Context: an optimization exercise on an open-source flow, tuned for small area. The choices shown serve that exercise and are no tape-out recipe. In this exercise RTL edits were held to simulation tests only and were not proved equivalent to the original. The series may have gaps, and a smaller design here may also do less where the tests do not look.

==> design/flow/design.v <==
`timescale 1ns / 100ps
module ee354_debouncer(CLK, RESET, PB, DPB, SCEN, MCEN, CCEN);
input	CLK, RESET;
input PB;
output DPB;
output SCEN, MCEN, CCEN;
parameter N_dc = 7;
(* fsm_encoding = "user" *)
reg [5:0] state;
reg [N_dc-1:0] debounce_count;
reg [3:0] MCEN_count;
assign {DPB, SCEN, MCEN, CCEN} = state[5:2];
localparam
 INI        = 6'b000000,
 W84        = 6'b000001,
 SCEN_st    = 6'b111100,
 WS         = 6'b100000,
 MCEN_st    = 6'b101100,
 CCEN_st    = 6'b100100,
 MCEN_cont  = 6'b101101,
 CCR        = 6'b100001,
 WFCR       = 6'b100010;
always @ (posedge CLK, posedge RESET)
	begin : State_Machine
		if (RESET)
		   begin
		      state <= INI;
		      debounce_count <= 0;
		      MCEN_count <= 4'd0;
		   end
		else 
		   begin
			   case (state)
				   INI: begin					
					     debounce_count <= 0;
					     MCEN_count <= 0;  
					     if (PB)
						   begin
							   state <= W84;
						   end
			            end
			       W84: begin
					     debounce_count <= debounce_count + 1;
			             if (!PB)
			              begin
			                state <= INI;
			              end
				         else if (debounce_count[N_dc-5]) 
				          begin
				            state <= SCEN_st;
				          end
				        end
				   SCEN_st: begin
					     debounce_count <= 0;
				         MCEN_count <= MCEN_count + 1;
				         state <= WS;
				        end
				   WS:  begin
					     debounce_count <= debounce_count + 1;
				         if (!PB)
				           begin
							state <= CCR;
						   end	
				         else if (debounce_count[N_dc-1]) 
				           begin
						    state <= MCEN_st;
						   end
				        end
				   MCEN_st: begin
					     debounce_count <= 0;
				         MCEN_count <= MCEN_count + 1;
				         state <= CCEN_st;
				        end
				   CCEN_st: begin
					     debounce_count <= debounce_count + 1;
				         if (!PB)
				          begin
						   state <= CCR;
						  end
				         else if (debounce_count[N_dc-1]) 
				          begin
				            if (MCEN_count == 4'b1000)
				                begin
									state <= MCEN_cont;
								end
				            else
				                begin
									state <= MCEN_st;
								end
				          end
				        end
				   MCEN_cont: begin
					     if (!PB)
				          begin
						   state <= CCR;
						  end
				        end
				   CCR: begin
					     debounce_count <= 0;
				         MCEN_count <= 0;
				         state <= WFCR;
				        end
				   WFCR: begin
					     debounce_count <= debounce_count + 1;
				         if (PB)
				           begin
							state <= WS;
						   end
				         else if (debounce_count[N_dc-5]) 
				           begin
							state <= INI;
						   end
				         end
				endcase		    
	      end
	end  
endmodule  
module mastermind_core(
    input  wire        Clk,
    input  wire        Reset,
    input  wire [11:0] correct_answer,   
    input  wire [2:0]  current_color,     
    input  wire        confirm_color,
    input  wire        check_guess,
    input  wire        BtnL,
    input  wire        BtnR,
    output reg  [1:0]  index,         
    output reg  [2:0]  guess_num,
    output reg  [11:0] current_guess,
    output wire        q_Start,
    output wire        q_Input,
    output wire        q_Check,
    output wire        q_DoneC,
    output wire        q_DoneNC
);
    reg  [4:0] state;
    assign { q_Start, q_Input, q_Check, q_DoneC, q_DoneNC } = state;
    reg [11:0] target;
    wire all_filled = 
        current_guess[ 2:0] != 3'd0 &&
        current_guess[ 5:3] != 3'd0 &&
        current_guess[ 8:6] != 3'd0 &&
        current_guess[11:9] != 3'd0;
    localparam 
      START   = 5'b10000,
      INPUT   = 5'b01000,
      CHECK   = 5'b00100,
      DONEC   = 5'b00010,
      DONENC  = 5'b00001;
    always @(posedge Clk or posedge Reset) begin
        if (Reset) begin
            state         <= START;
            index         <= 2'd0;
            guess_num     <= 3'd0;
            target        <= 12'd0;
            current_guess <= 12'd0;
        end else begin
            case (state)
              START: begin
                state         <= INPUT;
                index         <= 2'd0;
                guess_num     <= 3'd0;
                target        <= correct_answer;
                current_guess <= 12'd0;   
              end
              INPUT: begin
                if (check_guess && all_filled)
                  state <= CHECK;
                if (BtnR && index != 2'b11)
                  index <= index + 1;
                else if (BtnL && index != 2'b00)
                  index <= index - 1;
                if (confirm_color)
                  current_guess[index*3 +: 3] <= current_color;
              end
              CHECK: begin
                if (current_guess == target)
                  state <= DONEC;
                else if (guess_num == 3'd5)
                  state <= DONENC;
                else begin
                  current_guess <= 12'd0;
                  state     <= INPUT;
                  guess_num <= guess_num + 1;
                end
              end
              DONEC: begin end 
              DONENC: begin end
              default: state <= START;
            endcase
        end
    end
endmodule
`timescale 1ns / 1ps
module mastermind_vga (
    input            clk,
    input            bright,
    input      [9:0] hCount,
    input      [9:0] vCount,
    input     [71:0] matrix_flat,
    input      [2:0] guess_num,
    input            q_Input,
    input      [1:0] cursor_index,
    input      [2:0] current_color,
    input            q_DoneC,         
    output reg [3:0] vgaR,
    output reg [3:0] vgaG,
    output reg [3:0] vgaB
);
  wire [11:0] matrix [0:5];
  genvar i;
  generate
    for (i = 0; i < 6; i = i + 1)
      assign matrix[i] = matrix_flat[i*12 +:12];
  endgenerate
  localparam COLS=4, ROWS=6;
  localparam SLOT_W=48, SLOT_H=48, MARGIN=16;
  localparam X0=300, Y0=50;
  localparam GRID_W = COLS*(SLOT_W+MARGIN)-MARGIN;
  localparam GRID_H = ROWS*(SLOT_H+MARGIN)-MARGIN;
  integer row, col, x0_slot, y0_slot, dx, dy;
  reg [11:0] fill_color;
  always @(posedge clk) begin
    if (!bright) begin
      vgaR <= 0; vgaG <= 0; vgaB <= 0;
    end else if (q_DoneC) begin
      vgaR <= 4'h0; 
      vgaG <= 4'hF; 
      vgaB <= 4'h0;
    end else begin
      fill_color = 12'h000;
      if (hCount>=X0 && hCount<X0+GRID_W &&
          vCount>=Y0 && vCount<Y0+GRID_H) begin
        col     = (hCount - X0)/(SLOT_W+MARGIN);
        row     = (vCount - Y0)/(SLOT_H+MARGIN);
        x0_slot = X0 + col*(SLOT_W+MARGIN);
        y0_slot = Y0 + row*(SLOT_H+MARGIN);
        dx      = hCount - x0_slot;
        dy      = vCount - y0_slot;
        if ((dx-24)*(dx-24)+(dy-24)*(dy-24) <= 256 &&
            matrix[row][col*3 +:3] != 3'd0) begin
          case (matrix[row][col*3 +:3])
            3'b001: fill_color = 12'h00F;
            3'b010: fill_color = 12'h0F0;
            3'b011: fill_color = 12'h0FF;
            3'b100: fill_color = 12'hF00;
            3'b101: fill_color = 12'hFF0;
            3'b110: fill_color = 12'hF0F;
          endcase
        end else if ((dx-24)*(dx-24)+(dy-24)*(dy-24) <= 256 &&
                     row==guess_num && col==cursor_index && q_Input) begin
          case (current_color)
            3'b001: fill_color = 12'h00F;
            3'b010: fill_color = 12'h0F0;
            3'b011: fill_color = 12'h0FF;
            3'b100: fill_color = 12'hF00;
            3'b101: fill_color = 12'hFF0;
            3'b110: fill_color = 12'hF0F;
          endcase
        end else if (row==guess_num && q_Input) begin
          if (dx<2||dx>=SLOT_W-2||dy<2||dy>=SLOT_H-2)
            fill_color = 12'hFFF;
        end
      end
      vgaR <= fill_color[11:8];
      vgaG <= fill_color[ 7:4];
      vgaB <= fill_color[ 3:0];
    end
  end
endmodule
`timescale 1ns / 1ps
module display_controller(
	input clk,
	input reset,
	output hSync, vSync,
	output reg bright,
	output reg[9:0] hCount, 
	output reg [9:0] vCount  
	);
	always @ (posedge clk or posedge reset)
		begin
		if (reset)
			begin
			hCount <= 0;
			vCount <= 0;
			end
		else if (hCount < 10'd799)
			begin
			hCount <= hCount + 1;
			end
		else if (vCount < 10'd524)
			begin
			hCount <= 0;
			vCount <= vCount + 1;
			end
		else
			begin
			hCount <= 0;
			vCount <= 0;
			end
		end
	assign hSync = (hCount < 96) ? 1:0;
	assign vSync = (vCount < 2) ? 1:0;
	always @(posedge clk or posedge reset)
		begin
		if (reset)
			bright <= 0;
		else if(hCount > 10'd143 && hCount < 10'd784 && vCount > 10'd34 && vCount < 10'd516)
			bright <= 1;
		else
			bright <= 0;
		end	
endmodule
`timescale 1ns / 1ps
module ee354_mastermind_top_A7(
    input  wire       ClkPort,
    input  wire       Reset,
    input  wire       BtnL, BtnU, BtnD, BtnR, BtnC,
    input  wire       Sw5, Sw4, Sw3, Sw2, Sw1, Sw0,
    input  wire [11:0] Answer,
    output wire       hSync, vSync,
    output wire [3:0] vgaR, vgaG, vgaB
);
  wire sys_clk = ClkPort;
  wire reset_db;
  ee354_debouncer #(.N_dc(8)) db_reset(
    .CLK(sys_clk), .RESET(Reset), .PB(BtnU), .SCEN(reset_db)
  );
  wire game_reset = reset_db | Reset;
  wire btn_reset  = BtnU | Reset;
  wire confirm_color, confirm_guess, left_db, right_db;
  ee354_debouncer #(.N_dc(8)) db_color (
    .CLK(sys_clk), .RESET(btn_reset), .PB(BtnD), .SCEN(confirm_color)
  );
  ee354_debouncer #(.N_dc(8)) db_guess (
    .CLK(sys_clk), .RESET(btn_reset), .PB(BtnC), .SCEN(confirm_guess)
  );
  ee354_debouncer #(.N_dc(8)) db_right(
    .CLK(sys_clk), .RESET(btn_reset), .PB(BtnR), .SCEN(right_db)
  );
  ee354_debouncer #(.N_dc(8)) db_left (
    .CLK(sys_clk), .RESET(btn_reset), .PB(BtnL), .SCEN(left_db)
  );
  wire [1:0]  cursor_index;
  wire [2:0]  guessNumber;
  wire [11:0] current_guess;
  wire        q_Start, q_Input, q_Check, q_DoneC, q_DoneNC;
  wire [11:0] correct_answer = Answer;
  reg  [2:0]  current_color;
  always @(posedge sys_clk or posedge game_reset) begin
    if (game_reset)
      current_color <= 3'd0;
    else if (q_Input)
      case ({Sw5,Sw4,Sw3,Sw2,Sw1,Sw0})
        6'b000001: current_color <= 3'b001;
        6'b000010: current_color <= 3'b010;
        6'b000100: current_color <= 3'b011;
        6'b001000: current_color <= 3'b100;
        6'b010000: current_color <= 3'b101;
        6'b100000: current_color <= 3'b110;
        default:   current_color <= 3'b000;
      endcase
  end
  mastermind_core core_u(
    .Clk            (sys_clk),
    .Reset          (game_reset),
    .correct_answer (correct_answer),
    .current_color  (current_color),
    .confirm_color  (confirm_color),
    .check_guess    (confirm_guess),
    .BtnL           (left_db),
    .BtnR           (right_db),
    .index          (cursor_index),
    .guess_num      (guessNumber),
    .current_guess  (current_guess),
    .q_Start        (q_Start),
    .q_Input        (q_Input),
    .q_Check        (q_Check),
    .q_DoneC        (q_DoneC),
    .q_DoneNC       (q_DoneNC)
  );
  reg [11:0] matrix [0:5];
  integer r;
  always @(posedge sys_clk or posedge game_reset) begin
    if (game_reset) begin
      for (r = 0; r < 6; r = r + 1)
        matrix[r] <= 12'd0;
    end else if (confirm_color && q_Input) begin
      matrix[guessNumber][cursor_index*3 +: 3] <= current_color;
    end
  end
  reg [71:0] matrix_flat;
  integer m;
  always @(posedge sys_clk or posedge game_reset) begin
    if (game_reset) begin
      matrix_flat <= 72'd0;
    end else begin
      for (m = 0; m < 6; m = m + 1) begin
        matrix_flat[m*12 +: 12] <= matrix[m];
      end
    end
  end
  wire        bright;
  wire [9:0]  hc, vc;
  display_controller dc(
    .clk    (sys_clk),
    .reset  (Reset),
    .hSync  (hSync),
    .vSync  (vSync),
    .bright (bright),
    .hCount (hc),
    .vCount (vc)
  );
  mastermind_vga mg_vga(
    .clk           (sys_clk),
    .bright        (bright),
    .hCount        (hc),
    .vCount        (vc),
    .matrix_flat   (matrix_flat),
    .guess_num     (guessNumber),
    .q_Input       (q_Input),
    .cursor_index  (cursor_index),
    .current_color (current_color),
    .q_DoneC       (q_DoneC),       
    .vgaR          (vgaR),
    .vgaG          (vgaG),
    .vgaB          (vgaB)
  );
endmodule
==> design/flow/run.sh <==
#!/bin/bash
# synth_recipe.tcl (not shown) runs the flow's synth.tcl, then flattens the netlist and writes it again
# the make line also repeats each setting of config.mk as NAME=value (left out here)
make -C /OpenROAD-flow-scripts/flow DESIGN_CONFIG=/design/flow/config.mk WORK_HOME=/design/flow/orfs CLKGATE_MAP_FILE= SYNTH_SCRIPT=/design/flow/synth_recipe.tcl finish
==> design/flow/config.mk <==
export PLATFORM = sky130hd
export DESIGN_NAME = ee354_mastermind_top_A7
export DESIGN_NICKNAME = ee354_mastermind_top_A7
export VERILOG_FILES = /design/flow/design.v
export SDC_FILE = /design/flow/constraint.sdc
export NUM_CORES = 4
export LEC_CHECK = 0
export CAP_MARGIN = 20
export CORE_MARGIN = 2
export CORE_UTILIZATION = 40
export PLACE_DENSITY = 0.6
export SLEW_MARGIN = 20
==> design/flow/constraint.sdc <==
create_clock -name core_clock -period 14.0 [get_ports {ClkPort}]
set_input_delay 2.8000 -clock core_clock [delete_from_list [all_inputs] [get_ports {ClkPort}]]
set_output_delay 2.8000 -clock core_clock [all_outputs]
set_load 0.01 [all_outputs]
==> flow_metrics.py, run 1 <==
metrics = {
    "synthesis": {
        "synth_top_family_by_area": "adder cells",
        "ys_seq_area_frac": 0.172,
        "synth.top_cell.area_share": 0.370,
        "synth_top_area_cell": "fa_1",
        "yosys.area_share.simple": 0.111,
        "synth_cells": 4603,
        "synth_compound_area_frac": 0.0822,
    },
    "drt": {
        "drt-met1-wl_mm": 46.5,
        "wl_met3_mm": 5.52,
        "vias": 30521,
        "first_iter_violations": 2049,
    },
    "critical_path": {
        "crit_slowest_cell": "fa_1",
        "crit_start": "dc.hCount[4]",
        "rrSetupSlack_ns": 0.73,
        "r2r-end": "mg_vga.vgaR[2]",
        "arrival_ns": 13.73,
        "crit_path_max_fanout": 16,
        "r2r_cells": 49,
    },
    "sta": {
        "drv_slew": 0,
        "worst_pin_slew_ns": 1.06,
        "finalCritPeriodShare": 0.948,
    },
    "final_layout": {
        "utilization": 0.434,
        "area_delta_synth_final_pct": 7.95,
        "multi_input_area_um2": 30600,
        "antenna_cells": 2,
        "fin_area_um2": 46400,
        "register_area_um2": 7370,
    },
    "job": {
        "maxCapViolCount": 0,
    },
    "placed_design": {
        "gp_congestion": 0.949,
    },
    "hold_path": {
        "hold_depth": 0,
        "hp-start": "matrix[0][9]",
    },
    "floorplan": {
        "tap-cell-count": 1403,
    },
    "outcome": {
        "status": "timing/DRC/antenna clean",
    },
}
## run 1: cells in the mapped netlist (7+ instances only)
master / n
a211oi_1: 13
a21o_1: 25
a21oi_1: 82
a221o_1: 7
a31oi_1: 20
and2_1: 17
and3_1: 15
buf_1: 9
buf_2: 14
buf_4: 12
clkbuf_1: 108
dfrtp_1: 291
fa_1: 793
ha_1: 346
inv_1: 1185
inv_2: 7
mux2_2: 25
mux2i_1: 18
nand2_1: 422
nand2b_1: 36
nand3_1: 56
nand3b_1: 8
nand4_1: 23
nand4b_1: 11
nor2_1: 305
nor2b_1: 21
nor3_1: 58
nor4_1: 23
nor4b_1: 9
o21a_1: 9
o21ai_0: 249
o21ai_1: 7
o22ai_1: 23
o31ai_1: 16
or2_2: 9
or3_1: 12
or4_1: 8
xnor2_1: 101
xor2_1: 62
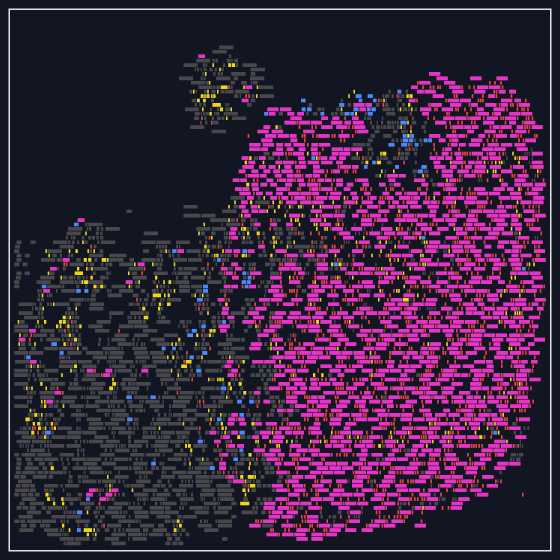
*Logic cells by family, run 1*
Key: blue = AND-OR and OR-AND gates [cells 82, most used a21o_1]; yellow = NOR gates [cells 426, most used nor2_1]; magenta = adder and majority cells [cells 1139, most used fa_1]; red = inverters [cells 1196, most used inv_1]
Cell Count, Final, Fillers Out: 6033
most common cell after layout, fill and taps aside: inv_1
multi-input combinational area share: 0.659

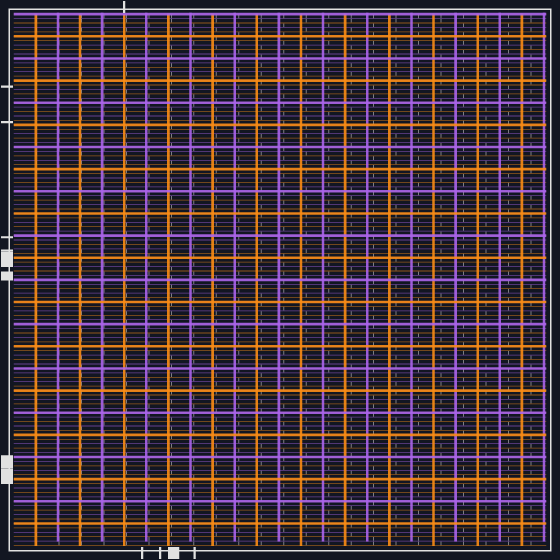
*Floorplan with the power grid, run 1*
Pins as bars on the die edge. Tap cells in gray.
Key: purple = VDD; orange = VSS
The core has 120 rows. 39 signal pins sit on the boundary. 121 met1 rails follow the rows. 1403 tap cells.
die height: 332 um

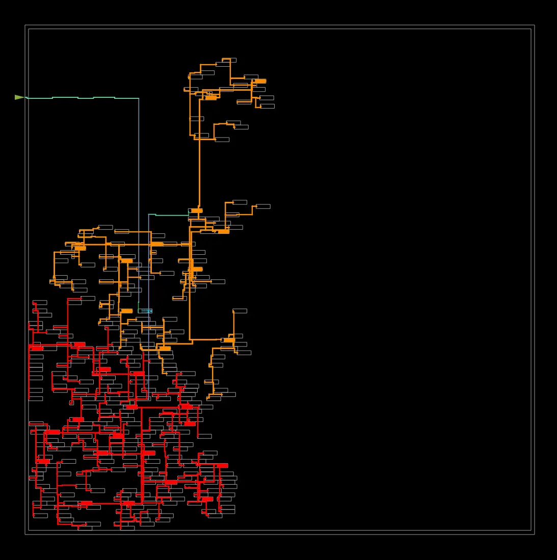
*The clock tree on the layout, run 1*
clock root cell: clkbuf_16
H-tree levels: 1

### Where the registers sit, run 1

Other sequential cells in the stronger gray, the rest of the logic in the fainter gray.
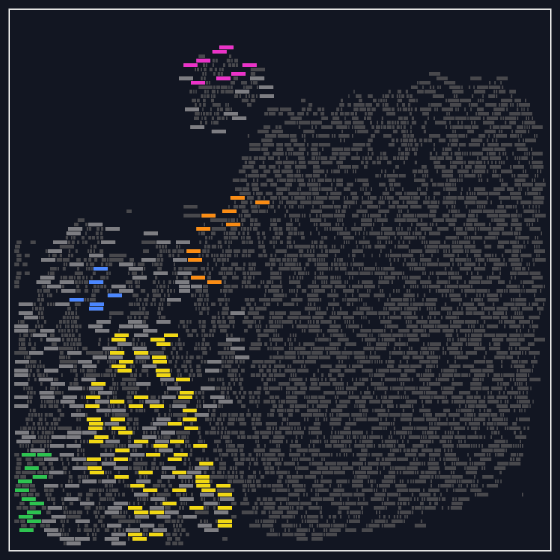

## Run 2: files that changed since run 1, shown whole
==> design/flow/design.v <==
module ee354_debouncer(CLK, RESET, PB, SCEN);
  input  CLK, RESET, PB;
  output SCEN;
  localparam [2:0]
    INI   = 3'd0,
    W84   = 3'd1,
    WS    = 3'd2,
    MCEN  = 3'd3,
    CCEN  = 3'd4,
    MCONT = 3'd5,
    CCR   = 3'd6,
    WFCR  = 3'd7;
  reg       scen;       
  reg [2:0] st;         
  reg [7:0] cnt;        
  reg [3:0] mc;         
  assign SCEN = scen;
  always @(posedge CLK or posedge RESET) begin
    if (RESET) begin
      scen <= 1'b0;
      st   <= INI;
    end else if (scen) begin
      scen <= 1'b0;
      st   <= WS;
    end else begin
      case (st)
        INI:   if (PB) st <= W84;
        W84:   if (!PB) st <= INI;
               else if (cnt[3]) begin scen <= 1'b1; st <= INI; end
        WS:    if (!PB) st <= CCR;
               else if (cnt[7]) st <= MCEN;
        MCEN:  st <= CCEN;
        CCEN:  if (!PB) st <= CCR;
               else if (cnt[7]) st <= (mc == 4'd8) ? MCONT : MCEN;
        MCONT: if (!PB) st <= CCR;
        CCR:   st <= WFCR;
        WFCR:  if (PB) st <= WS;
               else if (cnt[3]) st <= INI;
      endcase
    end
  end
  wire clr_cnt = scen | (st == INI) | (st == MCEN) | (st == CCR);
  wire clr_mc  = !scen & ((st == INI) | (st == CCR));
  wire inc_mc  = scen | (st == MCEN);
  always @(posedge CLK) begin
    if (clr_cnt) cnt <= 8'd0;
    else         cnt <= cnt + 8'd1;
    if (clr_mc)      mc <= 4'd0;
    else if (inc_mc) mc <= mc + 4'd1;
  end
endmodule
module mastermind_core(
    input  wire        Clk,
    input  wire        Reset,
    input  wire [11:0] correct_answer,
    input  wire [2:0]  current_color,
    input  wire        confirm_color,
    input  wire        check_guess,
    input  wire        BtnL,
    input  wire        BtnR,
    output reg  [1:0]  index,
    output reg  [2:0]  guess_num,
    output wire        q_Input,
    output wire        q_DoneC,
    output reg  [11:0] cgd,
    output reg  [59:0] frozen
);
    localparam [2:0] START = 3'b000, INPUT = 3'b001, CHECK = 3'b010,
                     DONEC = 3'b100, DONENC = 3'b110;
    reg [2:0]  state;
    reg [11:0] target;
    reg [11:0] current_guess;
    assign q_Input = state[0];
    assign q_DoneC = state[2] & ~state[1];
    wire is_start = (state == START);
    wire is_check = (state == CHECK);
    wire all_filled =
        current_guess[ 2:0] != 3'd0 &&
        current_guess[ 5:3] != 3'd0 &&
        current_guess[ 8:6] != 3'd0 &&
        current_guess[11:9] != 3'd0;
    wire match  = (current_guess == target);
    wire commit = is_check && !match && guess_num != 3'd5;
    always @(posedge Clk or posedge Reset) begin
        if (Reset) begin
            state     <= START;
            guess_num <= 3'd0;
            cgd       <= 12'd0;
        end else begin
            case (state)
              START:  state <= INPUT;
              INPUT:  if (check_guess && all_filled) state <= CHECK;
              CHECK:  if (match) state <= DONEC;
                      else if (guess_num == 3'd5) state <= DONENC;
                      else state <= INPUT;
              DONEC:  ;
              DONENC: ;
              default: state <= START;
            endcase
            if (commit) guess_num <= guess_num + 3'd1;
            cgd <= (is_start || commit) ? 12'd0 : current_guess;
        end
    end
    integer k;
    always @(posedge Clk) begin
        if (is_start) begin
            index         <= 2'd0;
            target        <= correct_answer;
            current_guess <= 12'd0;
        end else if (q_Input) begin
            if (BtnR && index != 2'b11)
              index <= index + 2'd1;
            else if (BtnL && index != 2'b00)
              index <= index - 2'd1;
            if (confirm_color)
              current_guess[index*3 +: 3] <= current_color;
        end else if (commit) begin
            current_guess <= 12'd0;
        end
        for (k = 0; k < 5; k = k + 1)
            if (commit && guess_num == k)
                frozen[k*12 +: 12] <= current_guess;
    end
endmodule
module mastermind_vga (
    input             clk,
    input             bright,
    input       [9:0] hc,
    input       [9:0] vc,
    input      [59:0] frozen,
    input      [11:0] cgd,
    input       [2:0] guess_num,
    input             q_Input,
    input       [1:0] cursor_index,
    input       [2:0] current_color,
    input             q_DoneC,
    output reg        r, g, b
);
  wire [1:0] col = hc[7:6];
  wire [2:0] row = vc[8:6];
  wire [5:0] dx  = hc[5:0];
  wire [5:0] dy  = vc[5:0];
  wire in_x = hc[9] & ~hc[8] & ~(col == 2'd3 && dx >= 6'd48);
  wire in_y = vc[9] & (row < 3'd5 || (row == 3'd5 && dy < 6'd48));
  wire in_grid = in_x & in_y;
  wire [5:0] adx = dx[5] ? dx - 6'd24 : (dx >= 6'd24 ? dx - 6'd24 : 6'd24 - dx);
  wire [5:0] ady = dy[5] ? dy - 6'd24 : (dy >= 6'd24 ? dy - 6'd24 : 6'd24 - dy);
  reg  [4:0] half;
  always @* begin
    case (ady[4:0])
      5'd0: half = 5'd16;
      5'd1, 5'd2, 5'd3, 5'd4, 5'd5: half = 5'd15;
      5'd6, 5'd7: half = 5'd14;
      5'd8, 5'd9: half = 5'd13;
      5'd10: half = 5'd12;
      5'd11: half = 5'd11;
      5'd12: half = 5'd10;
      5'd13: half = 5'd9;
      5'd14: half = 5'd7;
      5'd15: half = 5'd5;
      default: half = 5'd0;
    endcase
  end
  wire circ = (ady <= 6'd16) && (adx <= {1'b0, half});
  reg [2:0] peg;
  always @* begin
    if (row < guess_num)
      peg = frozen[row*12 + col*3 +: 3];
    else if (row == guess_num)
      peg = cgd[col*3 +: 3];
    else
      peg = 3'd0;
  end
  wire active = q_Input && (row == guess_num);
  wire cursor = active && (col == cursor_index);
  wire border = (dx < 6'd2) || (dx >= 6'd46) || (dy < 6'd2) || (dy >= 6'd46);
  reg [2:0] c;
  always @* begin
    if (circ && peg != 3'd0)  c = peg;
    else if (circ && cursor)  c = current_color;
    else                      c = 3'd0;
  end
  wire cr = (c == 3'd4) || (c == 3'd5) || (c == 3'd6);
  wire cg = (c == 3'd2) || (c == 3'd3) || (c == 3'd5);
  wire cb = (c == 3'd1) || (c == 3'd3) || (c == 3'd6);
  wire white = active && border;
  always @(posedge clk) begin
    r <= bright & ~q_DoneC & in_grid & (cr | white);
    g <= bright & (q_DoneC | (in_grid & (cg | white)));
    b <= bright & ~q_DoneC & in_grid & (cb | white);
  end
endmodule
module display_controller(
  input            clk,
  input            reset,
  output           hSync, vSync,
  output           bright,
  output reg [9:0] hc,
  output reg [9:0] vc
);
  localparam [9:0] H0 = 10'd212, V0 = 10'd462;
  wire h_end = (hc == 10'd1011);    
  wire v_end = (vc == 10'd986);     
  always @(posedge clk or posedge reset) begin
    if (reset) begin
      hc <= H0;
      vc <= V0;
    end else if (!h_end) begin
      hc <= hc + 10'd1;
    end else begin
      hc <= H0;
      vc <= v_end ? V0 : vc + 10'd1;
    end
  end
  assign hSync = (hc < 10'd308);    
  assign vSync = (vc < 10'd464);    
  assign bright = (hc >= 10'd357) && (hc <= 10'd996) &&    
                  (vc >= 10'd497) && (vc <= 10'd977);      
endmodule
`timescale 1ns / 1ps
module ee354_mastermind_top_A7(
    input  wire       ClkPort,
    input  wire       Reset,
    input  wire       BtnL, BtnU, BtnD, BtnR, BtnC,
    input  wire       Sw5, Sw4, Sw3, Sw2, Sw1, Sw0,
    input  wire [11:0] Answer,
    output wire       hSync, vSync,
    output wire [3:0] vgaR, vgaG, vgaB
);
  wire sys_clk = ClkPort;
  wire reset_db;
  ee354_debouncer db_reset(
    .CLK(sys_clk), .RESET(Reset), .PB(BtnU), .SCEN(reset_db)
  );
  wire game_reset = reset_db | Reset;
  wire btn_reset  = BtnU | Reset;
  wire confirm_color, confirm_guess, left_db, right_db;
  ee354_debouncer db_color (
    .CLK(sys_clk), .RESET(btn_reset), .PB(BtnD), .SCEN(confirm_color)
  );
  ee354_debouncer db_guess (
    .CLK(sys_clk), .RESET(btn_reset), .PB(BtnC), .SCEN(confirm_guess)
  );
  ee354_debouncer db_right(
    .CLK(sys_clk), .RESET(btn_reset), .PB(BtnR), .SCEN(right_db)
  );
  ee354_debouncer db_left (
    .CLK(sys_clk), .RESET(btn_reset), .PB(BtnL), .SCEN(left_db)
  );
  wire [1:0]  cursor_index;
  wire [2:0]  guessNumber;
  wire        q_Input, q_DoneC;
  wire [11:0] cgd;
  wire [59:0] frozen;
  reg  [2:0]  current_color;
  always @(posedge sys_clk or posedge game_reset) begin
    if (game_reset)
      current_color <= 3'd0;
    else if (q_Input)
      case ({Sw5,Sw4,Sw3,Sw2,Sw1,Sw0})
        6'b000001: current_color <= 3'b001;
        6'b000010: current_color <= 3'b010;
        6'b000100: current_color <= 3'b011;
        6'b001000: current_color <= 3'b100;
        6'b010000: current_color <= 3'b101;
        6'b100000: current_color <= 3'b110;
        default:   current_color <= 3'b000;
      endcase
  end
  mastermind_core core_u(
    .Clk            (sys_clk),
    .Reset          (game_reset),
    .correct_answer (Answer),
    .current_color  (current_color),
    .confirm_color  (confirm_color),
    .check_guess    (confirm_guess),
    .BtnL           (left_db),
    .BtnR           (right_db),
    .index          (cursor_index),
    .guess_num      (guessNumber),
    .q_Input        (q_Input),
    .q_DoneC        (q_DoneC),
    .cgd            (cgd),
    .frozen         (frozen)
  );
  wire       bright;
  wire [9:0] hc, vc;
  display_controller dc(
    .clk    (sys_clk),
    .reset  (Reset),
    .hSync  (hSync),
    .vSync  (vSync),
    .bright (bright),
    .hc     (hc),
    .vc     (vc)
  );
  wire r, g, b;
  mastermind_vga mg_vga(
    .clk           (sys_clk),
    .bright        (bright),
    .hc            (hc),
    .vc            (vc),
    .frozen        (frozen),
    .cgd           (cgd),
    .guess_num     (guessNumber),
    .q_Input       (q_Input),
    .cursor_index  (cursor_index),
    .current_color (current_color),
    .q_DoneC       (q_DoneC),
    .r             (r),
    .g             (g),
    .b             (b)
  );
  assign vgaR = {4{r}};
  assign vgaG = {4{g}};
  assign vgaB = {4{b}};
endmodule
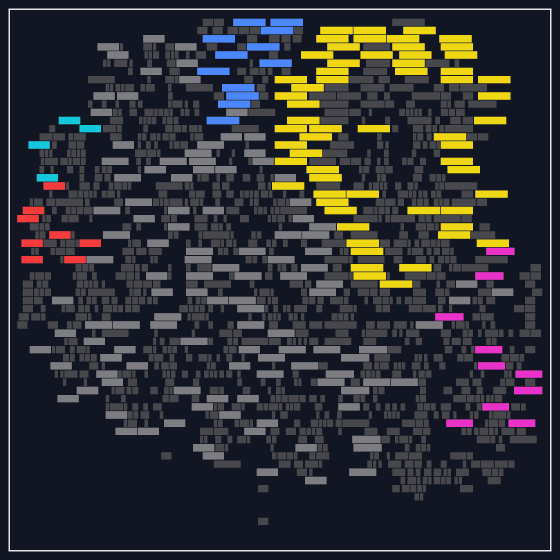
*Where the registers sit, run 2*
Other sequential cells in the stronger gray, the rest of the logic in the fainter gray.
Key: magenta = `dc.hc` [placed flops 10]; cyan = `db_right.mc` [placed flops 4, where top left]; red = `db_right.cnt` [placed flops 8, where left middle]; blue = `core_u.target` [placed flops 12, where top middle]; yellow = `core_u.frozen` [placed flops 60]
Another 116 sequential cells are not colored.
register area: 5240 um^2
fin util: 0.451
sequential share of cell area: 0.382

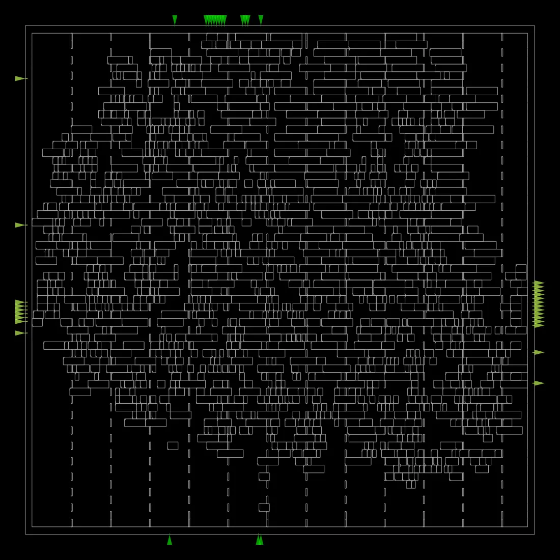
*Cell placement, run 2*
Cell Count, Final, Fillers Out: 1692
n_taps: 396

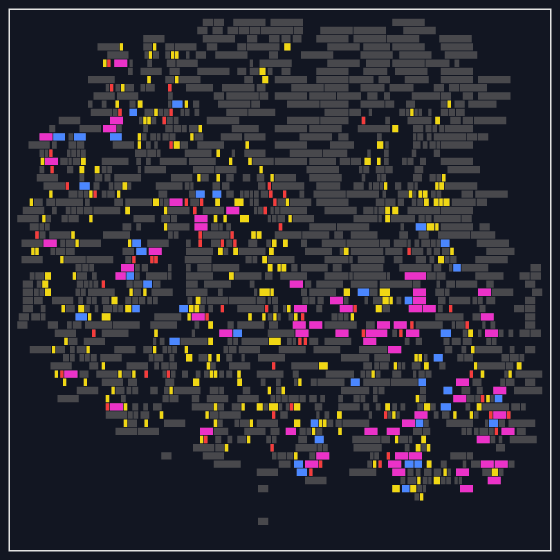
*Logic cells by family, run 2*
Key: red = inverters [cells 64, most used inv_1]; blue = AND-OR and OR-AND gates [cells 38, most used a21o_1, where all over the die]; magenta = adder and majority cells [cells 62, most used ha_1]; yellow = NOR gates [cells 211, most used nor2_1]
multi-input combinational area share: 0.471
most common cell after layout, fill and taps aside: nor2_1

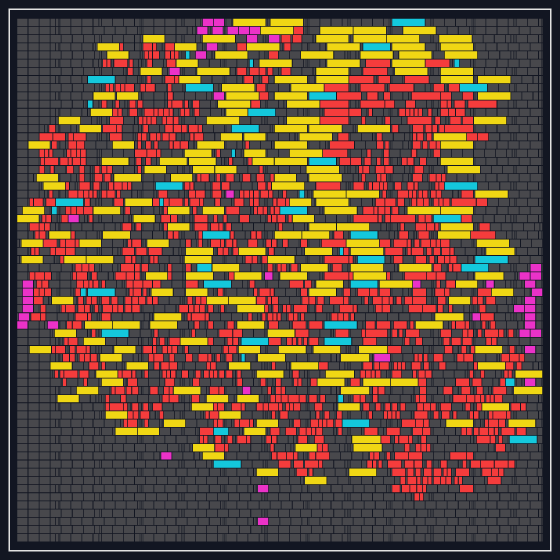
*Cell classes on the final placement, run 2*
Fill, decap, tap and diode cells in gray.
Key: cyan = clock drivers and dummy loads [cells 44]; yellow = flip-flops [cells 210]; red = all other logic [cells 997]; magenta = other buffers and delay cells [cells 45]
design area: 13700 um^2
CORE AREA: 30400 um^2
row cnt: 64

==> flow_metrics.py, run 2 <==
metrics = {
    "floorplan": {
        "fp.dieH_um": 180,
    },
    "global_routing": {
        "grt_max_degree": 57,
        "grt_use_met1": 0.233,
        "globalRouteMet2Util": 0.270,
        "grt_antenna_before_repair": 0,
    },
    "synthesis": {
        "post_synth.cell_area_avg_um2": 9.60,
        "synth_cells": 1284,
        "synth_top_area_cell": "edfxtp_1",
        "ys_seq_area_frac": 0.425,
        "synthFlopType": "dfxtp_1",
        "synth_most_common_cell": "nor2_1",
        "synth.top_cell.area_share": 0.175,
        "synthTopCellsByCount": "132 x nor2_1, 90 x nand2_1, 87 x o21ai_0",
    },
    "sta": {
        "rsz0062_at_grt": "false",
        "drv_slew": 0,
        "worst_pin_slew_ns": 1.07,
        "finalCritPeriodShare": 0.419,
        "report.final.setup_viol": 0,
    },
    "clocking": {
        "htree_levels": 1,
        "cts_resized": 0,
        "cts-root-buf": "clkbuf_16",
        "tritoncts": "built",
    },
    "placed_design": {
        "place_ws_ns": 8.60,
        "io_buffer_count": 38,
        "placed_area_um2": 12900,
        "gp_congestion": 0.854,
    },
    "final_layout": {
        "largest_reg_flops": 60,
        "multi_input_area_um2": 6460,
        "layout_common_cells": "131 x nor2_1, 90 x nand2_1, 87 x o21ai_0",
        "antenna_cells": 0,
        "area_delta_synth_final_pct": 11.3,
    },
    "critical_path": {
        "crit_slowest_cell": "buf_4",
        "r2r_cells": 14,
        "crit_path_max_fanout": 56,
        "arrival_ns": 3.07,
        "rrSetupSlack_ns": 9.14,
        "r2r-end": "mg_vga.b",
        "crit_start": "dc.hc[6]",
        "cp.depth": 7,
    },
    "drt": {
        "first_iter_violations": 695,
        "vias": 9372,
        "wl_met3_mm": 1.24,
        "drt-met1-wl_mm": 12.7,
        "drt_pass1_iterations": 5,
    },
    "hold_path": {
        "hp-start": "db_reset.cnt[0]",
        "hold_depth": 1,
    },
    "job": {
        "maxCapViolCount": 0,
    },
    "outcome": {
        "status": "timing/DRC/antenna clean",
    },
}
run 2: cell count changes in the layout (fill, tap and decap cells not counted), sizes merged, moves of 27 or more:
cell / change
nand2: -332
ha: -288
dfrtp: -240
mux4: +27
nor2: -177
dfxtp: +74
edfxtp: +72
fa: -791
xnor2: -77
o21ai: -166
buf: -70
inv: -1129
run 2: final cells by class:
type / instances / area share
multi-input cells: 933 / 0.471
flip-flops and latches: 210 / 0.382
clock buffers: 32 / 0.0490
well taps: 396 / 0.0361
repair buffers: 45 / 0.0321
inverters: 64 / 0.0175
clock inverters: 12 / 0.0119
run 2: logic make-up (layout without fill, tap and decap cells):
kind of cell | count (synthesis) | in the layout | synth area share
AOI/OAI and AO/OA | 284 | 284 | 0.150
buffers and inverters | 141 | 153 | 0.0515
DFF | 210 | 210 | 0.425
adders and majority gates | 62 | 62 | 0.0638
muxes | 59 | 59 | 0.0777
and+or+nand+nor | 458 | 458 | 0.182
xor gates and xnor gates | 70 | 70 | 0.0497
### The clock tree on the layout, run 2

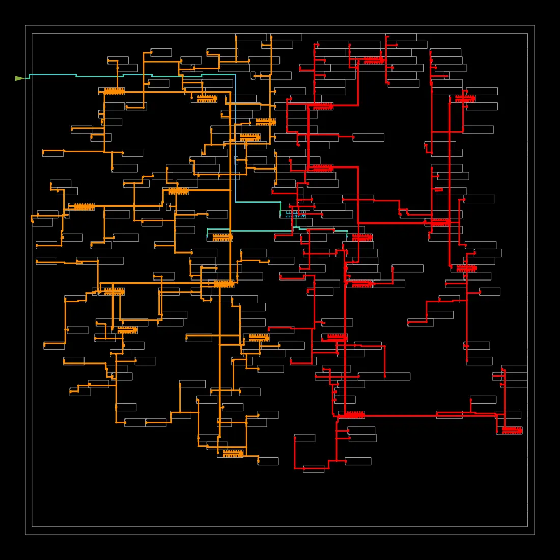

==> run 3: a larger rewrite; changed files in full <==
==> design/flow/design.v <==
module ee354_debouncer(CLK, RESET, PB, SCEN);
  input  CLK, RESET, PB;
  output SCEN;
  localparam [2:0]
    INI   = 3'd7,
    W84   = 3'd4,
    WS    = 3'd2,
    MCEN  = 3'd0,
    CCEN  = 3'd3,
    MCONT = 3'd1,
    CCR   = 3'd5,
    WFCR  = 3'd6;
  reg       scen;       
  reg [2:0] st;         
  reg [7:0] cnt;        
  reg [2:0] mc;         
  assign SCEN = scen;
  wire t8   = cnt[7];
  wire t128 = cnt[7] & cnt[5] & cnt[4] & cnt[2] & cnt[1];
  always @(posedge CLK or posedge RESET) begin
    if (RESET) begin
      scen <= 1'b0;
      st   <= INI;
    end else if (scen) begin
      scen <= 1'b0;
      st   <= WS;
    end else begin
      case (st)
        INI:   if (PB) st <= W84;
        W84:   if (!PB) st <= INI;
               else if (t8) begin scen <= 1'b1; st <= INI; end
        WS:    if (!PB) st <= CCR;
               else if (t128) st <= MCEN;
        MCEN:  st <= CCEN;
        CCEN:  if (!PB) st <= CCR;
               else if (t128) st <= (mc == 3'd0) ? MCONT : MCEN;
        MCONT: if (!PB) st <= CCR;
        CCR:   st <= WFCR;
        WFCR:  if (PB) st <= WS;
               else if (t8) st <= INI;
      endcase
    end
  end
  wire clr_cnt = scen | (st == INI) | (st == MCEN) | (st == CCR);
  wire clr_mc  = !scen & ((st == INI) | (st == CCR));
  wire inc_mc  = scen | (st == MCEN);
  always @(posedge CLK) begin
    if (clr_cnt) cnt <= 8'd0;
    else         cnt <= {cnt[6:0], ~(cnt[7] ^ cnt[4])};
    if (clr_mc)      mc <= 3'd0;
    else if (inc_mc) mc <= mc + 3'd1;
  end
endmodule
module mastermind_core(
    input  wire        Clk,
    input  wire        Reset,
    input  wire [11:0] correct_answer,
    input  wire [2:0]  current_color,
    input  wire        confirm_color,
    input  wire        check_guess,
    input  wire        BtnL,
    input  wire        BtnR,
    output reg  [1:0]  index,
    output reg  [2:0]  guess_num,
    output wire        q_Input,
    output wire        q_DoneC,
    output reg  [11:0] board,
    output reg  [59:0] frozen
);
    localparam [2:0] START = 3'b000, INPUT = 3'b001, CHECK = 3'b010,
                     DONEC = 3'b100, DONENC = 3'b110;
    reg [2:0]  state;
    reg [11:0] target;
    reg        pv;         
    reg [1:0]  pcol;       
    reg [2:0]  pcolor;     
    assign q_Input = state[0];
    assign q_DoneC = state[2] & ~state[1];
    wire is_start = (state == START);
    wire is_check = (state == CHECK);
    reg [11:0] current_guess;
    integer j;
    always @* begin
        current_guess = board;
        for (j = 0; j < 4; j = j + 1)
            if (pv && pcol == j)
                current_guess[j*3 +: 3] = pcolor;
    end
    wire all_filled =
        current_guess[ 2:0] != 3'd0 &&
        current_guess[ 5:3] != 3'd0 &&
        current_guess[ 8:6] != 3'd0 &&
        current_guess[11:9] != 3'd0;
    wire match  = (current_guess == target);
    wire commit = is_check && !match && guess_num != 3'd5;
    always @(posedge Clk or posedge Reset) begin
        if (Reset) begin
            state     <= START;
            guess_num <= 3'd0;
            board     <= 12'd0;
            pv        <= 1'b0;
        end else begin
            case (state)
              START:  state <= INPUT;
              INPUT:  if (check_guess && all_filled) state <= CHECK;
              CHECK:  if (match) state <= DONEC;
                      else if (guess_num == 3'd5) state <= DONENC;
                      else state <= INPUT;
              DONEC:  ;
              DONENC: ;
              default: state <= START;
            endcase
            if (commit) guess_num <= guess_num + 3'd1;
            board <= (is_start || commit) ? 12'd0 : current_guess;
            pv    <= q_Input && confirm_color;
        end
    end
    integer k;
    always @(posedge Clk) begin
        pcol   <= index;
        pcolor <= current_color;
        if (is_start) begin
            index  <= 2'd0;
            target <= correct_answer;
        end else if (q_Input) begin
            if (BtnR && index != 2'b11)
              index <= index + 2'd1;
            else if (BtnL && index != 2'b00)
              index <= index - 2'd1;
        end
        for (k = 0; k < 5; k = k + 1)
            if (commit && guess_num == k)
                frozen[k*12 +: 12] <= current_guess;
    end
endmodule
module mastermind_vga (
    input             clk,
    input             bright,
    input       [9:0] hc,
    input       [9:0] vc,
    input      [59:0] frozen,
    input      [11:0] board,
    input       [2:0] guess_num,
    input             q_Input,
    input       [1:0] cursor_index,
    input       [2:0] current_color,
    input             q_DoneC,
    output reg        r, g, b
);
  wire [1:0] col = hc[7:6];
  wire [2:0] row = vc[8:6];
  wire [5:0] dx  = hc[5:0];
  wire [5:0] dy  = vc[5:0];
  wire in_x = hc[9] & ~hc[8] & ~(col == 2'd3 && dx >= 6'd48);
  wire in_y = vc[9] & (row < 3'd5 || (row == 3'd5 && dy < 6'd48));
  wire in_grid = in_x & in_y;
  wire [5:0] ax = (dx < 6'd24) ? (6'd24 - dx) : (dx - 6'd24);
  wire [5:0] ay = (dy < 6'd24) ? (6'd24 - dy) : (dy - 6'd24);
  reg [4:0] half;    
  always @* begin
    case (ay[4:0])
      5'd0:                         half = 5'd16;
      5'd1, 5'd2, 5'd3, 5'd4, 5'd5: half = 5'd15;
      5'd6, 5'd7:                   half = 5'd14;
      5'd8, 5'd9:                   half = 5'd13;
      5'd10:                        half = 5'd12;
      5'd11:                        half = 5'd11;
      5'd12:                        half = 5'd10;
      5'd13:                        half = 5'd9;
      5'd14:                        half = 5'd7;
      5'd15:                        half = 5'd5;
      default:                      half = 5'd0;
    endcase
  end
  wire circ = (ay <= 6'd16) && (ax <= {1'b0, half});
  wire [3:0] cs = 4'b1 << col;
  wire [7:0] rs = 8'b1 << row;
  reg [2:0] peg;
  integer i, j;
  always @* begin
    peg = 3'd0;
    for (i = 0; i < 5; i = i + 1)
      for (j = 0; j < 4; j = j + 1)
        peg = peg | ({3{rs[i] & cs[j] & (i < guess_num)}} & frozen[i*12 + j*3 +: 3]);
    for (j = 0; j < 4; j = j + 1)
      peg = peg | ({3{(row == guess_num) & cs[j]}} & board[j*3 +: 3]);
  end
  wire active = q_Input && (row == guess_num);
  wire cursor = active && (col == cursor_index);
  wire border = (dx < 6'd2) || (dx >= 6'd46) || (dy < 6'd2) || (dy >= 6'd46);
  reg [2:0] c;
  always @* begin
    if (circ && peg != 3'd0)  c = peg;
    else if (circ && cursor)  c = current_color;
    else                      c = 3'd0;
  end
  wire cr = (c == 3'd4) || (c == 3'd5) || (c == 3'd6);
  wire cg = (c == 3'd2) || (c == 3'd3) || (c == 3'd5);
  wire cb = (c == 3'd1) || (c == 3'd3) || (c == 3'd6);
  wire white = active && border;
  always @(posedge clk) begin
    r <= bright & ~q_DoneC & in_grid & (cr | white);
    g <= bright & (q_DoneC | (in_grid & (cg | white)));
    b <= bright & ~q_DoneC & in_grid & (cb | white);
  end
endmodule
module display_controller(
  input            clk,
  input            reset,
  output           hSync, vSync,
  output           bright,
  output reg [9:0] hc,
  output reg [9:0] vc
);
  localparam [9:0] H0 = 10'd212, V0 = 10'd462;
  wire h_end = (hc == 10'd1011);    
  wire v_end = (vc == 10'd986);     
  always @(posedge clk or posedge reset) begin
    if (reset) begin
      hc <= H0;
      vc <= V0;
    end else if (!h_end) begin
      hc <= hc + 10'd1;
    end else begin
      hc <= H0;
      vc <= v_end ? V0 : vc + 10'd1;
    end
  end
  assign hSync = (hc < 10'd308);    
  assign vSync = (vc < 10'd464);    
  assign bright = (hc >= 10'd357) && (hc <= 10'd996) &&    
                  (vc >= 10'd497) && (vc <= 10'd977);      
endmodule
`timescale 1ns / 1ps
module ee354_mastermind_top_A7(
    input  wire       ClkPort,
    input  wire       Reset,
    input  wire       BtnL, BtnU, BtnD, BtnR, BtnC,
    input  wire       Sw5, Sw4, Sw3, Sw2, Sw1, Sw0,
    input  wire [11:0] Answer,
    output wire       hSync, vSync,
    output wire [3:0] vgaR, vgaG, vgaB
);
  wire sys_clk = ClkPort;
  wire reset_db;
  ee354_debouncer db_reset(
    .CLK(sys_clk), .RESET(Reset), .PB(BtnU), .SCEN(reset_db)
  );
  wire game_reset = reset_db | Reset;
  wire btn_reset  = BtnU | Reset;
  wire confirm_color, confirm_guess, left_db, right_db;
  ee354_debouncer db_color (
    .CLK(sys_clk), .RESET(btn_reset), .PB(BtnD), .SCEN(confirm_color)
  );
  ee354_debouncer db_guess (
    .CLK(sys_clk), .RESET(btn_reset), .PB(BtnC), .SCEN(confirm_guess)
  );
  ee354_debouncer db_right(
    .CLK(sys_clk), .RESET(btn_reset), .PB(BtnR), .SCEN(right_db)
  );
  ee354_debouncer db_left (
    .CLK(sys_clk), .RESET(btn_reset), .PB(BtnL), .SCEN(left_db)
  );
  wire [1:0]  cursor_index;
  wire [2:0]  guessNumber;
  wire        q_Input, q_DoneC;
  wire [11:0] board;
  wire [59:0] frozen;
  reg  [2:0]  current_color;
  always @(posedge sys_clk or posedge game_reset) begin
    if (game_reset)
      current_color <= 3'd0;
    else if (q_Input)
      case ({Sw5,Sw4,Sw3,Sw2,Sw1,Sw0})
        6'b000001: current_color <= 3'b001;
        6'b000010: current_color <= 3'b010;
        6'b000100: current_color <= 3'b011;
        6'b001000: current_color <= 3'b100;
        6'b010000: current_color <= 3'b101;
        6'b100000: current_color <= 3'b110;
        default:   current_color <= 3'b000;
      endcase
  end
  mastermind_core core_u(
    .Clk            (sys_clk),
    .Reset          (game_reset),
    .correct_answer (Answer),
    .current_color  (current_color),
    .confirm_color  (confirm_color),
    .check_guess    (confirm_guess),
    .BtnL           (left_db),
    .BtnR           (right_db),
    .index          (cursor_index),
    .guess_num      (guessNumber),
    .q_Input        (q_Input),
    .q_DoneC        (q_DoneC),
    .board            (board),
    .frozen         (frozen)
  );
  wire       bright;
  wire [9:0] hc, vc;
  display_controller dc(
    .clk    (sys_clk),
    .reset  (Reset),
    .hSync  (hSync),
    .vSync  (vSync),
    .bright (bright),
    .hc     (hc),
    .vc     (vc)
  );
  wire r, g, b;
  mastermind_vga mg_vga(
    .clk           (sys_clk),
    .bright        (bright),
    .hc            (hc),
    .vc            (vc),
    .frozen        (frozen),
    .board           (board),
    .guess_num     (guessNumber),
    .q_Input       (q_Input),
    .cursor_index  (cursor_index),
    .current_color (current_color),
    .q_DoneC       (q_DoneC),
    .r             (r),
    .g             (g),
    .b             (b)
  );
  assign vgaR = {4{r}};
  assign vgaG = {4{g}};
  assign vgaB = {4{b}};
endmodule
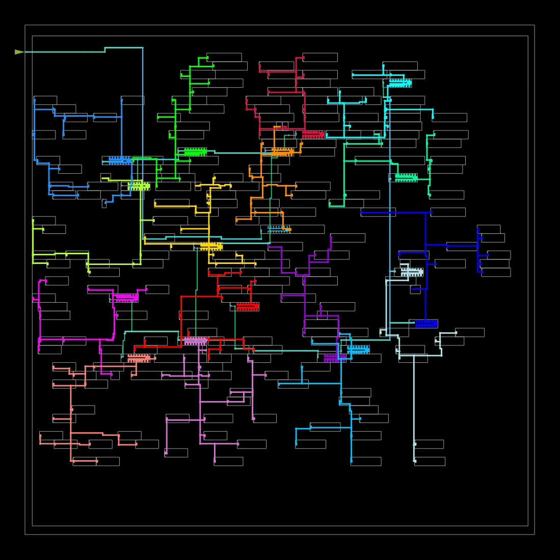
*The clock tree on the layout, run 3*
clock sink count: 199
cts bufs inserted: 17
H-tree levels: 4
seq_cells: 199

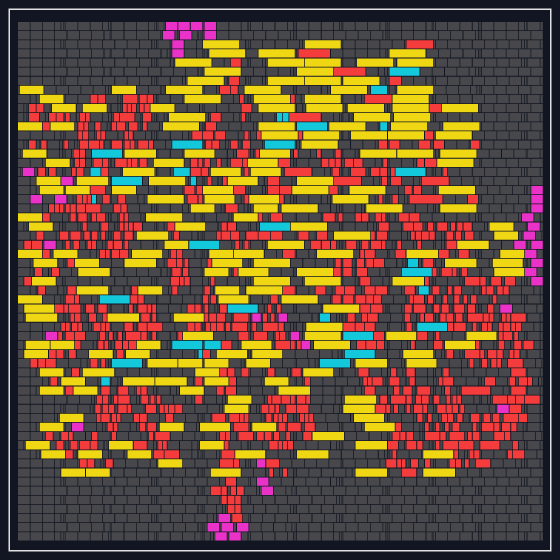
*Cell classes on the final placement, run 3*
Fill, decap, tap and diode cells in gray.
Key: yellow = flip-flops [cells 199]; red = all other logic [cells 698]; cyan = clock drivers and dummy loads [cells 32]; magenta = other buffers and delay cells [cells 43]
row cnt: 57
fin util: 0.452

==> flow_metrics.py, run 3 <==
metrics = {
    "outcome": {
        "status": "timing/DRC/antenna clean",
    },
    "critical_path": {
        "rrSetupSlack_ns": 9.95,
        "arrival_ns": 2.36,
        "cp.depth": 4,
        "crit_path_max_fanout": 35,
    },
    "sta": {
        "drv_slew": 0,
        "report.final.setup_viol": 0,
    },
    "global_routing": {
        "grt_use_met1": 0.223,
        "grt_antenna_before_repair": 0,
    },
    "job": {
        "maxCapViolCount": 0,
    },
    "hold_path": {
        "hold_depth": 0,
        "hp-start": "current_color[2]",
    },
    "synthesis": {
        "synth_cells": 958,
        "synthFlopType": "edfxtp_1",
        "synth.top_cell.area_share": 0.219,
        "synth_most_common_cell": "nor2_1",
        "synthTopCellsByCount": "97 x nor2_1, 72 x edfxtp_1, 65 x dfxtp_1",
    },
    "floorplan": {
        "fp.dieH_um": 161,
    },
    "drt": {
        "drt-met1-wl_mm": 9.79,
    },
    "placed_design": {
        "io_buffer_count": 38,
        "placed_area_um2": 10400,
        "gp_congestion": 0.832,
    },
    "clocking": {
        "tritoncts": "built",
    },
}
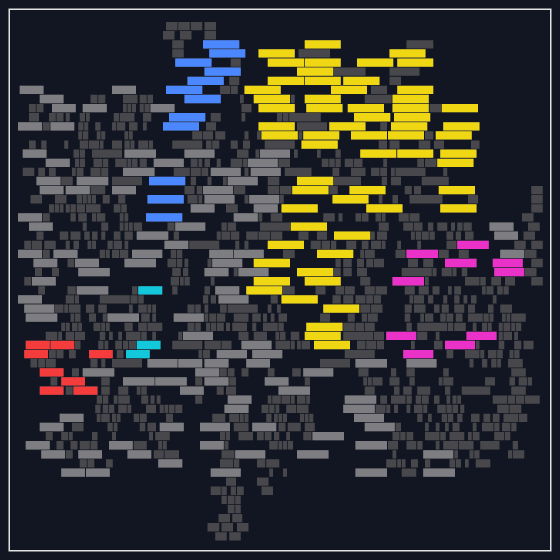
*Where the registers sit, run 3*
Other sequential cells in the stronger gray, the rest of the logic in the fainter gray.
Key: red = `db_right.cnt` [placed flops 8]; blue = `core_u.target` [placed flops 12]; yellow = `core_u.frozen` [placed flops 60]; magenta = `dc.hc` [placed flops 10, where right middle]; cyan = `db_right.mc` [placed flops 3]
Another 106 sequential cells are not colored.
register area: 5050 um^2
sequential share of cell area: 0.460

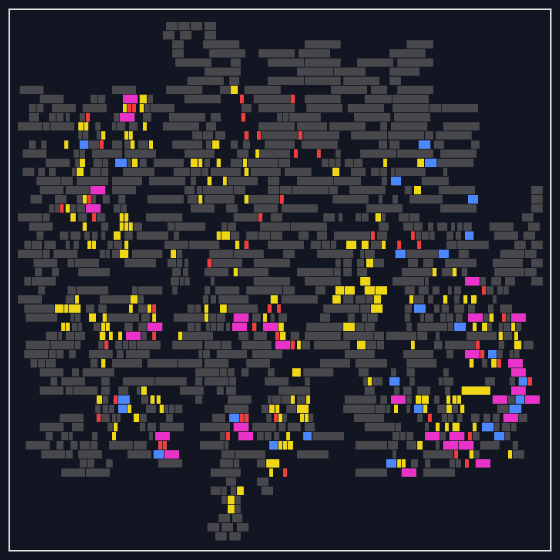
*Logic cells by family, run 3*
Key: yellow = NOR gates [cells 155, most used nor2_1]; red = inverters [cells 50, most used inv_1]; magenta = adder and majority cells [cells 31, most used ha_1]; blue = AND-OR and OR-AND gates [cells 26, most used o21a_1]
Cell Count, Final, Fillers Out: 1296
multi-input combinational area share: 0.397

[run 3: cell types whose count changed after synthesis, moves of 17 or more]
cell / previous run / this run
nor2_1: 132 / 97
ha_1: 58 / 31
o21ai_0: 87 / 54
nand3_1: 60 / 25
nor3_1: 42 / 20
mux4_2: 22 / 5
xor2_1: 44 / 10
clkbuf_1: 48 / 31
a21oi_1: 58 / 38
nand2_1: 90 / 53
and2_1: 12 / 46
[run 3: cell families (layout without fill, tap and decap cells)]
| group | after synthesis | after routing | share of synthesized area |
|---|---|---|---|
| XOR/XNOR | 40 | 40 | 0.0362 |
| adder cells (fa/ha/maj) | 31 | 31 | 0.0392 |
| AND/OR/NAND/NOR | 348 | 348 | 0.189 |
| multiplexers | 32 | 32 | 0.0444 |
| buffers and inverters | 111 | 125 | 0.0496 |
| AO/OA/AOI/OAI | 197 | 197 | 0.132 |
| flip-flops | 199 | 199 | 0.510 |
[run 3: cell type report]
cell class	instances	area, um^2	share of cell area
Sequential cell	199	5050	0.460
Multi-Input combinational cell	648	4360	0.397
Clock buffer	23	499	0.0455
Timing Repair Buffer	43	418	0.0381
Tap cell	324	405	0.0369
Inverter	50	188	0.0171
Clock inverter	9	63.8	0.00581
### Floorplan with the power grid, run 3

Pins as bars on the die edge. Tap cells in gray.
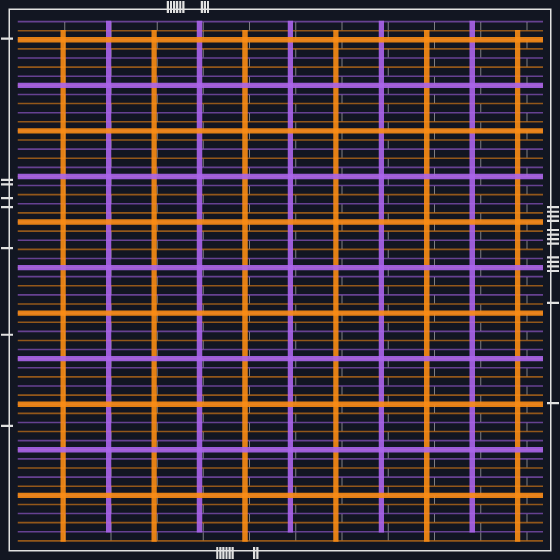

==> run 4: changes to the inputs <==
--- a/design/flow/design.v
+++ b/design/flow/design.v
@@ -148,46 +148,80 @@
     output reg        r, g, b
 );
   wire [1:0] col = hc[7:6];
+  wire [5:0] hx  = hc[5:0];
   wire [2:0] row = vc[8:6];
-  wire [5:0] dx  = hc[5:0];
   wire [5:0] dy  = vc[5:0];
-  wire in_x = hc[9] & ~hc[8] & ~(col == 2'd3 && dx >= 6'd48);
+  wire in_x = hc[9] & ~hc[8] & (hc[7:3] != 5'd0) & (hc[7:3] != 5'd31);
   wire in_y = vc[9] & (row < 3'd5 || (row == 3'd5 && dy < 6'd48));
   wire in_grid = in_x & in_y;
-  wire [5:0] ax = (dx < 6'd24) ? (6'd24 - dx) : (dx - 6'd24);
-  wire [5:0] ay = (dy < 6'd24) ? (6'd24 - dy) : (dy - 6'd24);
-  reg [4:0] half;    
+  reg       on_line;
+  reg [4:0] half;       
   always @* begin
-    case (ay[4:0])
-      5'd0:                         half = 5'd16;
-      5'd1, 5'd2, 5'd3, 5'd4, 5'd5: half = 5'd15;
-      5'd6, 5'd7:                   half = 5'd14;
-      5'd8, 5'd9:                   half = 5'd13;
-      5'd10:                        half = 5'd12;
-      5'd11:                        half = 5'd11;
-      5'd12:                        half = 5'd10;
-      5'd13:                        half = 5'd9;
-      5'd14:                        half = 5'd7;
-      5'd15:                        half = 5'd5;
-      default:                      half = 5'd0;
+    on_line = 1'b0; half = 5'd0;
+    case (dy)
+      6'd8: begin on_line = 1'b1; half = 5'd0; end
+      6'd9: begin on_line = 1'b1; half = 5'd5; end
+      6'd10: begin on_line = 1'b1; half = 5'd7; end
+      6'd11: begin on_line = 1'b1; half = 5'd9; end
+      6'd12: begin on_line = 1'b1; half = 5'd10; end
+      6'd13: begin on_line = 1'b1; half = 5'd11; end
+      6'd14: begin on_line = 1'b1; half = 5'd12; end
+      6'd15: begin on_line = 1'b1; half = 5'd13; end
+      6'd16: begin on_line = 1'b1; half = 5'd13; end
+      6'd17: begin on_line = 1'b1; half = 5'd14; end
+      6'd18: begin on_line = 1'b1; half = 5'd14; end
+      6'd19: begin on_line = 1'b1; half = 5'd15; end
+      6'd20: begin on_line = 1'b1; half = 5'd15; end
+      6'd21: begin on_line = 1'b1; half = 5'd15; end
+      6'd22: begin on_line = 1'b1; half = 5'd15; end
+      6'd23: begin on_line = 1'b1; half = 5'd15; end
+      6'd24: begin on_line = 1'b1; half = 5'd16; end
+      6'd25: begin on_line = 1'b1; half = 5'd15; end
+      6'd26: begin on_line = 1'b1; half = 5'd15; end
+      6'd27: begin on_line = 1'b1; half = 5'd15; end
+      6'd28: begin on_line = 1'b1; half = 5'd15; end
+      6'd29: begin on_line = 1'b1; half = 5'd15; end
+      6'd30: begin on_line = 1'b1; half = 5'd14; end
+      6'd31: begin on_line = 1'b1; half = 5'd14; end
+      6'd32: begin on_line = 1'b1; half = 5'd13; end
+      6'd33: begin on_line = 1'b1; half = 5'd13; end
+      6'd34: begin on_line = 1'b1; half = 5'd12; end
+      6'd35: begin on_line = 1'b1; half = 5'd11; end
+      6'd36: begin on_line = 1'b1; half = 5'd10; end
+      6'd37: begin on_line = 1'b1; half = 5'd9; end
+      6'd38: begin on_line = 1'b1; half = 5'd7; end
+      6'd39: begin on_line = 1'b1; half = 5'd5; end
+      6'd40: begin on_line = 1'b1; half = 5'd0; end
+      default: ;
     endcase
   end
-  wire circ = (ay <= 6'd16) && (ax <= {1'b0, half});
+  wire       sx = hx[5];
+  wire [4:0] fx = sx ? hx[4:0] : ~hx[4:0];
+  reg lt, eq;
+  integer i;
+  always @* begin
+    lt = 1'b0; eq = 1'b1;
+    for (i = 4; i >= 0; i = i - 1) begin
+      lt = lt | (eq & ~fx[i] & half[i]);
+      eq = eq & ~(fx[i] ^ half[i]);
+    end
+  end
+  wire circ = on_line & (lt | (sx & eq));
   wire [3:0] cs = 4'b1 << col;
   wire [7:0] rs = 8'b1 << row;
-  reg [2:0] peg;
-  integer i, j;
+  reg  [2:0] peg;
+  integer j, k;
   always @* begin
     peg = 3'd0;
-    for (i = 0; i < 5; i = i + 1)
-      for (j = 0; j < 4; j = j + 1)
-        peg = peg | ({3{rs[i] & cs[j] & (i < guess_num)}} & frozen[i*12 + j*3 +: 3]);
-    for (j = 0; j < 4; j = j + 1)
-      peg = peg | ({3{(row == guess_num) & cs[j]}} & board[j*3 +: 3]);
+    for (j = 0; j < 5; j = j + 1)
+      for (k = 0; k < 4; k = k + 1)
+        peg = peg | ({3{rs[j] & cs[k] & (j < guess_num)}} & frozen[j*12 + k*3 +: 3]);
+    for (k = 0; k < 4; k = k + 1)
+      peg = peg | ({3{(row == guess_num) & cs[k]}} & board[k*3 +: 3]);
   end
   wire active = q_Input && (row == guess_num);
   wire cursor = active && (col == cursor_index);
-  wire border = (dx < 6'd2) || (dx >= 6'd46) || (dy < 6'd2) || (dy >= 6'd46);
+  wire border = (hx < 6'd10) || (hx >= 6'd54) || (dy < 6'd2) || (dy >= 6'd46);
   reg [2:0] c;
   always @* begin
     if (circ && peg != 3'd0)  c = peg;
@@ -212,8 +246,8 @@
   output reg [9:0] hc,
   output reg [9:0] vc
 );
-  localparam [9:0] H0 = 10'd212, V0 = 10'd462;
-  wire h_end = (hc == 10'd1011);    
+  localparam [9:0] H0 = 10'd220, V0 = 10'd462;
+  wire h_end = (hc == 10'd1019);    
   wire v_end = (vc == 10'd986);     
   always @(posedge clk or posedge reset) begin
     if (reset) begin
@@ -226,9 +260,9 @@
       vc <= v_end ? V0 : vc + 10'd1;
     end
   end
-  assign hSync = (hc < 10'd308);    
+  assign hSync = (hc < 10'd316);    
   assign vSync = (vc < 10'd464);    
-  assign bright = (hc >= 10'd357) && (hc <= 10'd996) &&    
+  assign bright = (hc >= 10'd365) && (hc <= 10'd1004) &&    
                   (vc >= 10'd497) && (vc <= 10'd977);      
 endmodule
 `timescale 1ns / 1ps
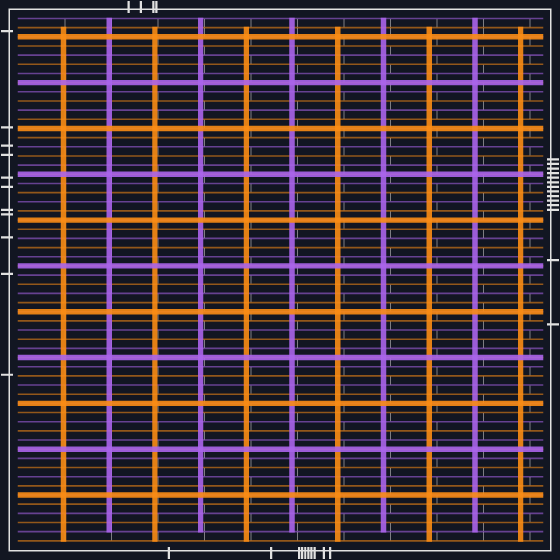
*Floorplan with the power grid, run 4*
Pins as bars on the die edge. Tap cells in gray.
Key: purple = VDD; orange = VSS
39 signal pins sit on the boundary. 58 met1 rails follow the rows. 11 straps on met5.
CORE AREA: 24200 um^2
die height: 160 um

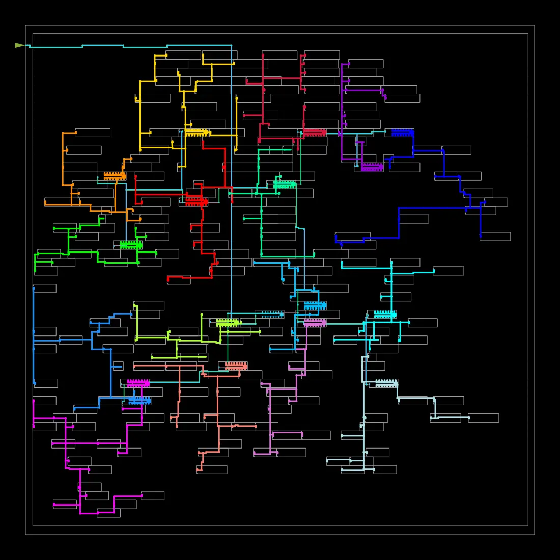
*The clock tree on the layout, run 4*

==> flow_metrics.py, run 4 <==
metrics = {
    "global_routing": {
        "grt_max_degree": 29,
    },
    "outcome": {
        "status": "timing/DRC/antenna clean",
    },
    "synthesis": {
        "synth-adder-area-share": 0.0382,
        "synthTopCellsByCount": "92 x nor2_1, 72 x edfxtp_1, 65 x dfxtp_1",
        "yosys.area_share.simple": 0.182,
        "synth.top_cell.area_share": 0.221,
        "post_synth.cell_area_avg_um2": 10.6,
        "synth_top_area_cell": "edfxtp_1",
        "synthFlopType": "edfxtp_1",
        "synth_top_family_by_area": "simple AND/OR/NAND/NOR gates",
    },
    "placed_design": {
        "gp_congestion": 0.825,
        "io_buffer_count": 38,
        "place_ws_ns": 9.36,
    },
    "sta": {
        "drv_slew": 0,
        "worst_pin_slew_ns": 0.985,
        "rsz0062_at_grt": "false",
        "report.final.setup_viol": 0,
    },
    "hold_path": {
        "hold_depth": 0,
        "hp-start": "current_color[1]",
    },
    "critical_path": {
        "arrival_ns": 2.30,
        "r2r_cells": 8,
        "rrSetupSlack_ns": 10.49,
        "crit_start": "dc.hc[6]",
    },
    "final_layout": {
        "layout_common_cells": "91 x nor2_1, 72 x edfxtp_1, 65 x dfxtp_1",
        "area_delta_synth_final_pct": 11.5,
    },
    "clocking": {
        "cts_resized": 0,
        "numCtsBuffers": 17,
        "cts_sinks": 199,
    },
    "drt": {
        "wl_met3_um": 601,
        "drt-met1-wl_mm": 9.51,
        "vias": 6691,
        "first_iter_violations": 576,
    },
    "floorplan": {
        "num_rows": 57,
    },
    "job": {
        "maxCapViolCount": 0,
    },
}
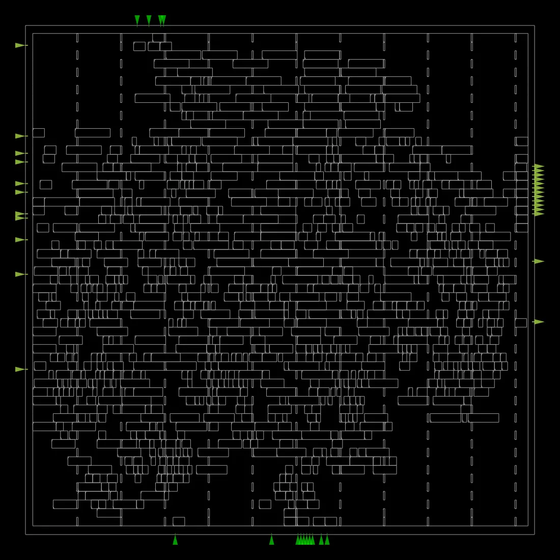
*Cell placement, run 4*
Cell Count, Final, Fillers Out: 1271
sequential share of cell area: 0.463

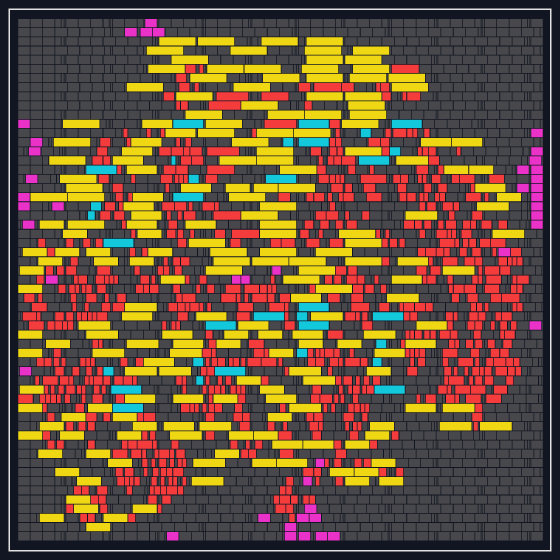
*Cell classes on the final placement, run 4*
Fill, decap, tap and diode cells in gray.
Key: yellow = flip-flops [cells 199]; red = all other logic [cells 673]; magenta = other buffers and delay cells [cells 43]; cyan = clock drivers and dummy loads [cells 32]
fin util: 0.451
design area: 10900 um^2

==> run 4: final cells by class <==
cell class,count,share of cell area
Tap cell,324,0.0372
Clock inverter,14,0.0102
Sequential cell,199,0.463
Timing Repair Buffer,43,0.0384
Clock buffer,18,0.0413
Multi-Input combinational cell,623,0.392
Inverter,50,0.0172
==> run 4: metal layers <==
metal  GRT usage  vias to the layer above
met4      0.0565                        0
met2       0.264                      117
met3      0.0286                       26
met1       0.216                     3232
li1            -                     3316
met5           0                        -
==> run 4: worst max-delay path, stage by stage, from the launching register on <==
cell	delay, ns
dfstp_2	0.98
nor2_1	0.20
nand2_1	0.11
a21oi_1	0.08
clkdlybuf4s50_1	0.50
==> run 4: through the flow <==
step | instance area, um^2 | hold slack, ns
after floorplan | 9770 | 0.347
after global placement | 10300 | 0.408
after detailed placement | 10300 | 0.392
after CTS | 10900 | 0.415
after global routing | 10900 | 0.423
final | 10900 | 0.418
### Logic cells by family, run 4

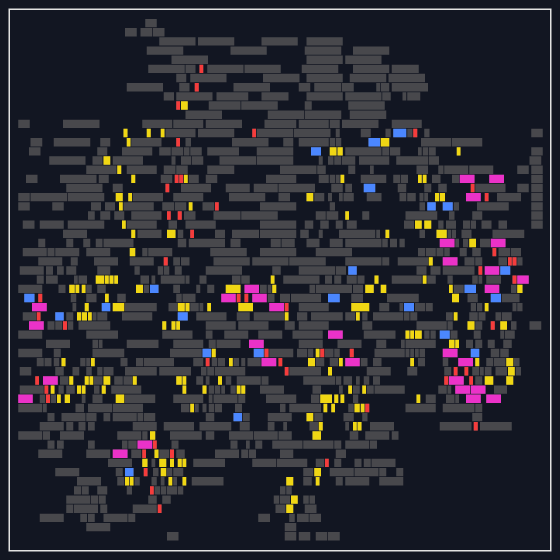

==> run 5: changes to the inputs <==
==> design/flow/flow/run.sh (new file) <==
#!/bin/bash
# Own layout flow: the standard flow (standard.sh) with these changes to
# how the layout is made:
#  - after the standard synthesis (unchanged), its combinational cells are
#    mapped again for area by ABC (remap.tcl); registers keep their
#    instances, names and cell types;
#  - ports are buffered with buf_1 instead of the resizer's default pick;
#  - CTS uses small clock buffers and inserts no dummy loads.
# Logs: flow_synth.log, flow_comb_cells.log, flow_remap.log, flow_layout.log
# in this folder, and
# the ORFS logs under orfs/logs.
set -euo pipefail
here=$(pwd)
res="$here/orfs/results/${FLOW_PLATFORM}/ee354_mastermind_top_A7/base"
bash standard.sh synth > "$here/flow_synth.log" 2>&1
cp "$res/1_2_yosys.v" "$here/standard_synth.v"
export LIB="$FLOW_HOME/platforms/sky130hd/lib/sky130_fd_sc_hd__tt_025C_1v80.lib"
export COMB_CELLS="$here/comb_cells.v"
yosys -c "$here/flow/comb_cells.tcl" > "$here/flow_comb_cells.log" 2>&1
NET_IN="$here/standard_synth.v" NET_OUT="$here/remapped.v" TOP="$FLOW_TOP" \
ABC_SCRIPT="$here/flow/area.abc" \
DONT_USE="sky130_fd_sc_hd__probe_p_8 sky130_fd_sc_hd__probec_p_8 sky130_fd_sc_hd__lpflow_*" \
  yosys -c "$here/flow/remap.tcl" > "$here/flow_remap.log" 2>&1
cp "$here/remapped.v" "$res/1_2_yosys.v"
rm -f "$res/1_synth.odb" "$res/1_synth.sdc"
export BUFFER_PORTS_ARGS="-buffer_cell sky130_fd_sc_hd__buf_1"
export CTS_ARGS="-sink_clustering_enable -repair_clock_nets -dont_use_dummy_load -sink_clustering_size 16 -buf_list {sky130_fd_sc_hd__clkbuf_8 sky130_fd_sc_hd__clkbuf_4}"
bash standard.sh > "$here/flow_layout.log" 2>&1
==> design/flow/flow/area.abc (new file) <==
strash; balance; rewrite; refactor; balance; rewrite; rewrite -z; balance; refactor -z; rewrite -z; balance; dch -f; amap; topo; dnsize
==> design/flow/flow/comb_cells.tcl (new file) <==
# Write Verilog models of the platform's combinational cells from their
# liberty functions (env: LIB, COMB_CELLS).
yosys read_liberty -ignore_miss_func $::env(LIB)
yosys delete sky130_fd_sc_hd__df* sky130_fd_sc_hd__edf* sky130_fd_sc_hd__sdf* sky130_fd_sc_hd__sedf* sky130_fd_sc_hd__dl* sky130_fd_sc_hd__conb_1 sky130_fd_sc_hd__lpflow* sky130_fd_sc_hd__probe* sky130_fd_sc_hd__ebuf* sky130_fd_sc_hd__einv*
yosys write_verilog -noattr $::env(COMB_CELLS)
==> design/flow/flow/remap.tcl (new file) <==
# Re-map the combinational logic of the standard synthesis netlist for area.
# Sequential cells stay as they are (same instances, names and cell types);
# every other cell is read as its liberty function and mapped again by ABC.
# env: LIB, NET_IN, NET_OUT, TOP, ABC_SCRIPT, DONT_USE, COMB_CELLS
#   COMB_CELLS: Verilog models of the combinational cells (written by
#   comb_cells.tcl from the liberty file)
yosys read_liberty -lib $::env(LIB)
yosys read_verilog -overwrite $::env(COMB_CELLS)
yosys read_verilog $::env(NET_IN)
yosys hierarchy -top $::env(TOP)
yosys flatten
yosys hierarchy -top $::env(TOP)
yosys delete t:\$scopeinfo
yosys techmap
yosys opt_clean -purge
set du {}
foreach c $::env(DONT_USE) { lappend du -dont_use $c }
yosys abc -script $::env(ABC_SCRIPT) -liberty $::env(LIB) {*}$du
yosys opt_clean -purge
yosys splitnets
yosys opt_clean -purge
yosys hilomap -singleton -hicell sky130_fd_sc_hd__conb_1 HI -locell sky130_fd_sc_hd__conb_1 LO
yosys insbuf -buf sky130_fd_sc_hd__buf_1 A X
yosys tee -o $::env(NET_OUT).stat stat -liberty $::env(LIB)
yosys write_verilog -noattr -nohex -nodec $::env(NET_OUT)
==> design/flow/standard.sh (new file) <==
#!/bin/bash
# synth_recipe.tcl (not shown) runs the flow's synth.tcl, then flattens the netlist and writes it again
# the make line also repeats each setting of config.mk as NAME=value (left out here)
make -C /OpenROAD-flow-scripts/flow DESIGN_CONFIG=/design/flow/config.mk WORK_HOME=/design/flow/orfs CLKGATE_MAP_FILE= SYNTH_SCRIPT=/design/flow/synth_recipe.tcl "${@:-finish}"
--- a/design/flow/config.mk
+++ b/design/flow/config.mk
@@ -7,6 +7,6 @@
 export LEC_CHECK = 0
 export CAP_MARGIN = 20
 export CORE_MARGIN = 2
-export CORE_UTILIZATION = 40
-export PLACE_DENSITY = 0.6
+export CORE_UTILIZATION = 65
+export PLACE_DENSITY = 0.8
 export SLEW_MARGIN = 20
removed: design/flow/run.sh
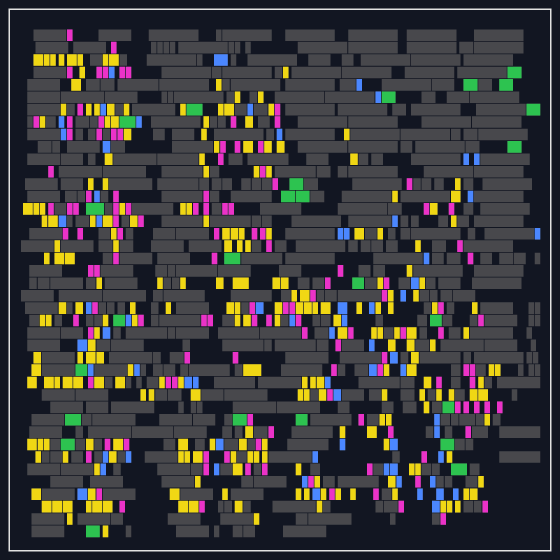
*Logic cells by family, run 5*
Key: yellow = NOR gates [cells 228, most used nor2_1, where all over the die]; green = AND-OR and OR-AND gates [cells 25, most used a22o_1, where all over the die]; magenta = inverters [cells 123, most used clkinv_1, where all over the die]; blue = NAND gates [cells 66, most used nand2_1, where all over the die]
multi-input combinational area share: 0.326
Cell Count, Final, Fillers Out: 1100

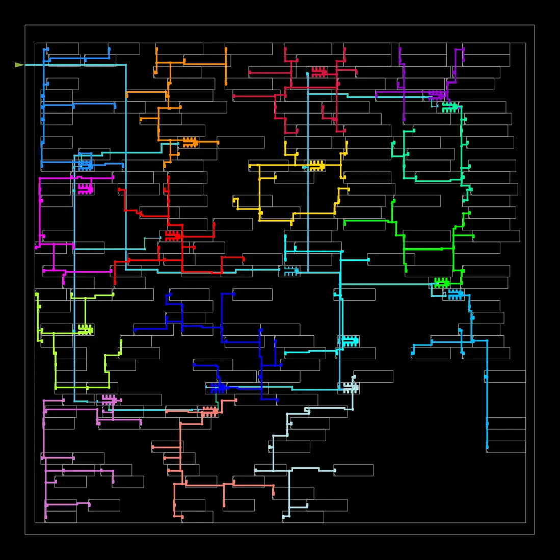
*The clock tree on the layout, run 5*
clock root cell: clkbuf_8

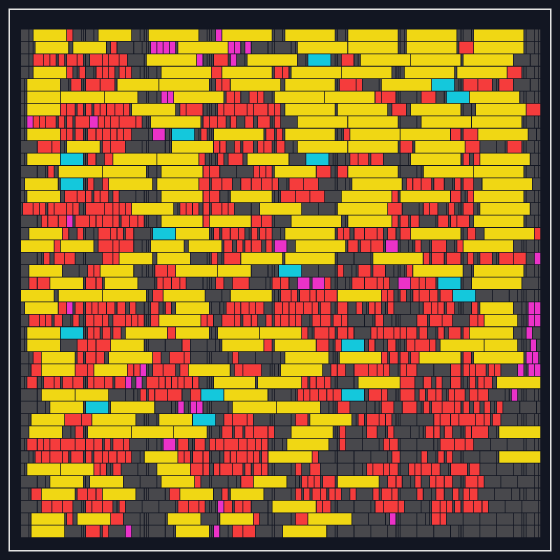
*Cell classes on the final placement, run 5*
Fill, decap, tap and diode cells in gray.
Key: magenta = other buffers and delay cells [cells 46]; yellow = flip-flops [cells 199]; cyan = cells driving clock nets [cells 17]; red = all other logic [cells 666]
fin util: 0.718
design area: 9130 um^2
row cnt: 41
CORE AREA: 12700 um^2
sequential share of cell area: 0.553

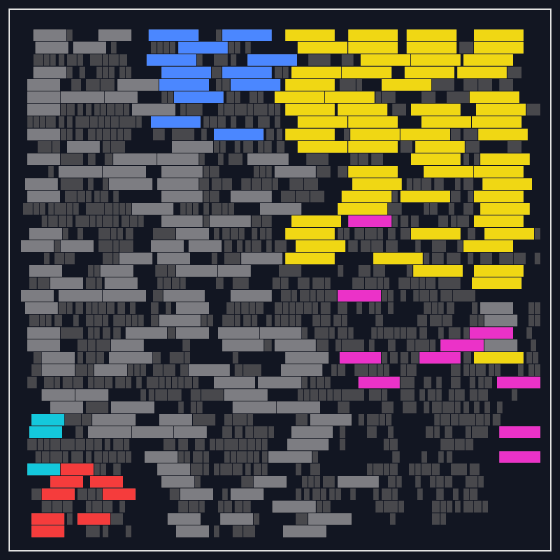
*Where the registers sit, run 5*
Other sequential cells in the stronger gray, the rest of the logic in the fainter gray.
Key: cyan = `db_right.mc` [placed flops 3]; blue = `core_u.target` [placed flops 12]; magenta = `dc.hc` [placed flops 10]; red = `db_right.cnt` [placed flops 8, where bottom left]; yellow = `core_u.frozen` [placed flops 60]
register area: 5050 um^2

==> flow_metrics.py, run 5 <==
metrics = {
    "final_layout": {
        "clkbuf_count": 17,
        "buffer_area_frac": 0.0219,
        "multi_input_comb_cells": 543,
        "largest_reg_flops": 60,
        "antenna_cells": 0,
        "final_common_cell": "nor2_1",
        "layout_common_cells": "141 x nor2_1, 123 x clkinv_1, 72 x edfxtp_1",
        "nNonClkBuffers": 46,
        "clkCellAreaFrac": 0.0256,
        "area_delta_synth_final_pct": 7.31,
        "seq_cell_count": 199,
        "area_dominant_class": "sequential cells",
    },
    "clocking": {
        "numCtsBuffers": 17,
        "htree_levels": 4,
        "cts_sinks": 199,
        "tritoncts": "built",
        "cts_resized": 0,
    },
    "critical_path": {
        "r2r_cells": 16,
        "crit_top_cell": "nor2_1",
        "crit_path_max_fanout": 15,
        "critical-path-max-stage-delay_ns": 0.58,
        "cp.depth": 6,
        "path_buf_inv": 2,
        "arrival_ns": 2.25,
        "critPathTopFamily": "simple AND/OR/NAND/NOR gates",
        "crit_slowest_cell": "nor2_2",
    },
    "hold_path": {
        "hold_depth": 0,
    },
    "sta": {
        "report.final.setup_viol": 0,
        "rsz0062_at_grt": "false",
        "drv_slew": 0,
        "finalCritPeriodShare": 0.361,
    },
    "floorplan": {
        "tap-cell-count": 172,
        "fp.dieH_um": 118,
    },
    "outcome": {
        "status": "timing/DRC/antenna clean",
    },
    "global_routing": {
        "grt_max_degree": 25,
    },
    "placed_design": {
        "gp_congestion": 0.909,
    },
    "drt": {
        "first_iter_violations": 855,
        "vias": 6803,
        "drt_pass1_iterations": 5,
    },
    "synthesis": {
        "synth_cells": 877,
        "post_synth.cell_area_avg_um2": 9.70,
    },
}
run 5: metrics by stage:
step | worst slack (ns) | cells | cell area (um^2) | util | hold WS, ns
3_3_place_gp | 9.10 | 1081 | 8870 | 0.698 | 0.359
4_1_cts | 8.57 | 1098 | 9110 | 0.716 | 0.386
6_report | 8.95 | 1100 | 9130 | 0.718 | 0.381
5_1_grt | 8.78 | 1100 | 9130 | 0.718 | 0.405
2_1_floorplan | 9.67 | 877 | 8510 | - | 0.354
3_5_place_dp | 9.06 | 1081 | 8870 | 0.698 | 0.364
run 5: worst min path at each step:
stage,start,slack [ns],endpoint
detailed placement,current_color[2],0.36,core_u.pcolor[2]
global route,current_color[2],0.40,core_u.pcolor[2]
finish,current_color[2],0.38,core_u.pcolor[2]
global placement,current_color[1],0.36,core_u.pcolor[1]
CTS,current_color[2],0.39,core_u.pcolor[2]
floorplan,current_color[1],0.35,core_u.pcolor[1]
run 5: per-layer routing:
layer | GRT usage | up-vias | wire, um
li1 | - | 3263 | -
met1 | 0.363 | 3190 | 7800
met2 | 0.455 | 313 | 8860
met3 | 0.0623 | 37 | 1460
met4 | 0.0930 | 0 | 369
met5 | 0 | - | 0
### Floorplan with the power grid, run 5

Pins as bars on the die edge. Tap cells in gray.
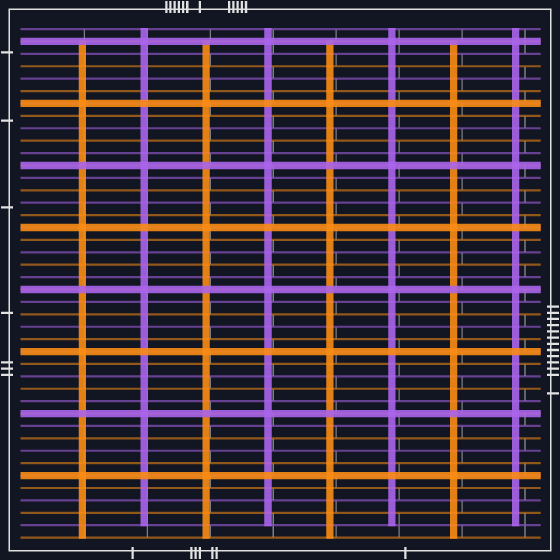

==> run 6: changes to the inputs <==
--- a/design/flow/flow/run.sh
+++ b/design/flow/flow/run.sh
@@ -24,5 +24,5 @@
 cp "$here/remapped.v" "$res/1_2_yosys.v"
 rm -f "$res/1_synth.odb" "$res/1_synth.sdc"
 export BUFFER_PORTS_ARGS="-buffer_cell sky130_fd_sc_hd__buf_1"
-export CTS_ARGS="-sink_clustering_enable -repair_clock_nets -dont_use_dummy_load -sink_clustering_size 16 -buf_list {sky130_fd_sc_hd__clkbuf_8 sky130_fd_sc_hd__clkbuf_4}"
+export CTS_ARGS="-sink_clustering_enable -repair_clock_nets -dont_use_dummy_load -sink_clustering_size 12 -buf_list {sky130_fd_sc_hd__clkbuf_8 sky130_fd_sc_hd__clkbuf_4 sky130_fd_sc_hd__clkbuf_2}"
 bash standard.sh > "$here/flow_layout.log" 2>&1
--- a/design/flow/config.mk
+++ b/design/flow/config.mk
@@ -7,6 +7,6 @@
 export LEC_CHECK = 0
 export CAP_MARGIN = 20
 export CORE_MARGIN = 2
-export CORE_UTILIZATION = 65
-export PLACE_DENSITY = 0.8
+export CORE_UTILIZATION = 40
+export PLACE_DENSITY = 0.6
 export SLEW_MARGIN = 20
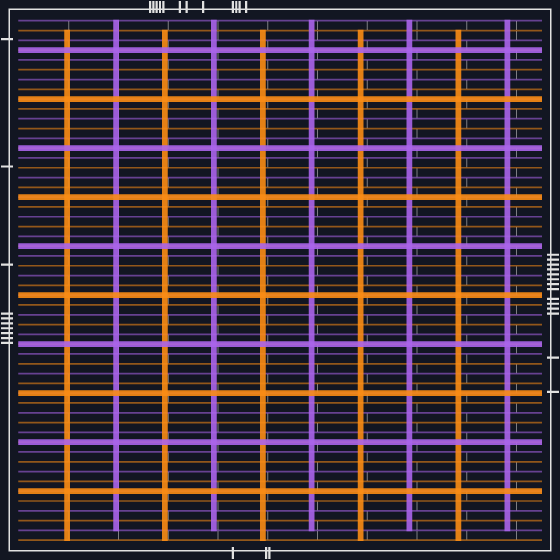
*Floorplan with the power grid, run 6*
Pins as bars on the die edge. Tap cells in gray.
Key: orange = VSS; purple = VDD
54 met1 rails follow the rows. 10 straps on met4. 275 tap cells. 39 signal pins sit on the boundary. 10 straps on met5.
die height: 150 um
Die W: 150 um

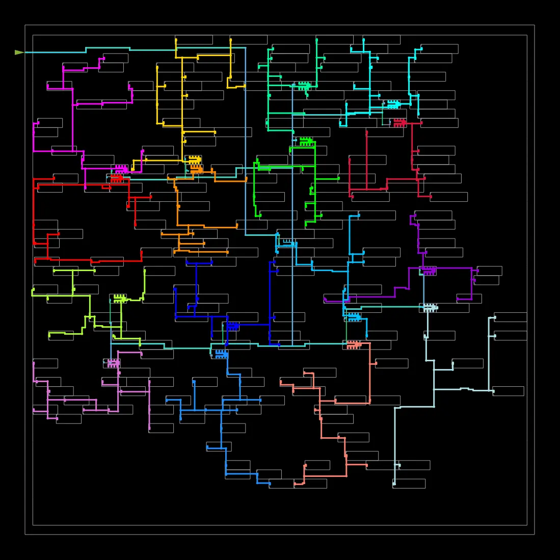
*The clock tree on the layout, run 6*

==> flow_metrics.py, run 6 <==
metrics = {
    "outcome": {
        "status": "timing/DRC/antenna clean",
    },
    "clocking": {
        "cts_sinks": 199,
        "htree_levels": 4,
    },
    "synthesis": {
        "synth_cells": 877,
        "post_synth.cell_area_avg_um2": 9.70,
    },
    "global_routing": {
        "grt_max_degree": 25,
        "globalRouteMet2Util": 0.281,
        "grt_antenna_before_repair": 0,
        "grt_use_met1": 0.241,
        "grt_busiest_layer": "met2",
        "use_met3": 0.0390,
    },
    "placed_design": {
        "place_ws_ns": 9.80,
        "gp_congestion": 0.878,
        "io_buffer_count": 38,
        "dp.cells": 1187,
    },
    "sta": {
        "rsz0062_at_grt": "false",
        "finalCritPeriodShare": 0.332,
        "drv_slew": 0,
    },
    "drt": {
        "route.met2.wl_mm": 8.74,
        "drt-met1-wl_mm": 8.68,
        "routed.top_layer": "met4",
        "first_iter_violations": 615,
        "vias": 6615,
    },
    "floorplan": {
        "core_um2": 21000,
    },
    "critical_path": {
        "rrSetupSlack_ns": 9.76,
        "r2r-end": "core_u.frozen[47]",
        "r2r_cells": 16,
    },
    "job": {
        "maxCapViolCount": 0,
    },
}
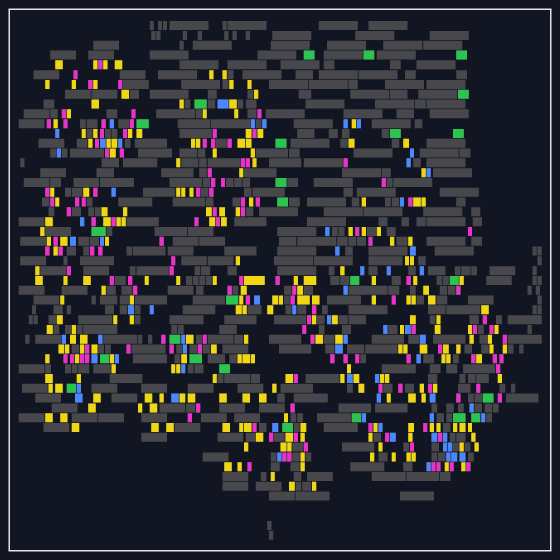
*Logic cells by family, run 6*
Key: blue = NAND gates [cells 66, most used nand2_1]; green = AND-OR and OR-AND gates [cells 25, most used a22o_1, where all over the die]; magenta = inverters [cells 123, most used clkinv_1]; yellow = NOR gates [cells 228, most used nor2_1]
Cell Count, Final, Fillers Out: 1205
multi-input combinational area share: 0.321

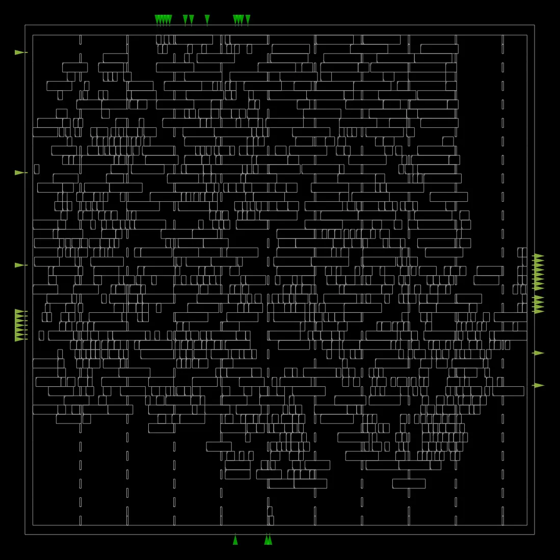
*Cell placement, run 6*
filler cell count: 2052
n_taps: 275
sequential share of cell area: 0.543

[run 6: how the worst min path moves through the flow]
stage,start,endpoint,slack (ns),cells past startpoint
floorplan,current_color[1],core_u.pcolor[1],0.35,0
global placement,current_color[1],core_u.pcolor[1],0.36,0
CTS,current_color[1],core_u.pcolor[1],0.39,0
finish,current_color[1],core_u.pcolor[1],0.38,0
detailed placement,current_color[2],core_u.pcolor[2],0.36,0
global route,current_color[1],core_u.pcolor[1],0.39,0
[run 6: per-stage QoR]
step	instance area, um^2	hold WS [ns]
3_3_place_gp	9030	0.358
5_1_grt	9290	0.395
3_5_place_dp	9040	0.363
6_report	9290	0.380
2_1_floorplan	8510	0.354
4_1_cts	9270	0.388
[run 6: worst max-delay path: stages, from the launching register on]
cell and delay [ns]:
dfstp_2 0.42, nor2_1 0.11, buf_4 0.24, clkinv_1 0.18, a31oi_1 0.17, nor2_1 0.05, nor2_1 0.09, buf_1 0.16
[run 6: cell type report]
class                   instances  area, um^2  share of cell area
clock buffers                  17         234              0.0252
inverters                     123         462              0.0497
well taps                     275         344              0.0370
multi-input cells             543        2980               0.321
repair buffers                 48         219              0.0236
flip-flops and latches        199        5050               0.543
### Cell classes on the final placement, run 6

Fill, decap, tap and diode cells in gray.
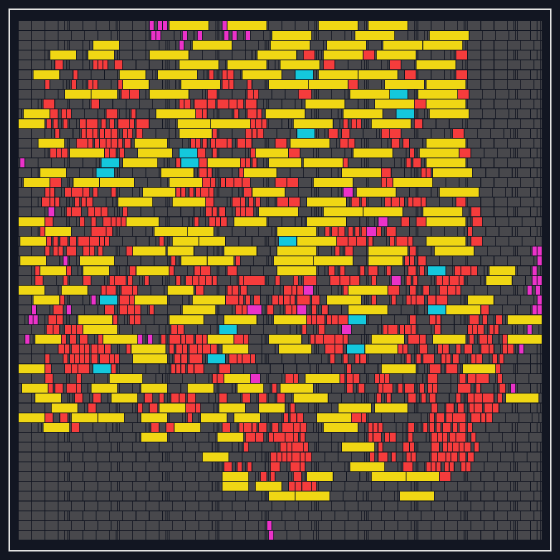

==> run 7: changes to the inputs <==
--- a/design/flow/design.v
+++ b/design/flow/design.v
@@ -2,18 +2,22 @@
   input  CLK, RESET, PB;
   output SCEN;
   localparam [2:0]
-    INI   = 3'd7,
-    W84   = 3'd4,
-    WS    = 3'd2,
-    MCEN  = 3'd0,
-    CCEN  = 3'd3,
-    MCONT = 3'd1,
-    CCR   = 3'd5,
-    WFCR  = 3'd6;
+    INI   = 3'd2,
+    W84   = 3'd3,
+    WS    = 3'd5,
+    MCEN  = 3'd4,
+    CCEN  = 3'd7,
+    MCONT = 3'd6,
+    CCR   = 3'd0,
+    WFCR  = 3'd1;
   reg       scen;       
   reg [2:0] st;         
-  reg [7:0] cnt;        
-  reg [2:0] mc;         
+  localparam [7:0] CNT_INV = 8'h55;
+  localparam [2:0] MC_INV  = 3'd5;
+  reg  [7:0] cnt_q;
+  reg  [2:0] mc_q;
+  wire [7:0] cnt = cnt_q ^ CNT_INV;    
+  wire [2:0] mc  = mc_q ^ MC_INV;      
   assign SCEN = scen;
   wire t8   = cnt[7];
   wire t128 = cnt[7] & cnt[5] & cnt[4] & cnt[2] & cnt[1];
@@ -45,10 +49,10 @@
   wire clr_mc  = !scen & ((st == INI) | (st == CCR));
   wire inc_mc  = scen | (st == MCEN);
   always @(posedge CLK) begin
-    if (clr_cnt) cnt <= 8'd0;
-    else         cnt <= {cnt[6:0], ~(cnt[7] ^ cnt[4])};
-    if (clr_mc)      mc <= 3'd0;
-    else if (inc_mc) mc <= mc + 3'd1;
+    if (clr_cnt) cnt_q <= CNT_INV;
+    else         cnt_q <= {cnt[6:0], ~(cnt[7] ^ cnt[4])} ^ CNT_INV;
+    if (clr_mc)      mc_q <= MC_INV;
+    else if (inc_mc) mc_q <= (mc + 3'd1) ^ MC_INV;
   end
 endmodule
 module mastermind_core(
@@ -207,18 +211,10 @@
     end
   end
   wire circ = on_line & (lt | (sx & eq));
-  wire [3:0] cs = 4'b1 << col;
-  wire [7:0] rs = 8'b1 << row;
-  reg  [2:0] peg;
-  integer j, k;
-  always @* begin
-    peg = 3'd0;
-    for (j = 0; j < 5; j = j + 1)
-      for (k = 0; k < 4; k = k + 1)
-        peg = peg | ({3{rs[j] & cs[k] & (j < guess_num)}} & frozen[j*12 + k*3 +: 3]);
-    for (k = 0; k < 4; k = k + 1)
-      peg = peg | ({3{(row == guess_num) & cs[k]}} & board[k*3 +: 3]);
-  end
+  wire [71:0] rows  = {board, frozen};
+  wire [2:0]  row_s = (row == guess_num) ? 3'd5 : row;    
+  wire [11:0] row_w = rows[row_s*12 +: 12];
+  wire [2:0]  peg   = (row <= guess_num) ? row_w[col*3 +: 3] : 3'd0;
   wire active = q_Input && (row == guess_num);
   wire cursor = active && (col == cursor_index);
   wire border = (hx < 6'd10) || (hx >= 6'd54) || (dy < 6'd2) || (dy >= 6'd46);
--- a/design/flow/flow/run.sh
+++ b/design/flow/flow/run.sh
@@ -24,5 +24,5 @@
 cp "$here/remapped.v" "$res/1_2_yosys.v"
 rm -f "$res/1_synth.odb" "$res/1_synth.sdc"
 export BUFFER_PORTS_ARGS="-buffer_cell sky130_fd_sc_hd__buf_1"
-export CTS_ARGS="-sink_clustering_enable -repair_clock_nets -dont_use_dummy_load -sink_clustering_size 12 -buf_list {sky130_fd_sc_hd__clkbuf_8 sky130_fd_sc_hd__clkbuf_4 sky130_fd_sc_hd__clkbuf_2}"
+export CTS_ARGS="-sink_clustering_enable -repair_clock_nets -dont_use_dummy_load -sink_clustering_size 16 -buf_list {sky130_fd_sc_hd__clkbuf_8 sky130_fd_sc_hd__clkbuf_4}"
 bash standard.sh > "$here/flow_layout.log" 2>&1
--- a/design/flow/config.mk
+++ b/design/flow/config.mk
@@ -7,6 +7,6 @@
 export LEC_CHECK = 0
 export CAP_MARGIN = 20
 export CORE_MARGIN = 2
-export CORE_UTILIZATION = 40
-export PLACE_DENSITY = 0.6
+export CORE_UTILIZATION = 65
+export PLACE_DENSITY = 0.8
 export SLEW_MARGIN = 20
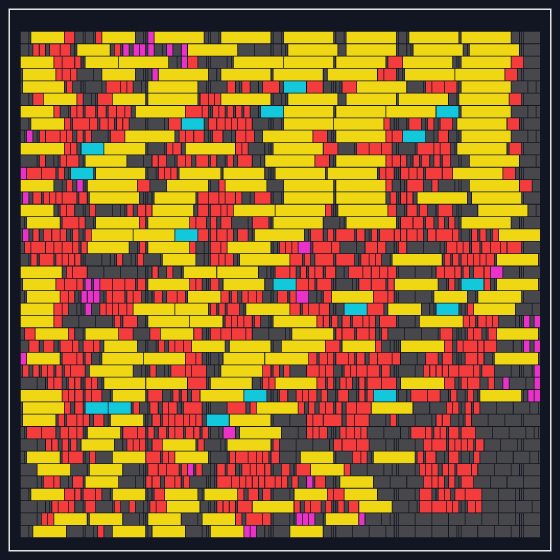
*Cell classes on the final placement, run 7*
Fill, decap, tap and diode cells in gray.
Key: cyan = cells driving clock nets [cells 17]; yellow = flip-flops [cells 199]; magenta = other buffers and delay cells [cells 42]; red = all other logic [cells 680]
sequential share of cell area: 0.549
fin util: 0.718

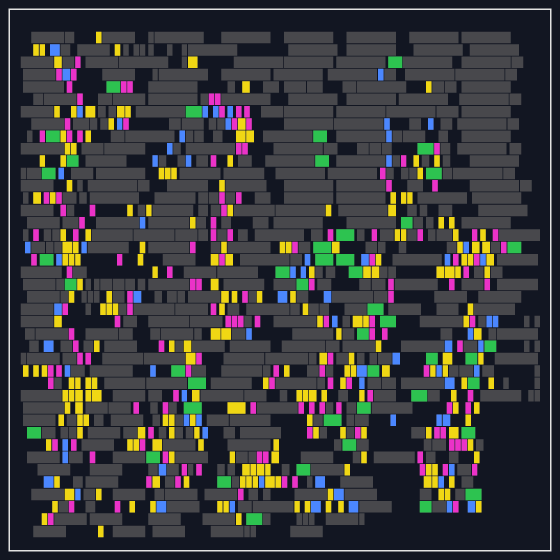
*Logic cells by family, run 7*
Key: blue = NAND gates [cells 72, most used nand2_1, where all over the die]; magenta = inverters [cells 139, most used clkinv_1, where all over the die]; yellow = NOR gates [cells 210, most used nor2_1]; green = AND-OR and OR-AND gates [cells 44, most used o21a_1, where all over the die]
multi-input combinational area share: 0.327
Cell Count, Final, Fillers Out: 1110

==> flow_metrics.py, run 7 <==
metrics = {
    "global_routing": {
        "use_met3": 0.0733,
        "grt_use_met1": 0.355,
        "grt_max_degree": 25,
    },
    "drt": {
        "routed.top_layer": "met4",
    },
    "synthesis": {
        "synth_cells": 891,
        "post_synth.cell_area_avg_um2": 9.64,
    },
    "sta": {
        "drv_slew": 0,
        "finalCritPeriodShare": 0.332,
    },
    "placed_design": {
        "place_ws_ns": 9.54,
        "io_buffer_count": 38,
    },
    "final_layout": {
        "fin_area_um2": 9180,
        "nNonClkBuffers": 42,
        "antenna_cells": 0,
        "buffer_area_frac": 0.0188,
        "seq_cell_count": 199,
        "final_common_cell": "nor2_1",
    },
    "critical_path": {
        "r2r-end": "core_u.frozen[3]",
    },
    "clocking": {
        "htree_levels": 4,
        "cts-root-buf": "clkbuf_8",
        "cts_sinks": 199,
        "cts_resized": 0,
    },
    "floorplan": {
        "num_rows": 41,
    },
    "outcome": {
        "status": "timing/DRC/antenna clean",
    },
}
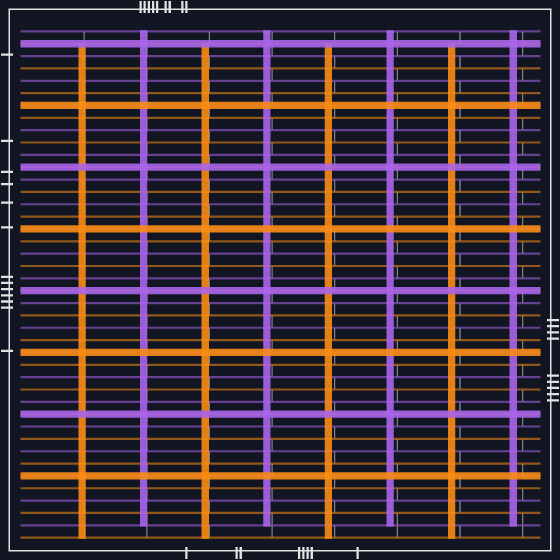
*Floorplan with the power grid, run 7*
Pins as bars on the die edge. Tap cells in gray.
Key: purple = VDD; orange = VSS
42 met1 rails follow the rows. 39 signal pins sit on the boundary. The core has 41 rows. 8 straps on met4.
Die W: 119 um
CORE AREA: 12800 um^2
die height: 119 um

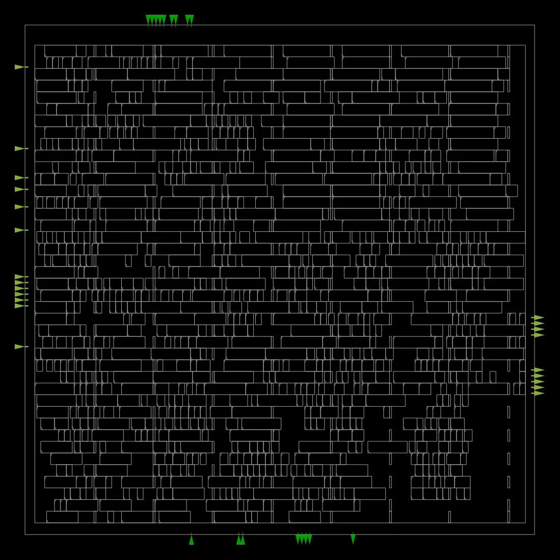
*Cell placement, run 7*
filler cell count: 935
n_taps: 172

==> run 7: changes by cell type in the layout (fill, tap and decap cells not counted), moves of 7 or more <==
cell      change
a21oi_1      -13
a221oi_1     -11
a31oi_1      -10
clkinv_1     +16
dfrtp_1      +10
dfstp_2      -10
nand2b_1      +7
nor2_1       +19
nor2b_1      -22
nor3_1        -7
or2_0        +15
==> run 7: worst min path at each step <==
stage / end / slack, ns / depth (start not counted)
after floorplan: core_u.pcolor[0] / 0.35 / 0
after global placement: db_guess.cnt_q[4] / 0.36 / 1
after detailed placement: db_left.cnt_q[4] / 0.37 / 1
after CTS: db_reset.cnt_q[4] / 0.38 / 1
after global routing: db_color.cnt_q[4] / 0.38 / 1
final: db_reset.cnt_q[4] / 0.38 / 1
==> run 7: critical path, cell delays in order (launching register included) <==
cell and delay (ns):
dfstp_2 0.58, clkinv_1 0.09, nor2_1 0.18, nand2_1 0.12
o21ai_0 0.16, a21oi_1 0.11, buf_1 0.14
### The clock tree on the layout, run 7

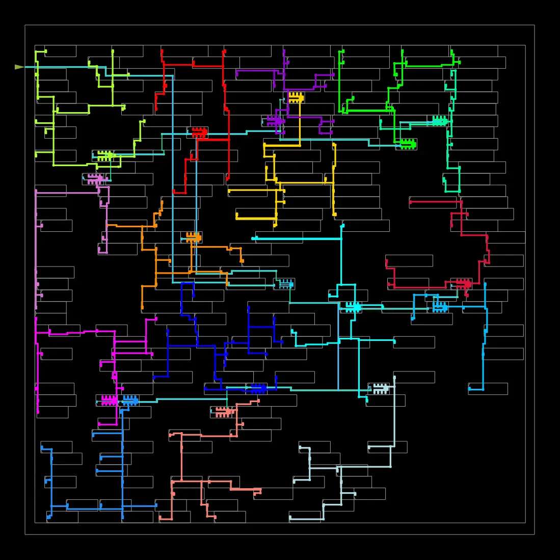

==> run 8: changes to the inputs <==
==> design/flow/flow/run.sh (replaced) <==
#!/bin/bash
# Own layout flow: the standard flow (standard.sh) with these changes to
# how the layout is made:
#  - after the standard synthesis (unchanged), its combinational cells are
#    mapped again for area by ABC (remap.tcl) with each of the scripts
#    area*.abc, and the smallest result is kept; registers keep their
#    instances, names and cell types;
#  - ports are buffered with buf_1 instead of the resizer's default pick;
#  - CTS uses small clock buffers and inserts no dummy loads.
# Logs (in this folder): flow_synth.log, flow_comb_cells.log,
# flow_remap_<script>.log, flow_layout.log; the ORFS logs are under orfs/logs.
set -euo pipefail
here=$(pwd)
res="$here/orfs/results/${FLOW_PLATFORM}/ee354_mastermind_top_A7/base"
bash standard.sh synth > "$here/flow_synth.log" 2>&1
cp "$res/1_2_yosys.v" "$here/standard_synth.v"
export LIB="$FLOW_HOME/platforms/sky130hd/lib/sky130_fd_sc_hd__tt_025C_1v80.lib"
export COMB_CELLS="$here/comb_cells.v"
yosys -c "$here/flow/comb_cells.tcl" > "$here/flow_comb_cells.log" 2>&1
best=""; best_area=""
for s in "$here"/flow/area*.abc; do
  n=$(basename "$s" .abc)
  NET_IN="$here/standard_synth.v" NET_OUT="$here/remapped_$n.v" TOP="$FLOW_TOP" \
  ABC_SCRIPT="$s" \
  DONT_USE="sky130_fd_sc_hd__probe_p_8 sky130_fd_sc_hd__probec_p_8 sky130_fd_sc_hd__lpflow_*" \
    yosys -c "$here/flow/remap.tcl" > "$here/flow_remap_$n.log" 2>&1
  a=$(awk '/Chip area/ {print $NF}' "$here/remapped_$n.v.stat" | tail -1)
  echo "$n: $a" >> "$here/flow_remap_choice.log"
  if [[ -z "$best" ]] || awk -v a="$a" -v b="$best_area" 'BEGIN {exit !(a < b)}'; then
    best="$n"; best_area="$a"
  fi
done
echo "kept $best ($best_area)" >> "$here/flow_remap_choice.log"
cp "$here/remapped_$best.v" "$res/1_2_yosys.v"
rm -f "$res/1_synth.odb" "$res/1_synth.sdc"
export BUFFER_PORTS_ARGS="-buffer_cell sky130_fd_sc_hd__buf_1"
export CTS_ARGS="-sink_clustering_enable -repair_clock_nets -dont_use_dummy_load -sink_clustering_size 10 -sink_clustering_max_diameter 50 -buf_list {sky130_fd_sc_hd__clkbuf_8 sky130_fd_sc_hd__clkbuf_4} -sink_clustering_buffer sky130_fd_sc_hd__clkbuf_4"
bash standard.sh > "$here/flow_layout.log" 2>&1
==> design/flow/flow/area1.abc (new file) <==
strash; balance; rewrite; refactor; balance; rewrite; rewrite -z; balance; refactor -z; rewrite -z; balance; dch -f; amap; topo; dnsize
==> design/flow/flow/area2.abc (new file) <==
strash; balance -l; resub -K 6 -l; rewrite -l; resub -K 6 -N 2 -l; refactor -l; resub -K 8 -l; balance -l; resub -K 8 -N 2 -l; rewrite -l; resub -K 10 -l; rewrite -z -l; resub -K 10 -N 2 -l; balance -l; resub -K 12 -l; refactor -z -l; resub -K 12 -N 2 -l; rewrite -z -l; balance -l; dch -f; amap; topo; dnsize
==> design/flow/flow/area3.abc (new file) <==
strash; balance -l; resub -K 6 -l; rewrite -l; resub -K 6 -N 2 -l; refactor -l; resub -K 8 -l; balance -l; resub -K 8 -N 2 -l; rewrite -l; resub -K 10 -l; rewrite -z -l; resub -K 10 -N 2 -l; balance -l; resub -K 12 -l; refactor -z -l; resub -K 12 -N 2 -l; rewrite -z -l; balance -l; strash; balance -l; resub -K 6 -l; rewrite -l; resub -K 6 -N 2 -l; refactor -l; resub -K 8 -l; balance -l; resub -K 8 -N 2 -l; rewrite -l; resub -K 10 -l; rewrite -z -l; resub -K 10 -N 2 -l; balance -l; resub -K 12 -l; refactor -z -l; resub -K 12 -N 2 -l; rewrite -z -l; balance -l; dch -f; amap; topo; dnsize
==> design/flow/flow/area4.abc (new file) <==
strash; balance; rewrite; refactor; balance; rewrite; rewrite -z; balance; refactor -z; rewrite -z; balance; strash; balance; rewrite; refactor; balance; rewrite; rewrite -z; balance; refactor -z; rewrite -z; balance; dch -f; amap; topo; dnsize
removed: design/flow/flow/area.abc
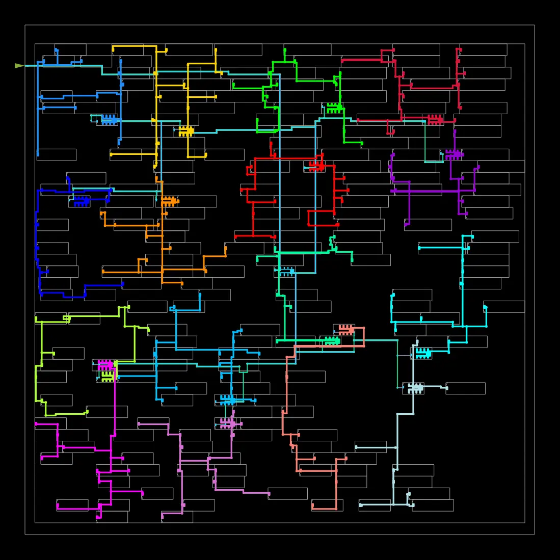
*The clock tree on the layout, run 8*

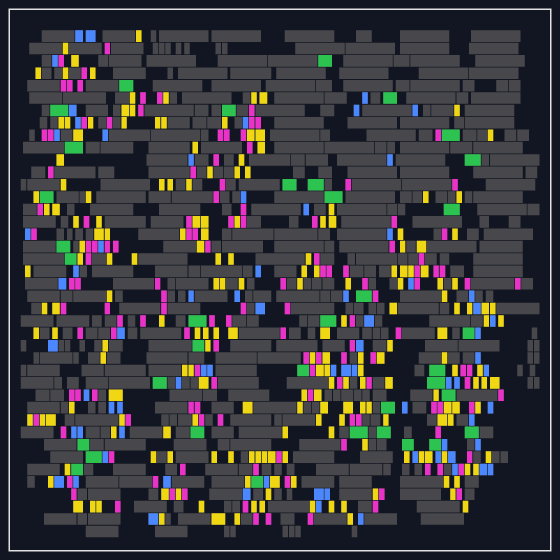
*Logic cells by family, run 8*
Key: green = AND-OR and OR-AND gates [cells 36, most used o21a_1, where all over the die]; yellow = NOR gates [cells 196, most used nor2_1, where all over the die]; magenta = inverters [cells 135, most used clkinv_1, where all over the die]; blue = NAND gates [cells 72, most used nand2_1, where all over the die]
multi-input combinational area share: 0.324
Cell Count, Final, Fillers Out: 1103

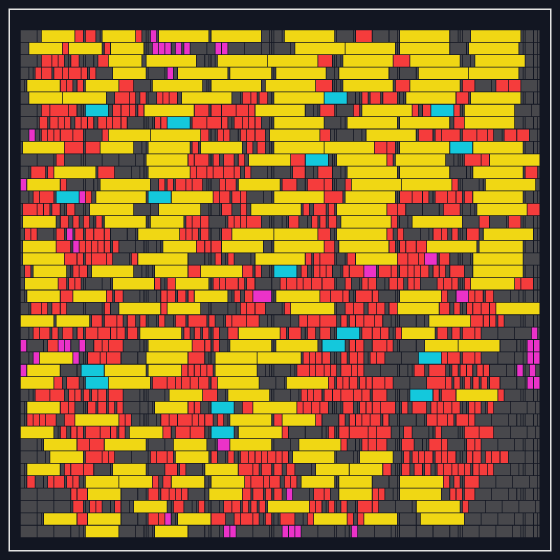
*Cell classes on the final placement, run 8*
Fill, decap, tap and diode cells in gray.
Key: red = all other logic [cells 672]; yellow = flip-flops [cells 199]; cyan = cells driving clock nets [cells 17]; magenta = other buffers and delay cells [cells 43]
design area: 9130 um^2
CORE AREA: 12700 um^2
fin util: 0.718
sequential share of cell area: 0.551

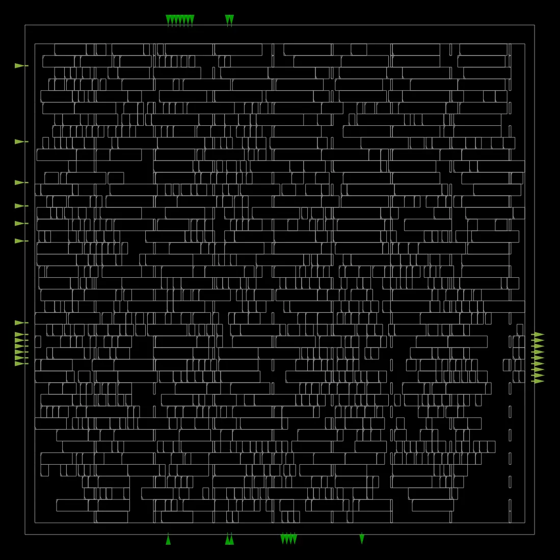
*Cell placement, run 8*
filler cell count: 946

==> flow_metrics.py, run 8 <==
metrics = {
    "final_layout": {
        "clkCellAreaFrac": 0.0256,
        "multi_input_area_um2": 2960,
        "largest_reg_flops": 60,
        "antenna_cells": 0,
        "nNonClkBuffers": 43,
        "clkbuf_count": 17,
        "multi_input_comb_cells": 537,
        "area_dominant_class": "sequential cells",
        "buffer_area_frac": 0.0201,
        "n_all_inverters": 135,
        "area_delta_synth_final_pct": 6.94,
        "final_common_cell": "nor2_1",
    },
    "global_routing": {
        "grt_max_degree": 26,
        "globalRouteMet2Util": 0.468,
        "grt_antenna_before_repair": 0,
        "grt_use_met1": 0.372,
        "use_met3": 0.0637,
    },
    "outcome": {
        "status": "timing/DRC/antenna clean",
    },
    "drt": {
        "drt-met1-wl_mm": 7.98,
        "route.met2.wl_mm": 9.20,
        "wl_met3_mm": 1.34,
        "first_iter_violations": 871,
        "drt_pass1_iterations": 6,
        "vias": 6835,
    },
    "floorplan": {
        "die_width_um": 119,
        "fp.dieH_um": 119,
        "num_rows": 41,
        "tap-cell-count": 172,
    },
    "critical_path": {
        "crit_path_max_fanout": 12,
        "critical-path-max-stage-delay_ns": 0.74,
        "critPathTopFamily": "simple AND/OR/NAND/NOR gates",
        "arrival_ns": 2.25,
        "path_buf_inv": 1,
    },
    "synthesis": {
        "synth_cells": 883,
        "post_synth.cell_area_avg_um2": 9.67,
    },
    "sta": {
        "finalCritPeriodShare": 0.361,
        "drv_slew": 0,
        "rsz0062_at_grt": "false",
    },
    "clocking": {
        "htree_levels": 4,
        "numCtsBuffers": 17,
        "tritoncts": "built",
        "cts-root-buf": "clkbuf_8",
        "cts_sinks": 199,
    },
    "job": {
        "maxCapViolCount": 0,
    },
}
## run 8: worst paths after layout
path                                   from          endpoint  slack, ns  cells past startpoint
setup / recovery                   dc.hc[7]             hSync       8.95                      4
hold / removal             current_color[2]  core_u.pcolor[2]       0.37                      0
setup reg to reg                   dc.hc[6]          dc.vc[9]       9.77                     14
hold reg to reg            current_color[2]  core_u.pcolor[2]       0.37                      0
max in group asynchronous             Reset   core_u.board[1]      10.96                      3
min in group asynchronous     db_reset.scen   core_u.state[2]       0.50                      1
## run 8: stage by stage
| stage | instances | setup WS [ns] | hold slack, ns | cell area [um^2] |
|---|---|---|---|---|
| after global routing | 1103 | 8.79 | 0.369 | 9130 |
| after detailed placement | 1086 | 9.41 | 0.361 | 8900 |
| after CTS | 1103 | 8.90 | 0.372 | 9130 |
| after floorplan | 883 | 9.98 | 0.343 | 8540 |
| after global placement | 1085 | 9.45 | 0.347 | 8890 |
| final | 1103 | 8.95 | 0.371 | 9130 |

==> gallery <==
Cell placement.
(a)
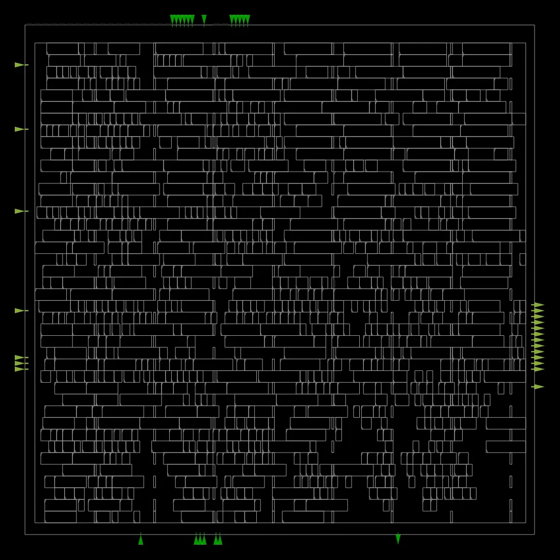
(b)
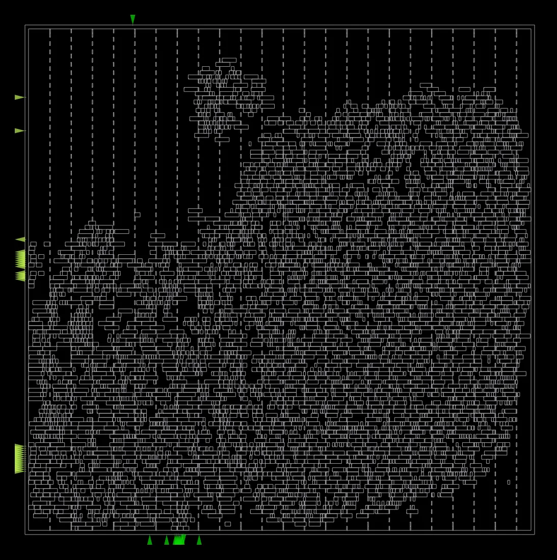
(c)
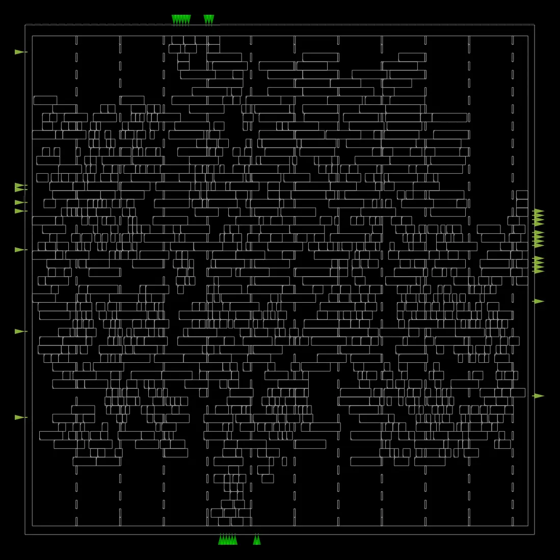
Of these, highest utilization: (a)
Of these, most cells: (b)
(c) comes from run 3.
(a) comes from run 5.
(b) comes from run 1.


## Gallery

Where the registers sit.
Other sequential cells in the stronger gray, the rest of the logic in the fainter gray.
picture 1
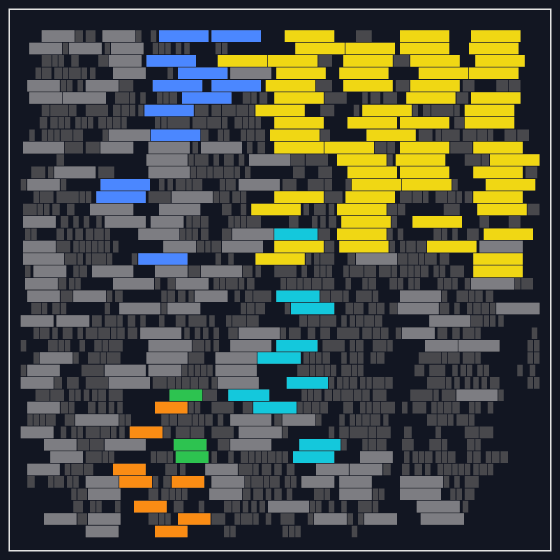
picture 2
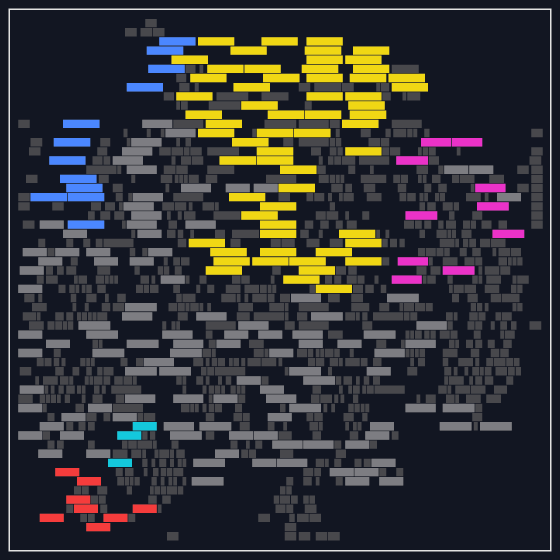
picture 3
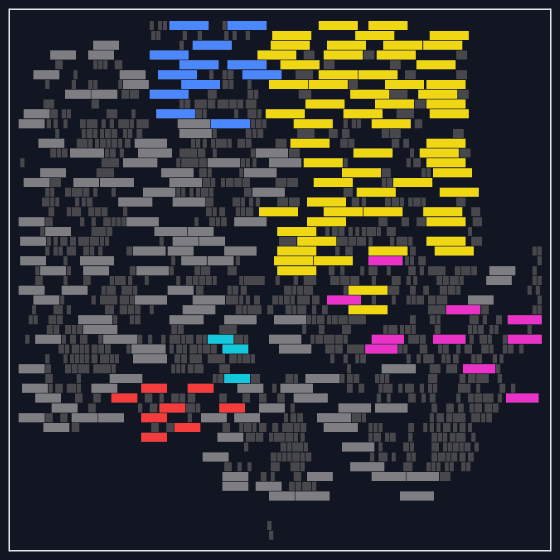
run 6 -> picture 3
run 4 -> picture 2
run 8 -> picture 1

what the ideal ports hide:
How much do the figures lean on ideal ports? The routed layouts below were timed once more, with nothing changed but the port constraints.
Step 1: set_driving_cell puts a clkbuf_16 on ClkPort and a buf_2 on each other input, an assumption about the parent block.
Step 2 moves the port delays by t, midway between the first and last clock arrival at a register: inputs arrive t later, outputs are due t later. That takes back most of the time a late clock gives input paths.
Slacks: ideal / step 1 / step 2; pairs: ideal / step 1.
run	t, ns	setup WS [ns]	hold slack, ns	latest minus earliest clock arrival (ns)
run 1	0.635	0.734 / 0.734 / 0.734	0.349 / 0.349 / 0.349	0.044 / 0.044
run 2	0.558	8.127 / 8.081 / 8.639	0.454 / 0.454 / 0.454	0.010 / 0.009
run 3	0.476	8.841 / 8.795 / 9.272	0.422 / 0.422 / 0.422	0.015 / 0.015
run 4	0.477	8.901 / 8.853 / 9.330	0.418 / 0.418 / 0.418	0.019 / 0.019
run 5	0.482	8.946 / 8.907 / 9.388	0.381 / 0.381 / 0.381	0.030 / 0.029
run 6	0.483	9.352 / 9.313 / 9.760	0.380 / 0.380 / 0.380	0.021 / 0.021
run 7	0.486	9.349 / 9.311 / 9.556	0.377 / 0.377 / 0.377	0.042 / 0.042
run 8	0.486	8.947 / 8.909 / 9.396	0.371 / 0.371 / 0.371	0.027 / 0.027
After both steps every run listed still meets setup and hold.
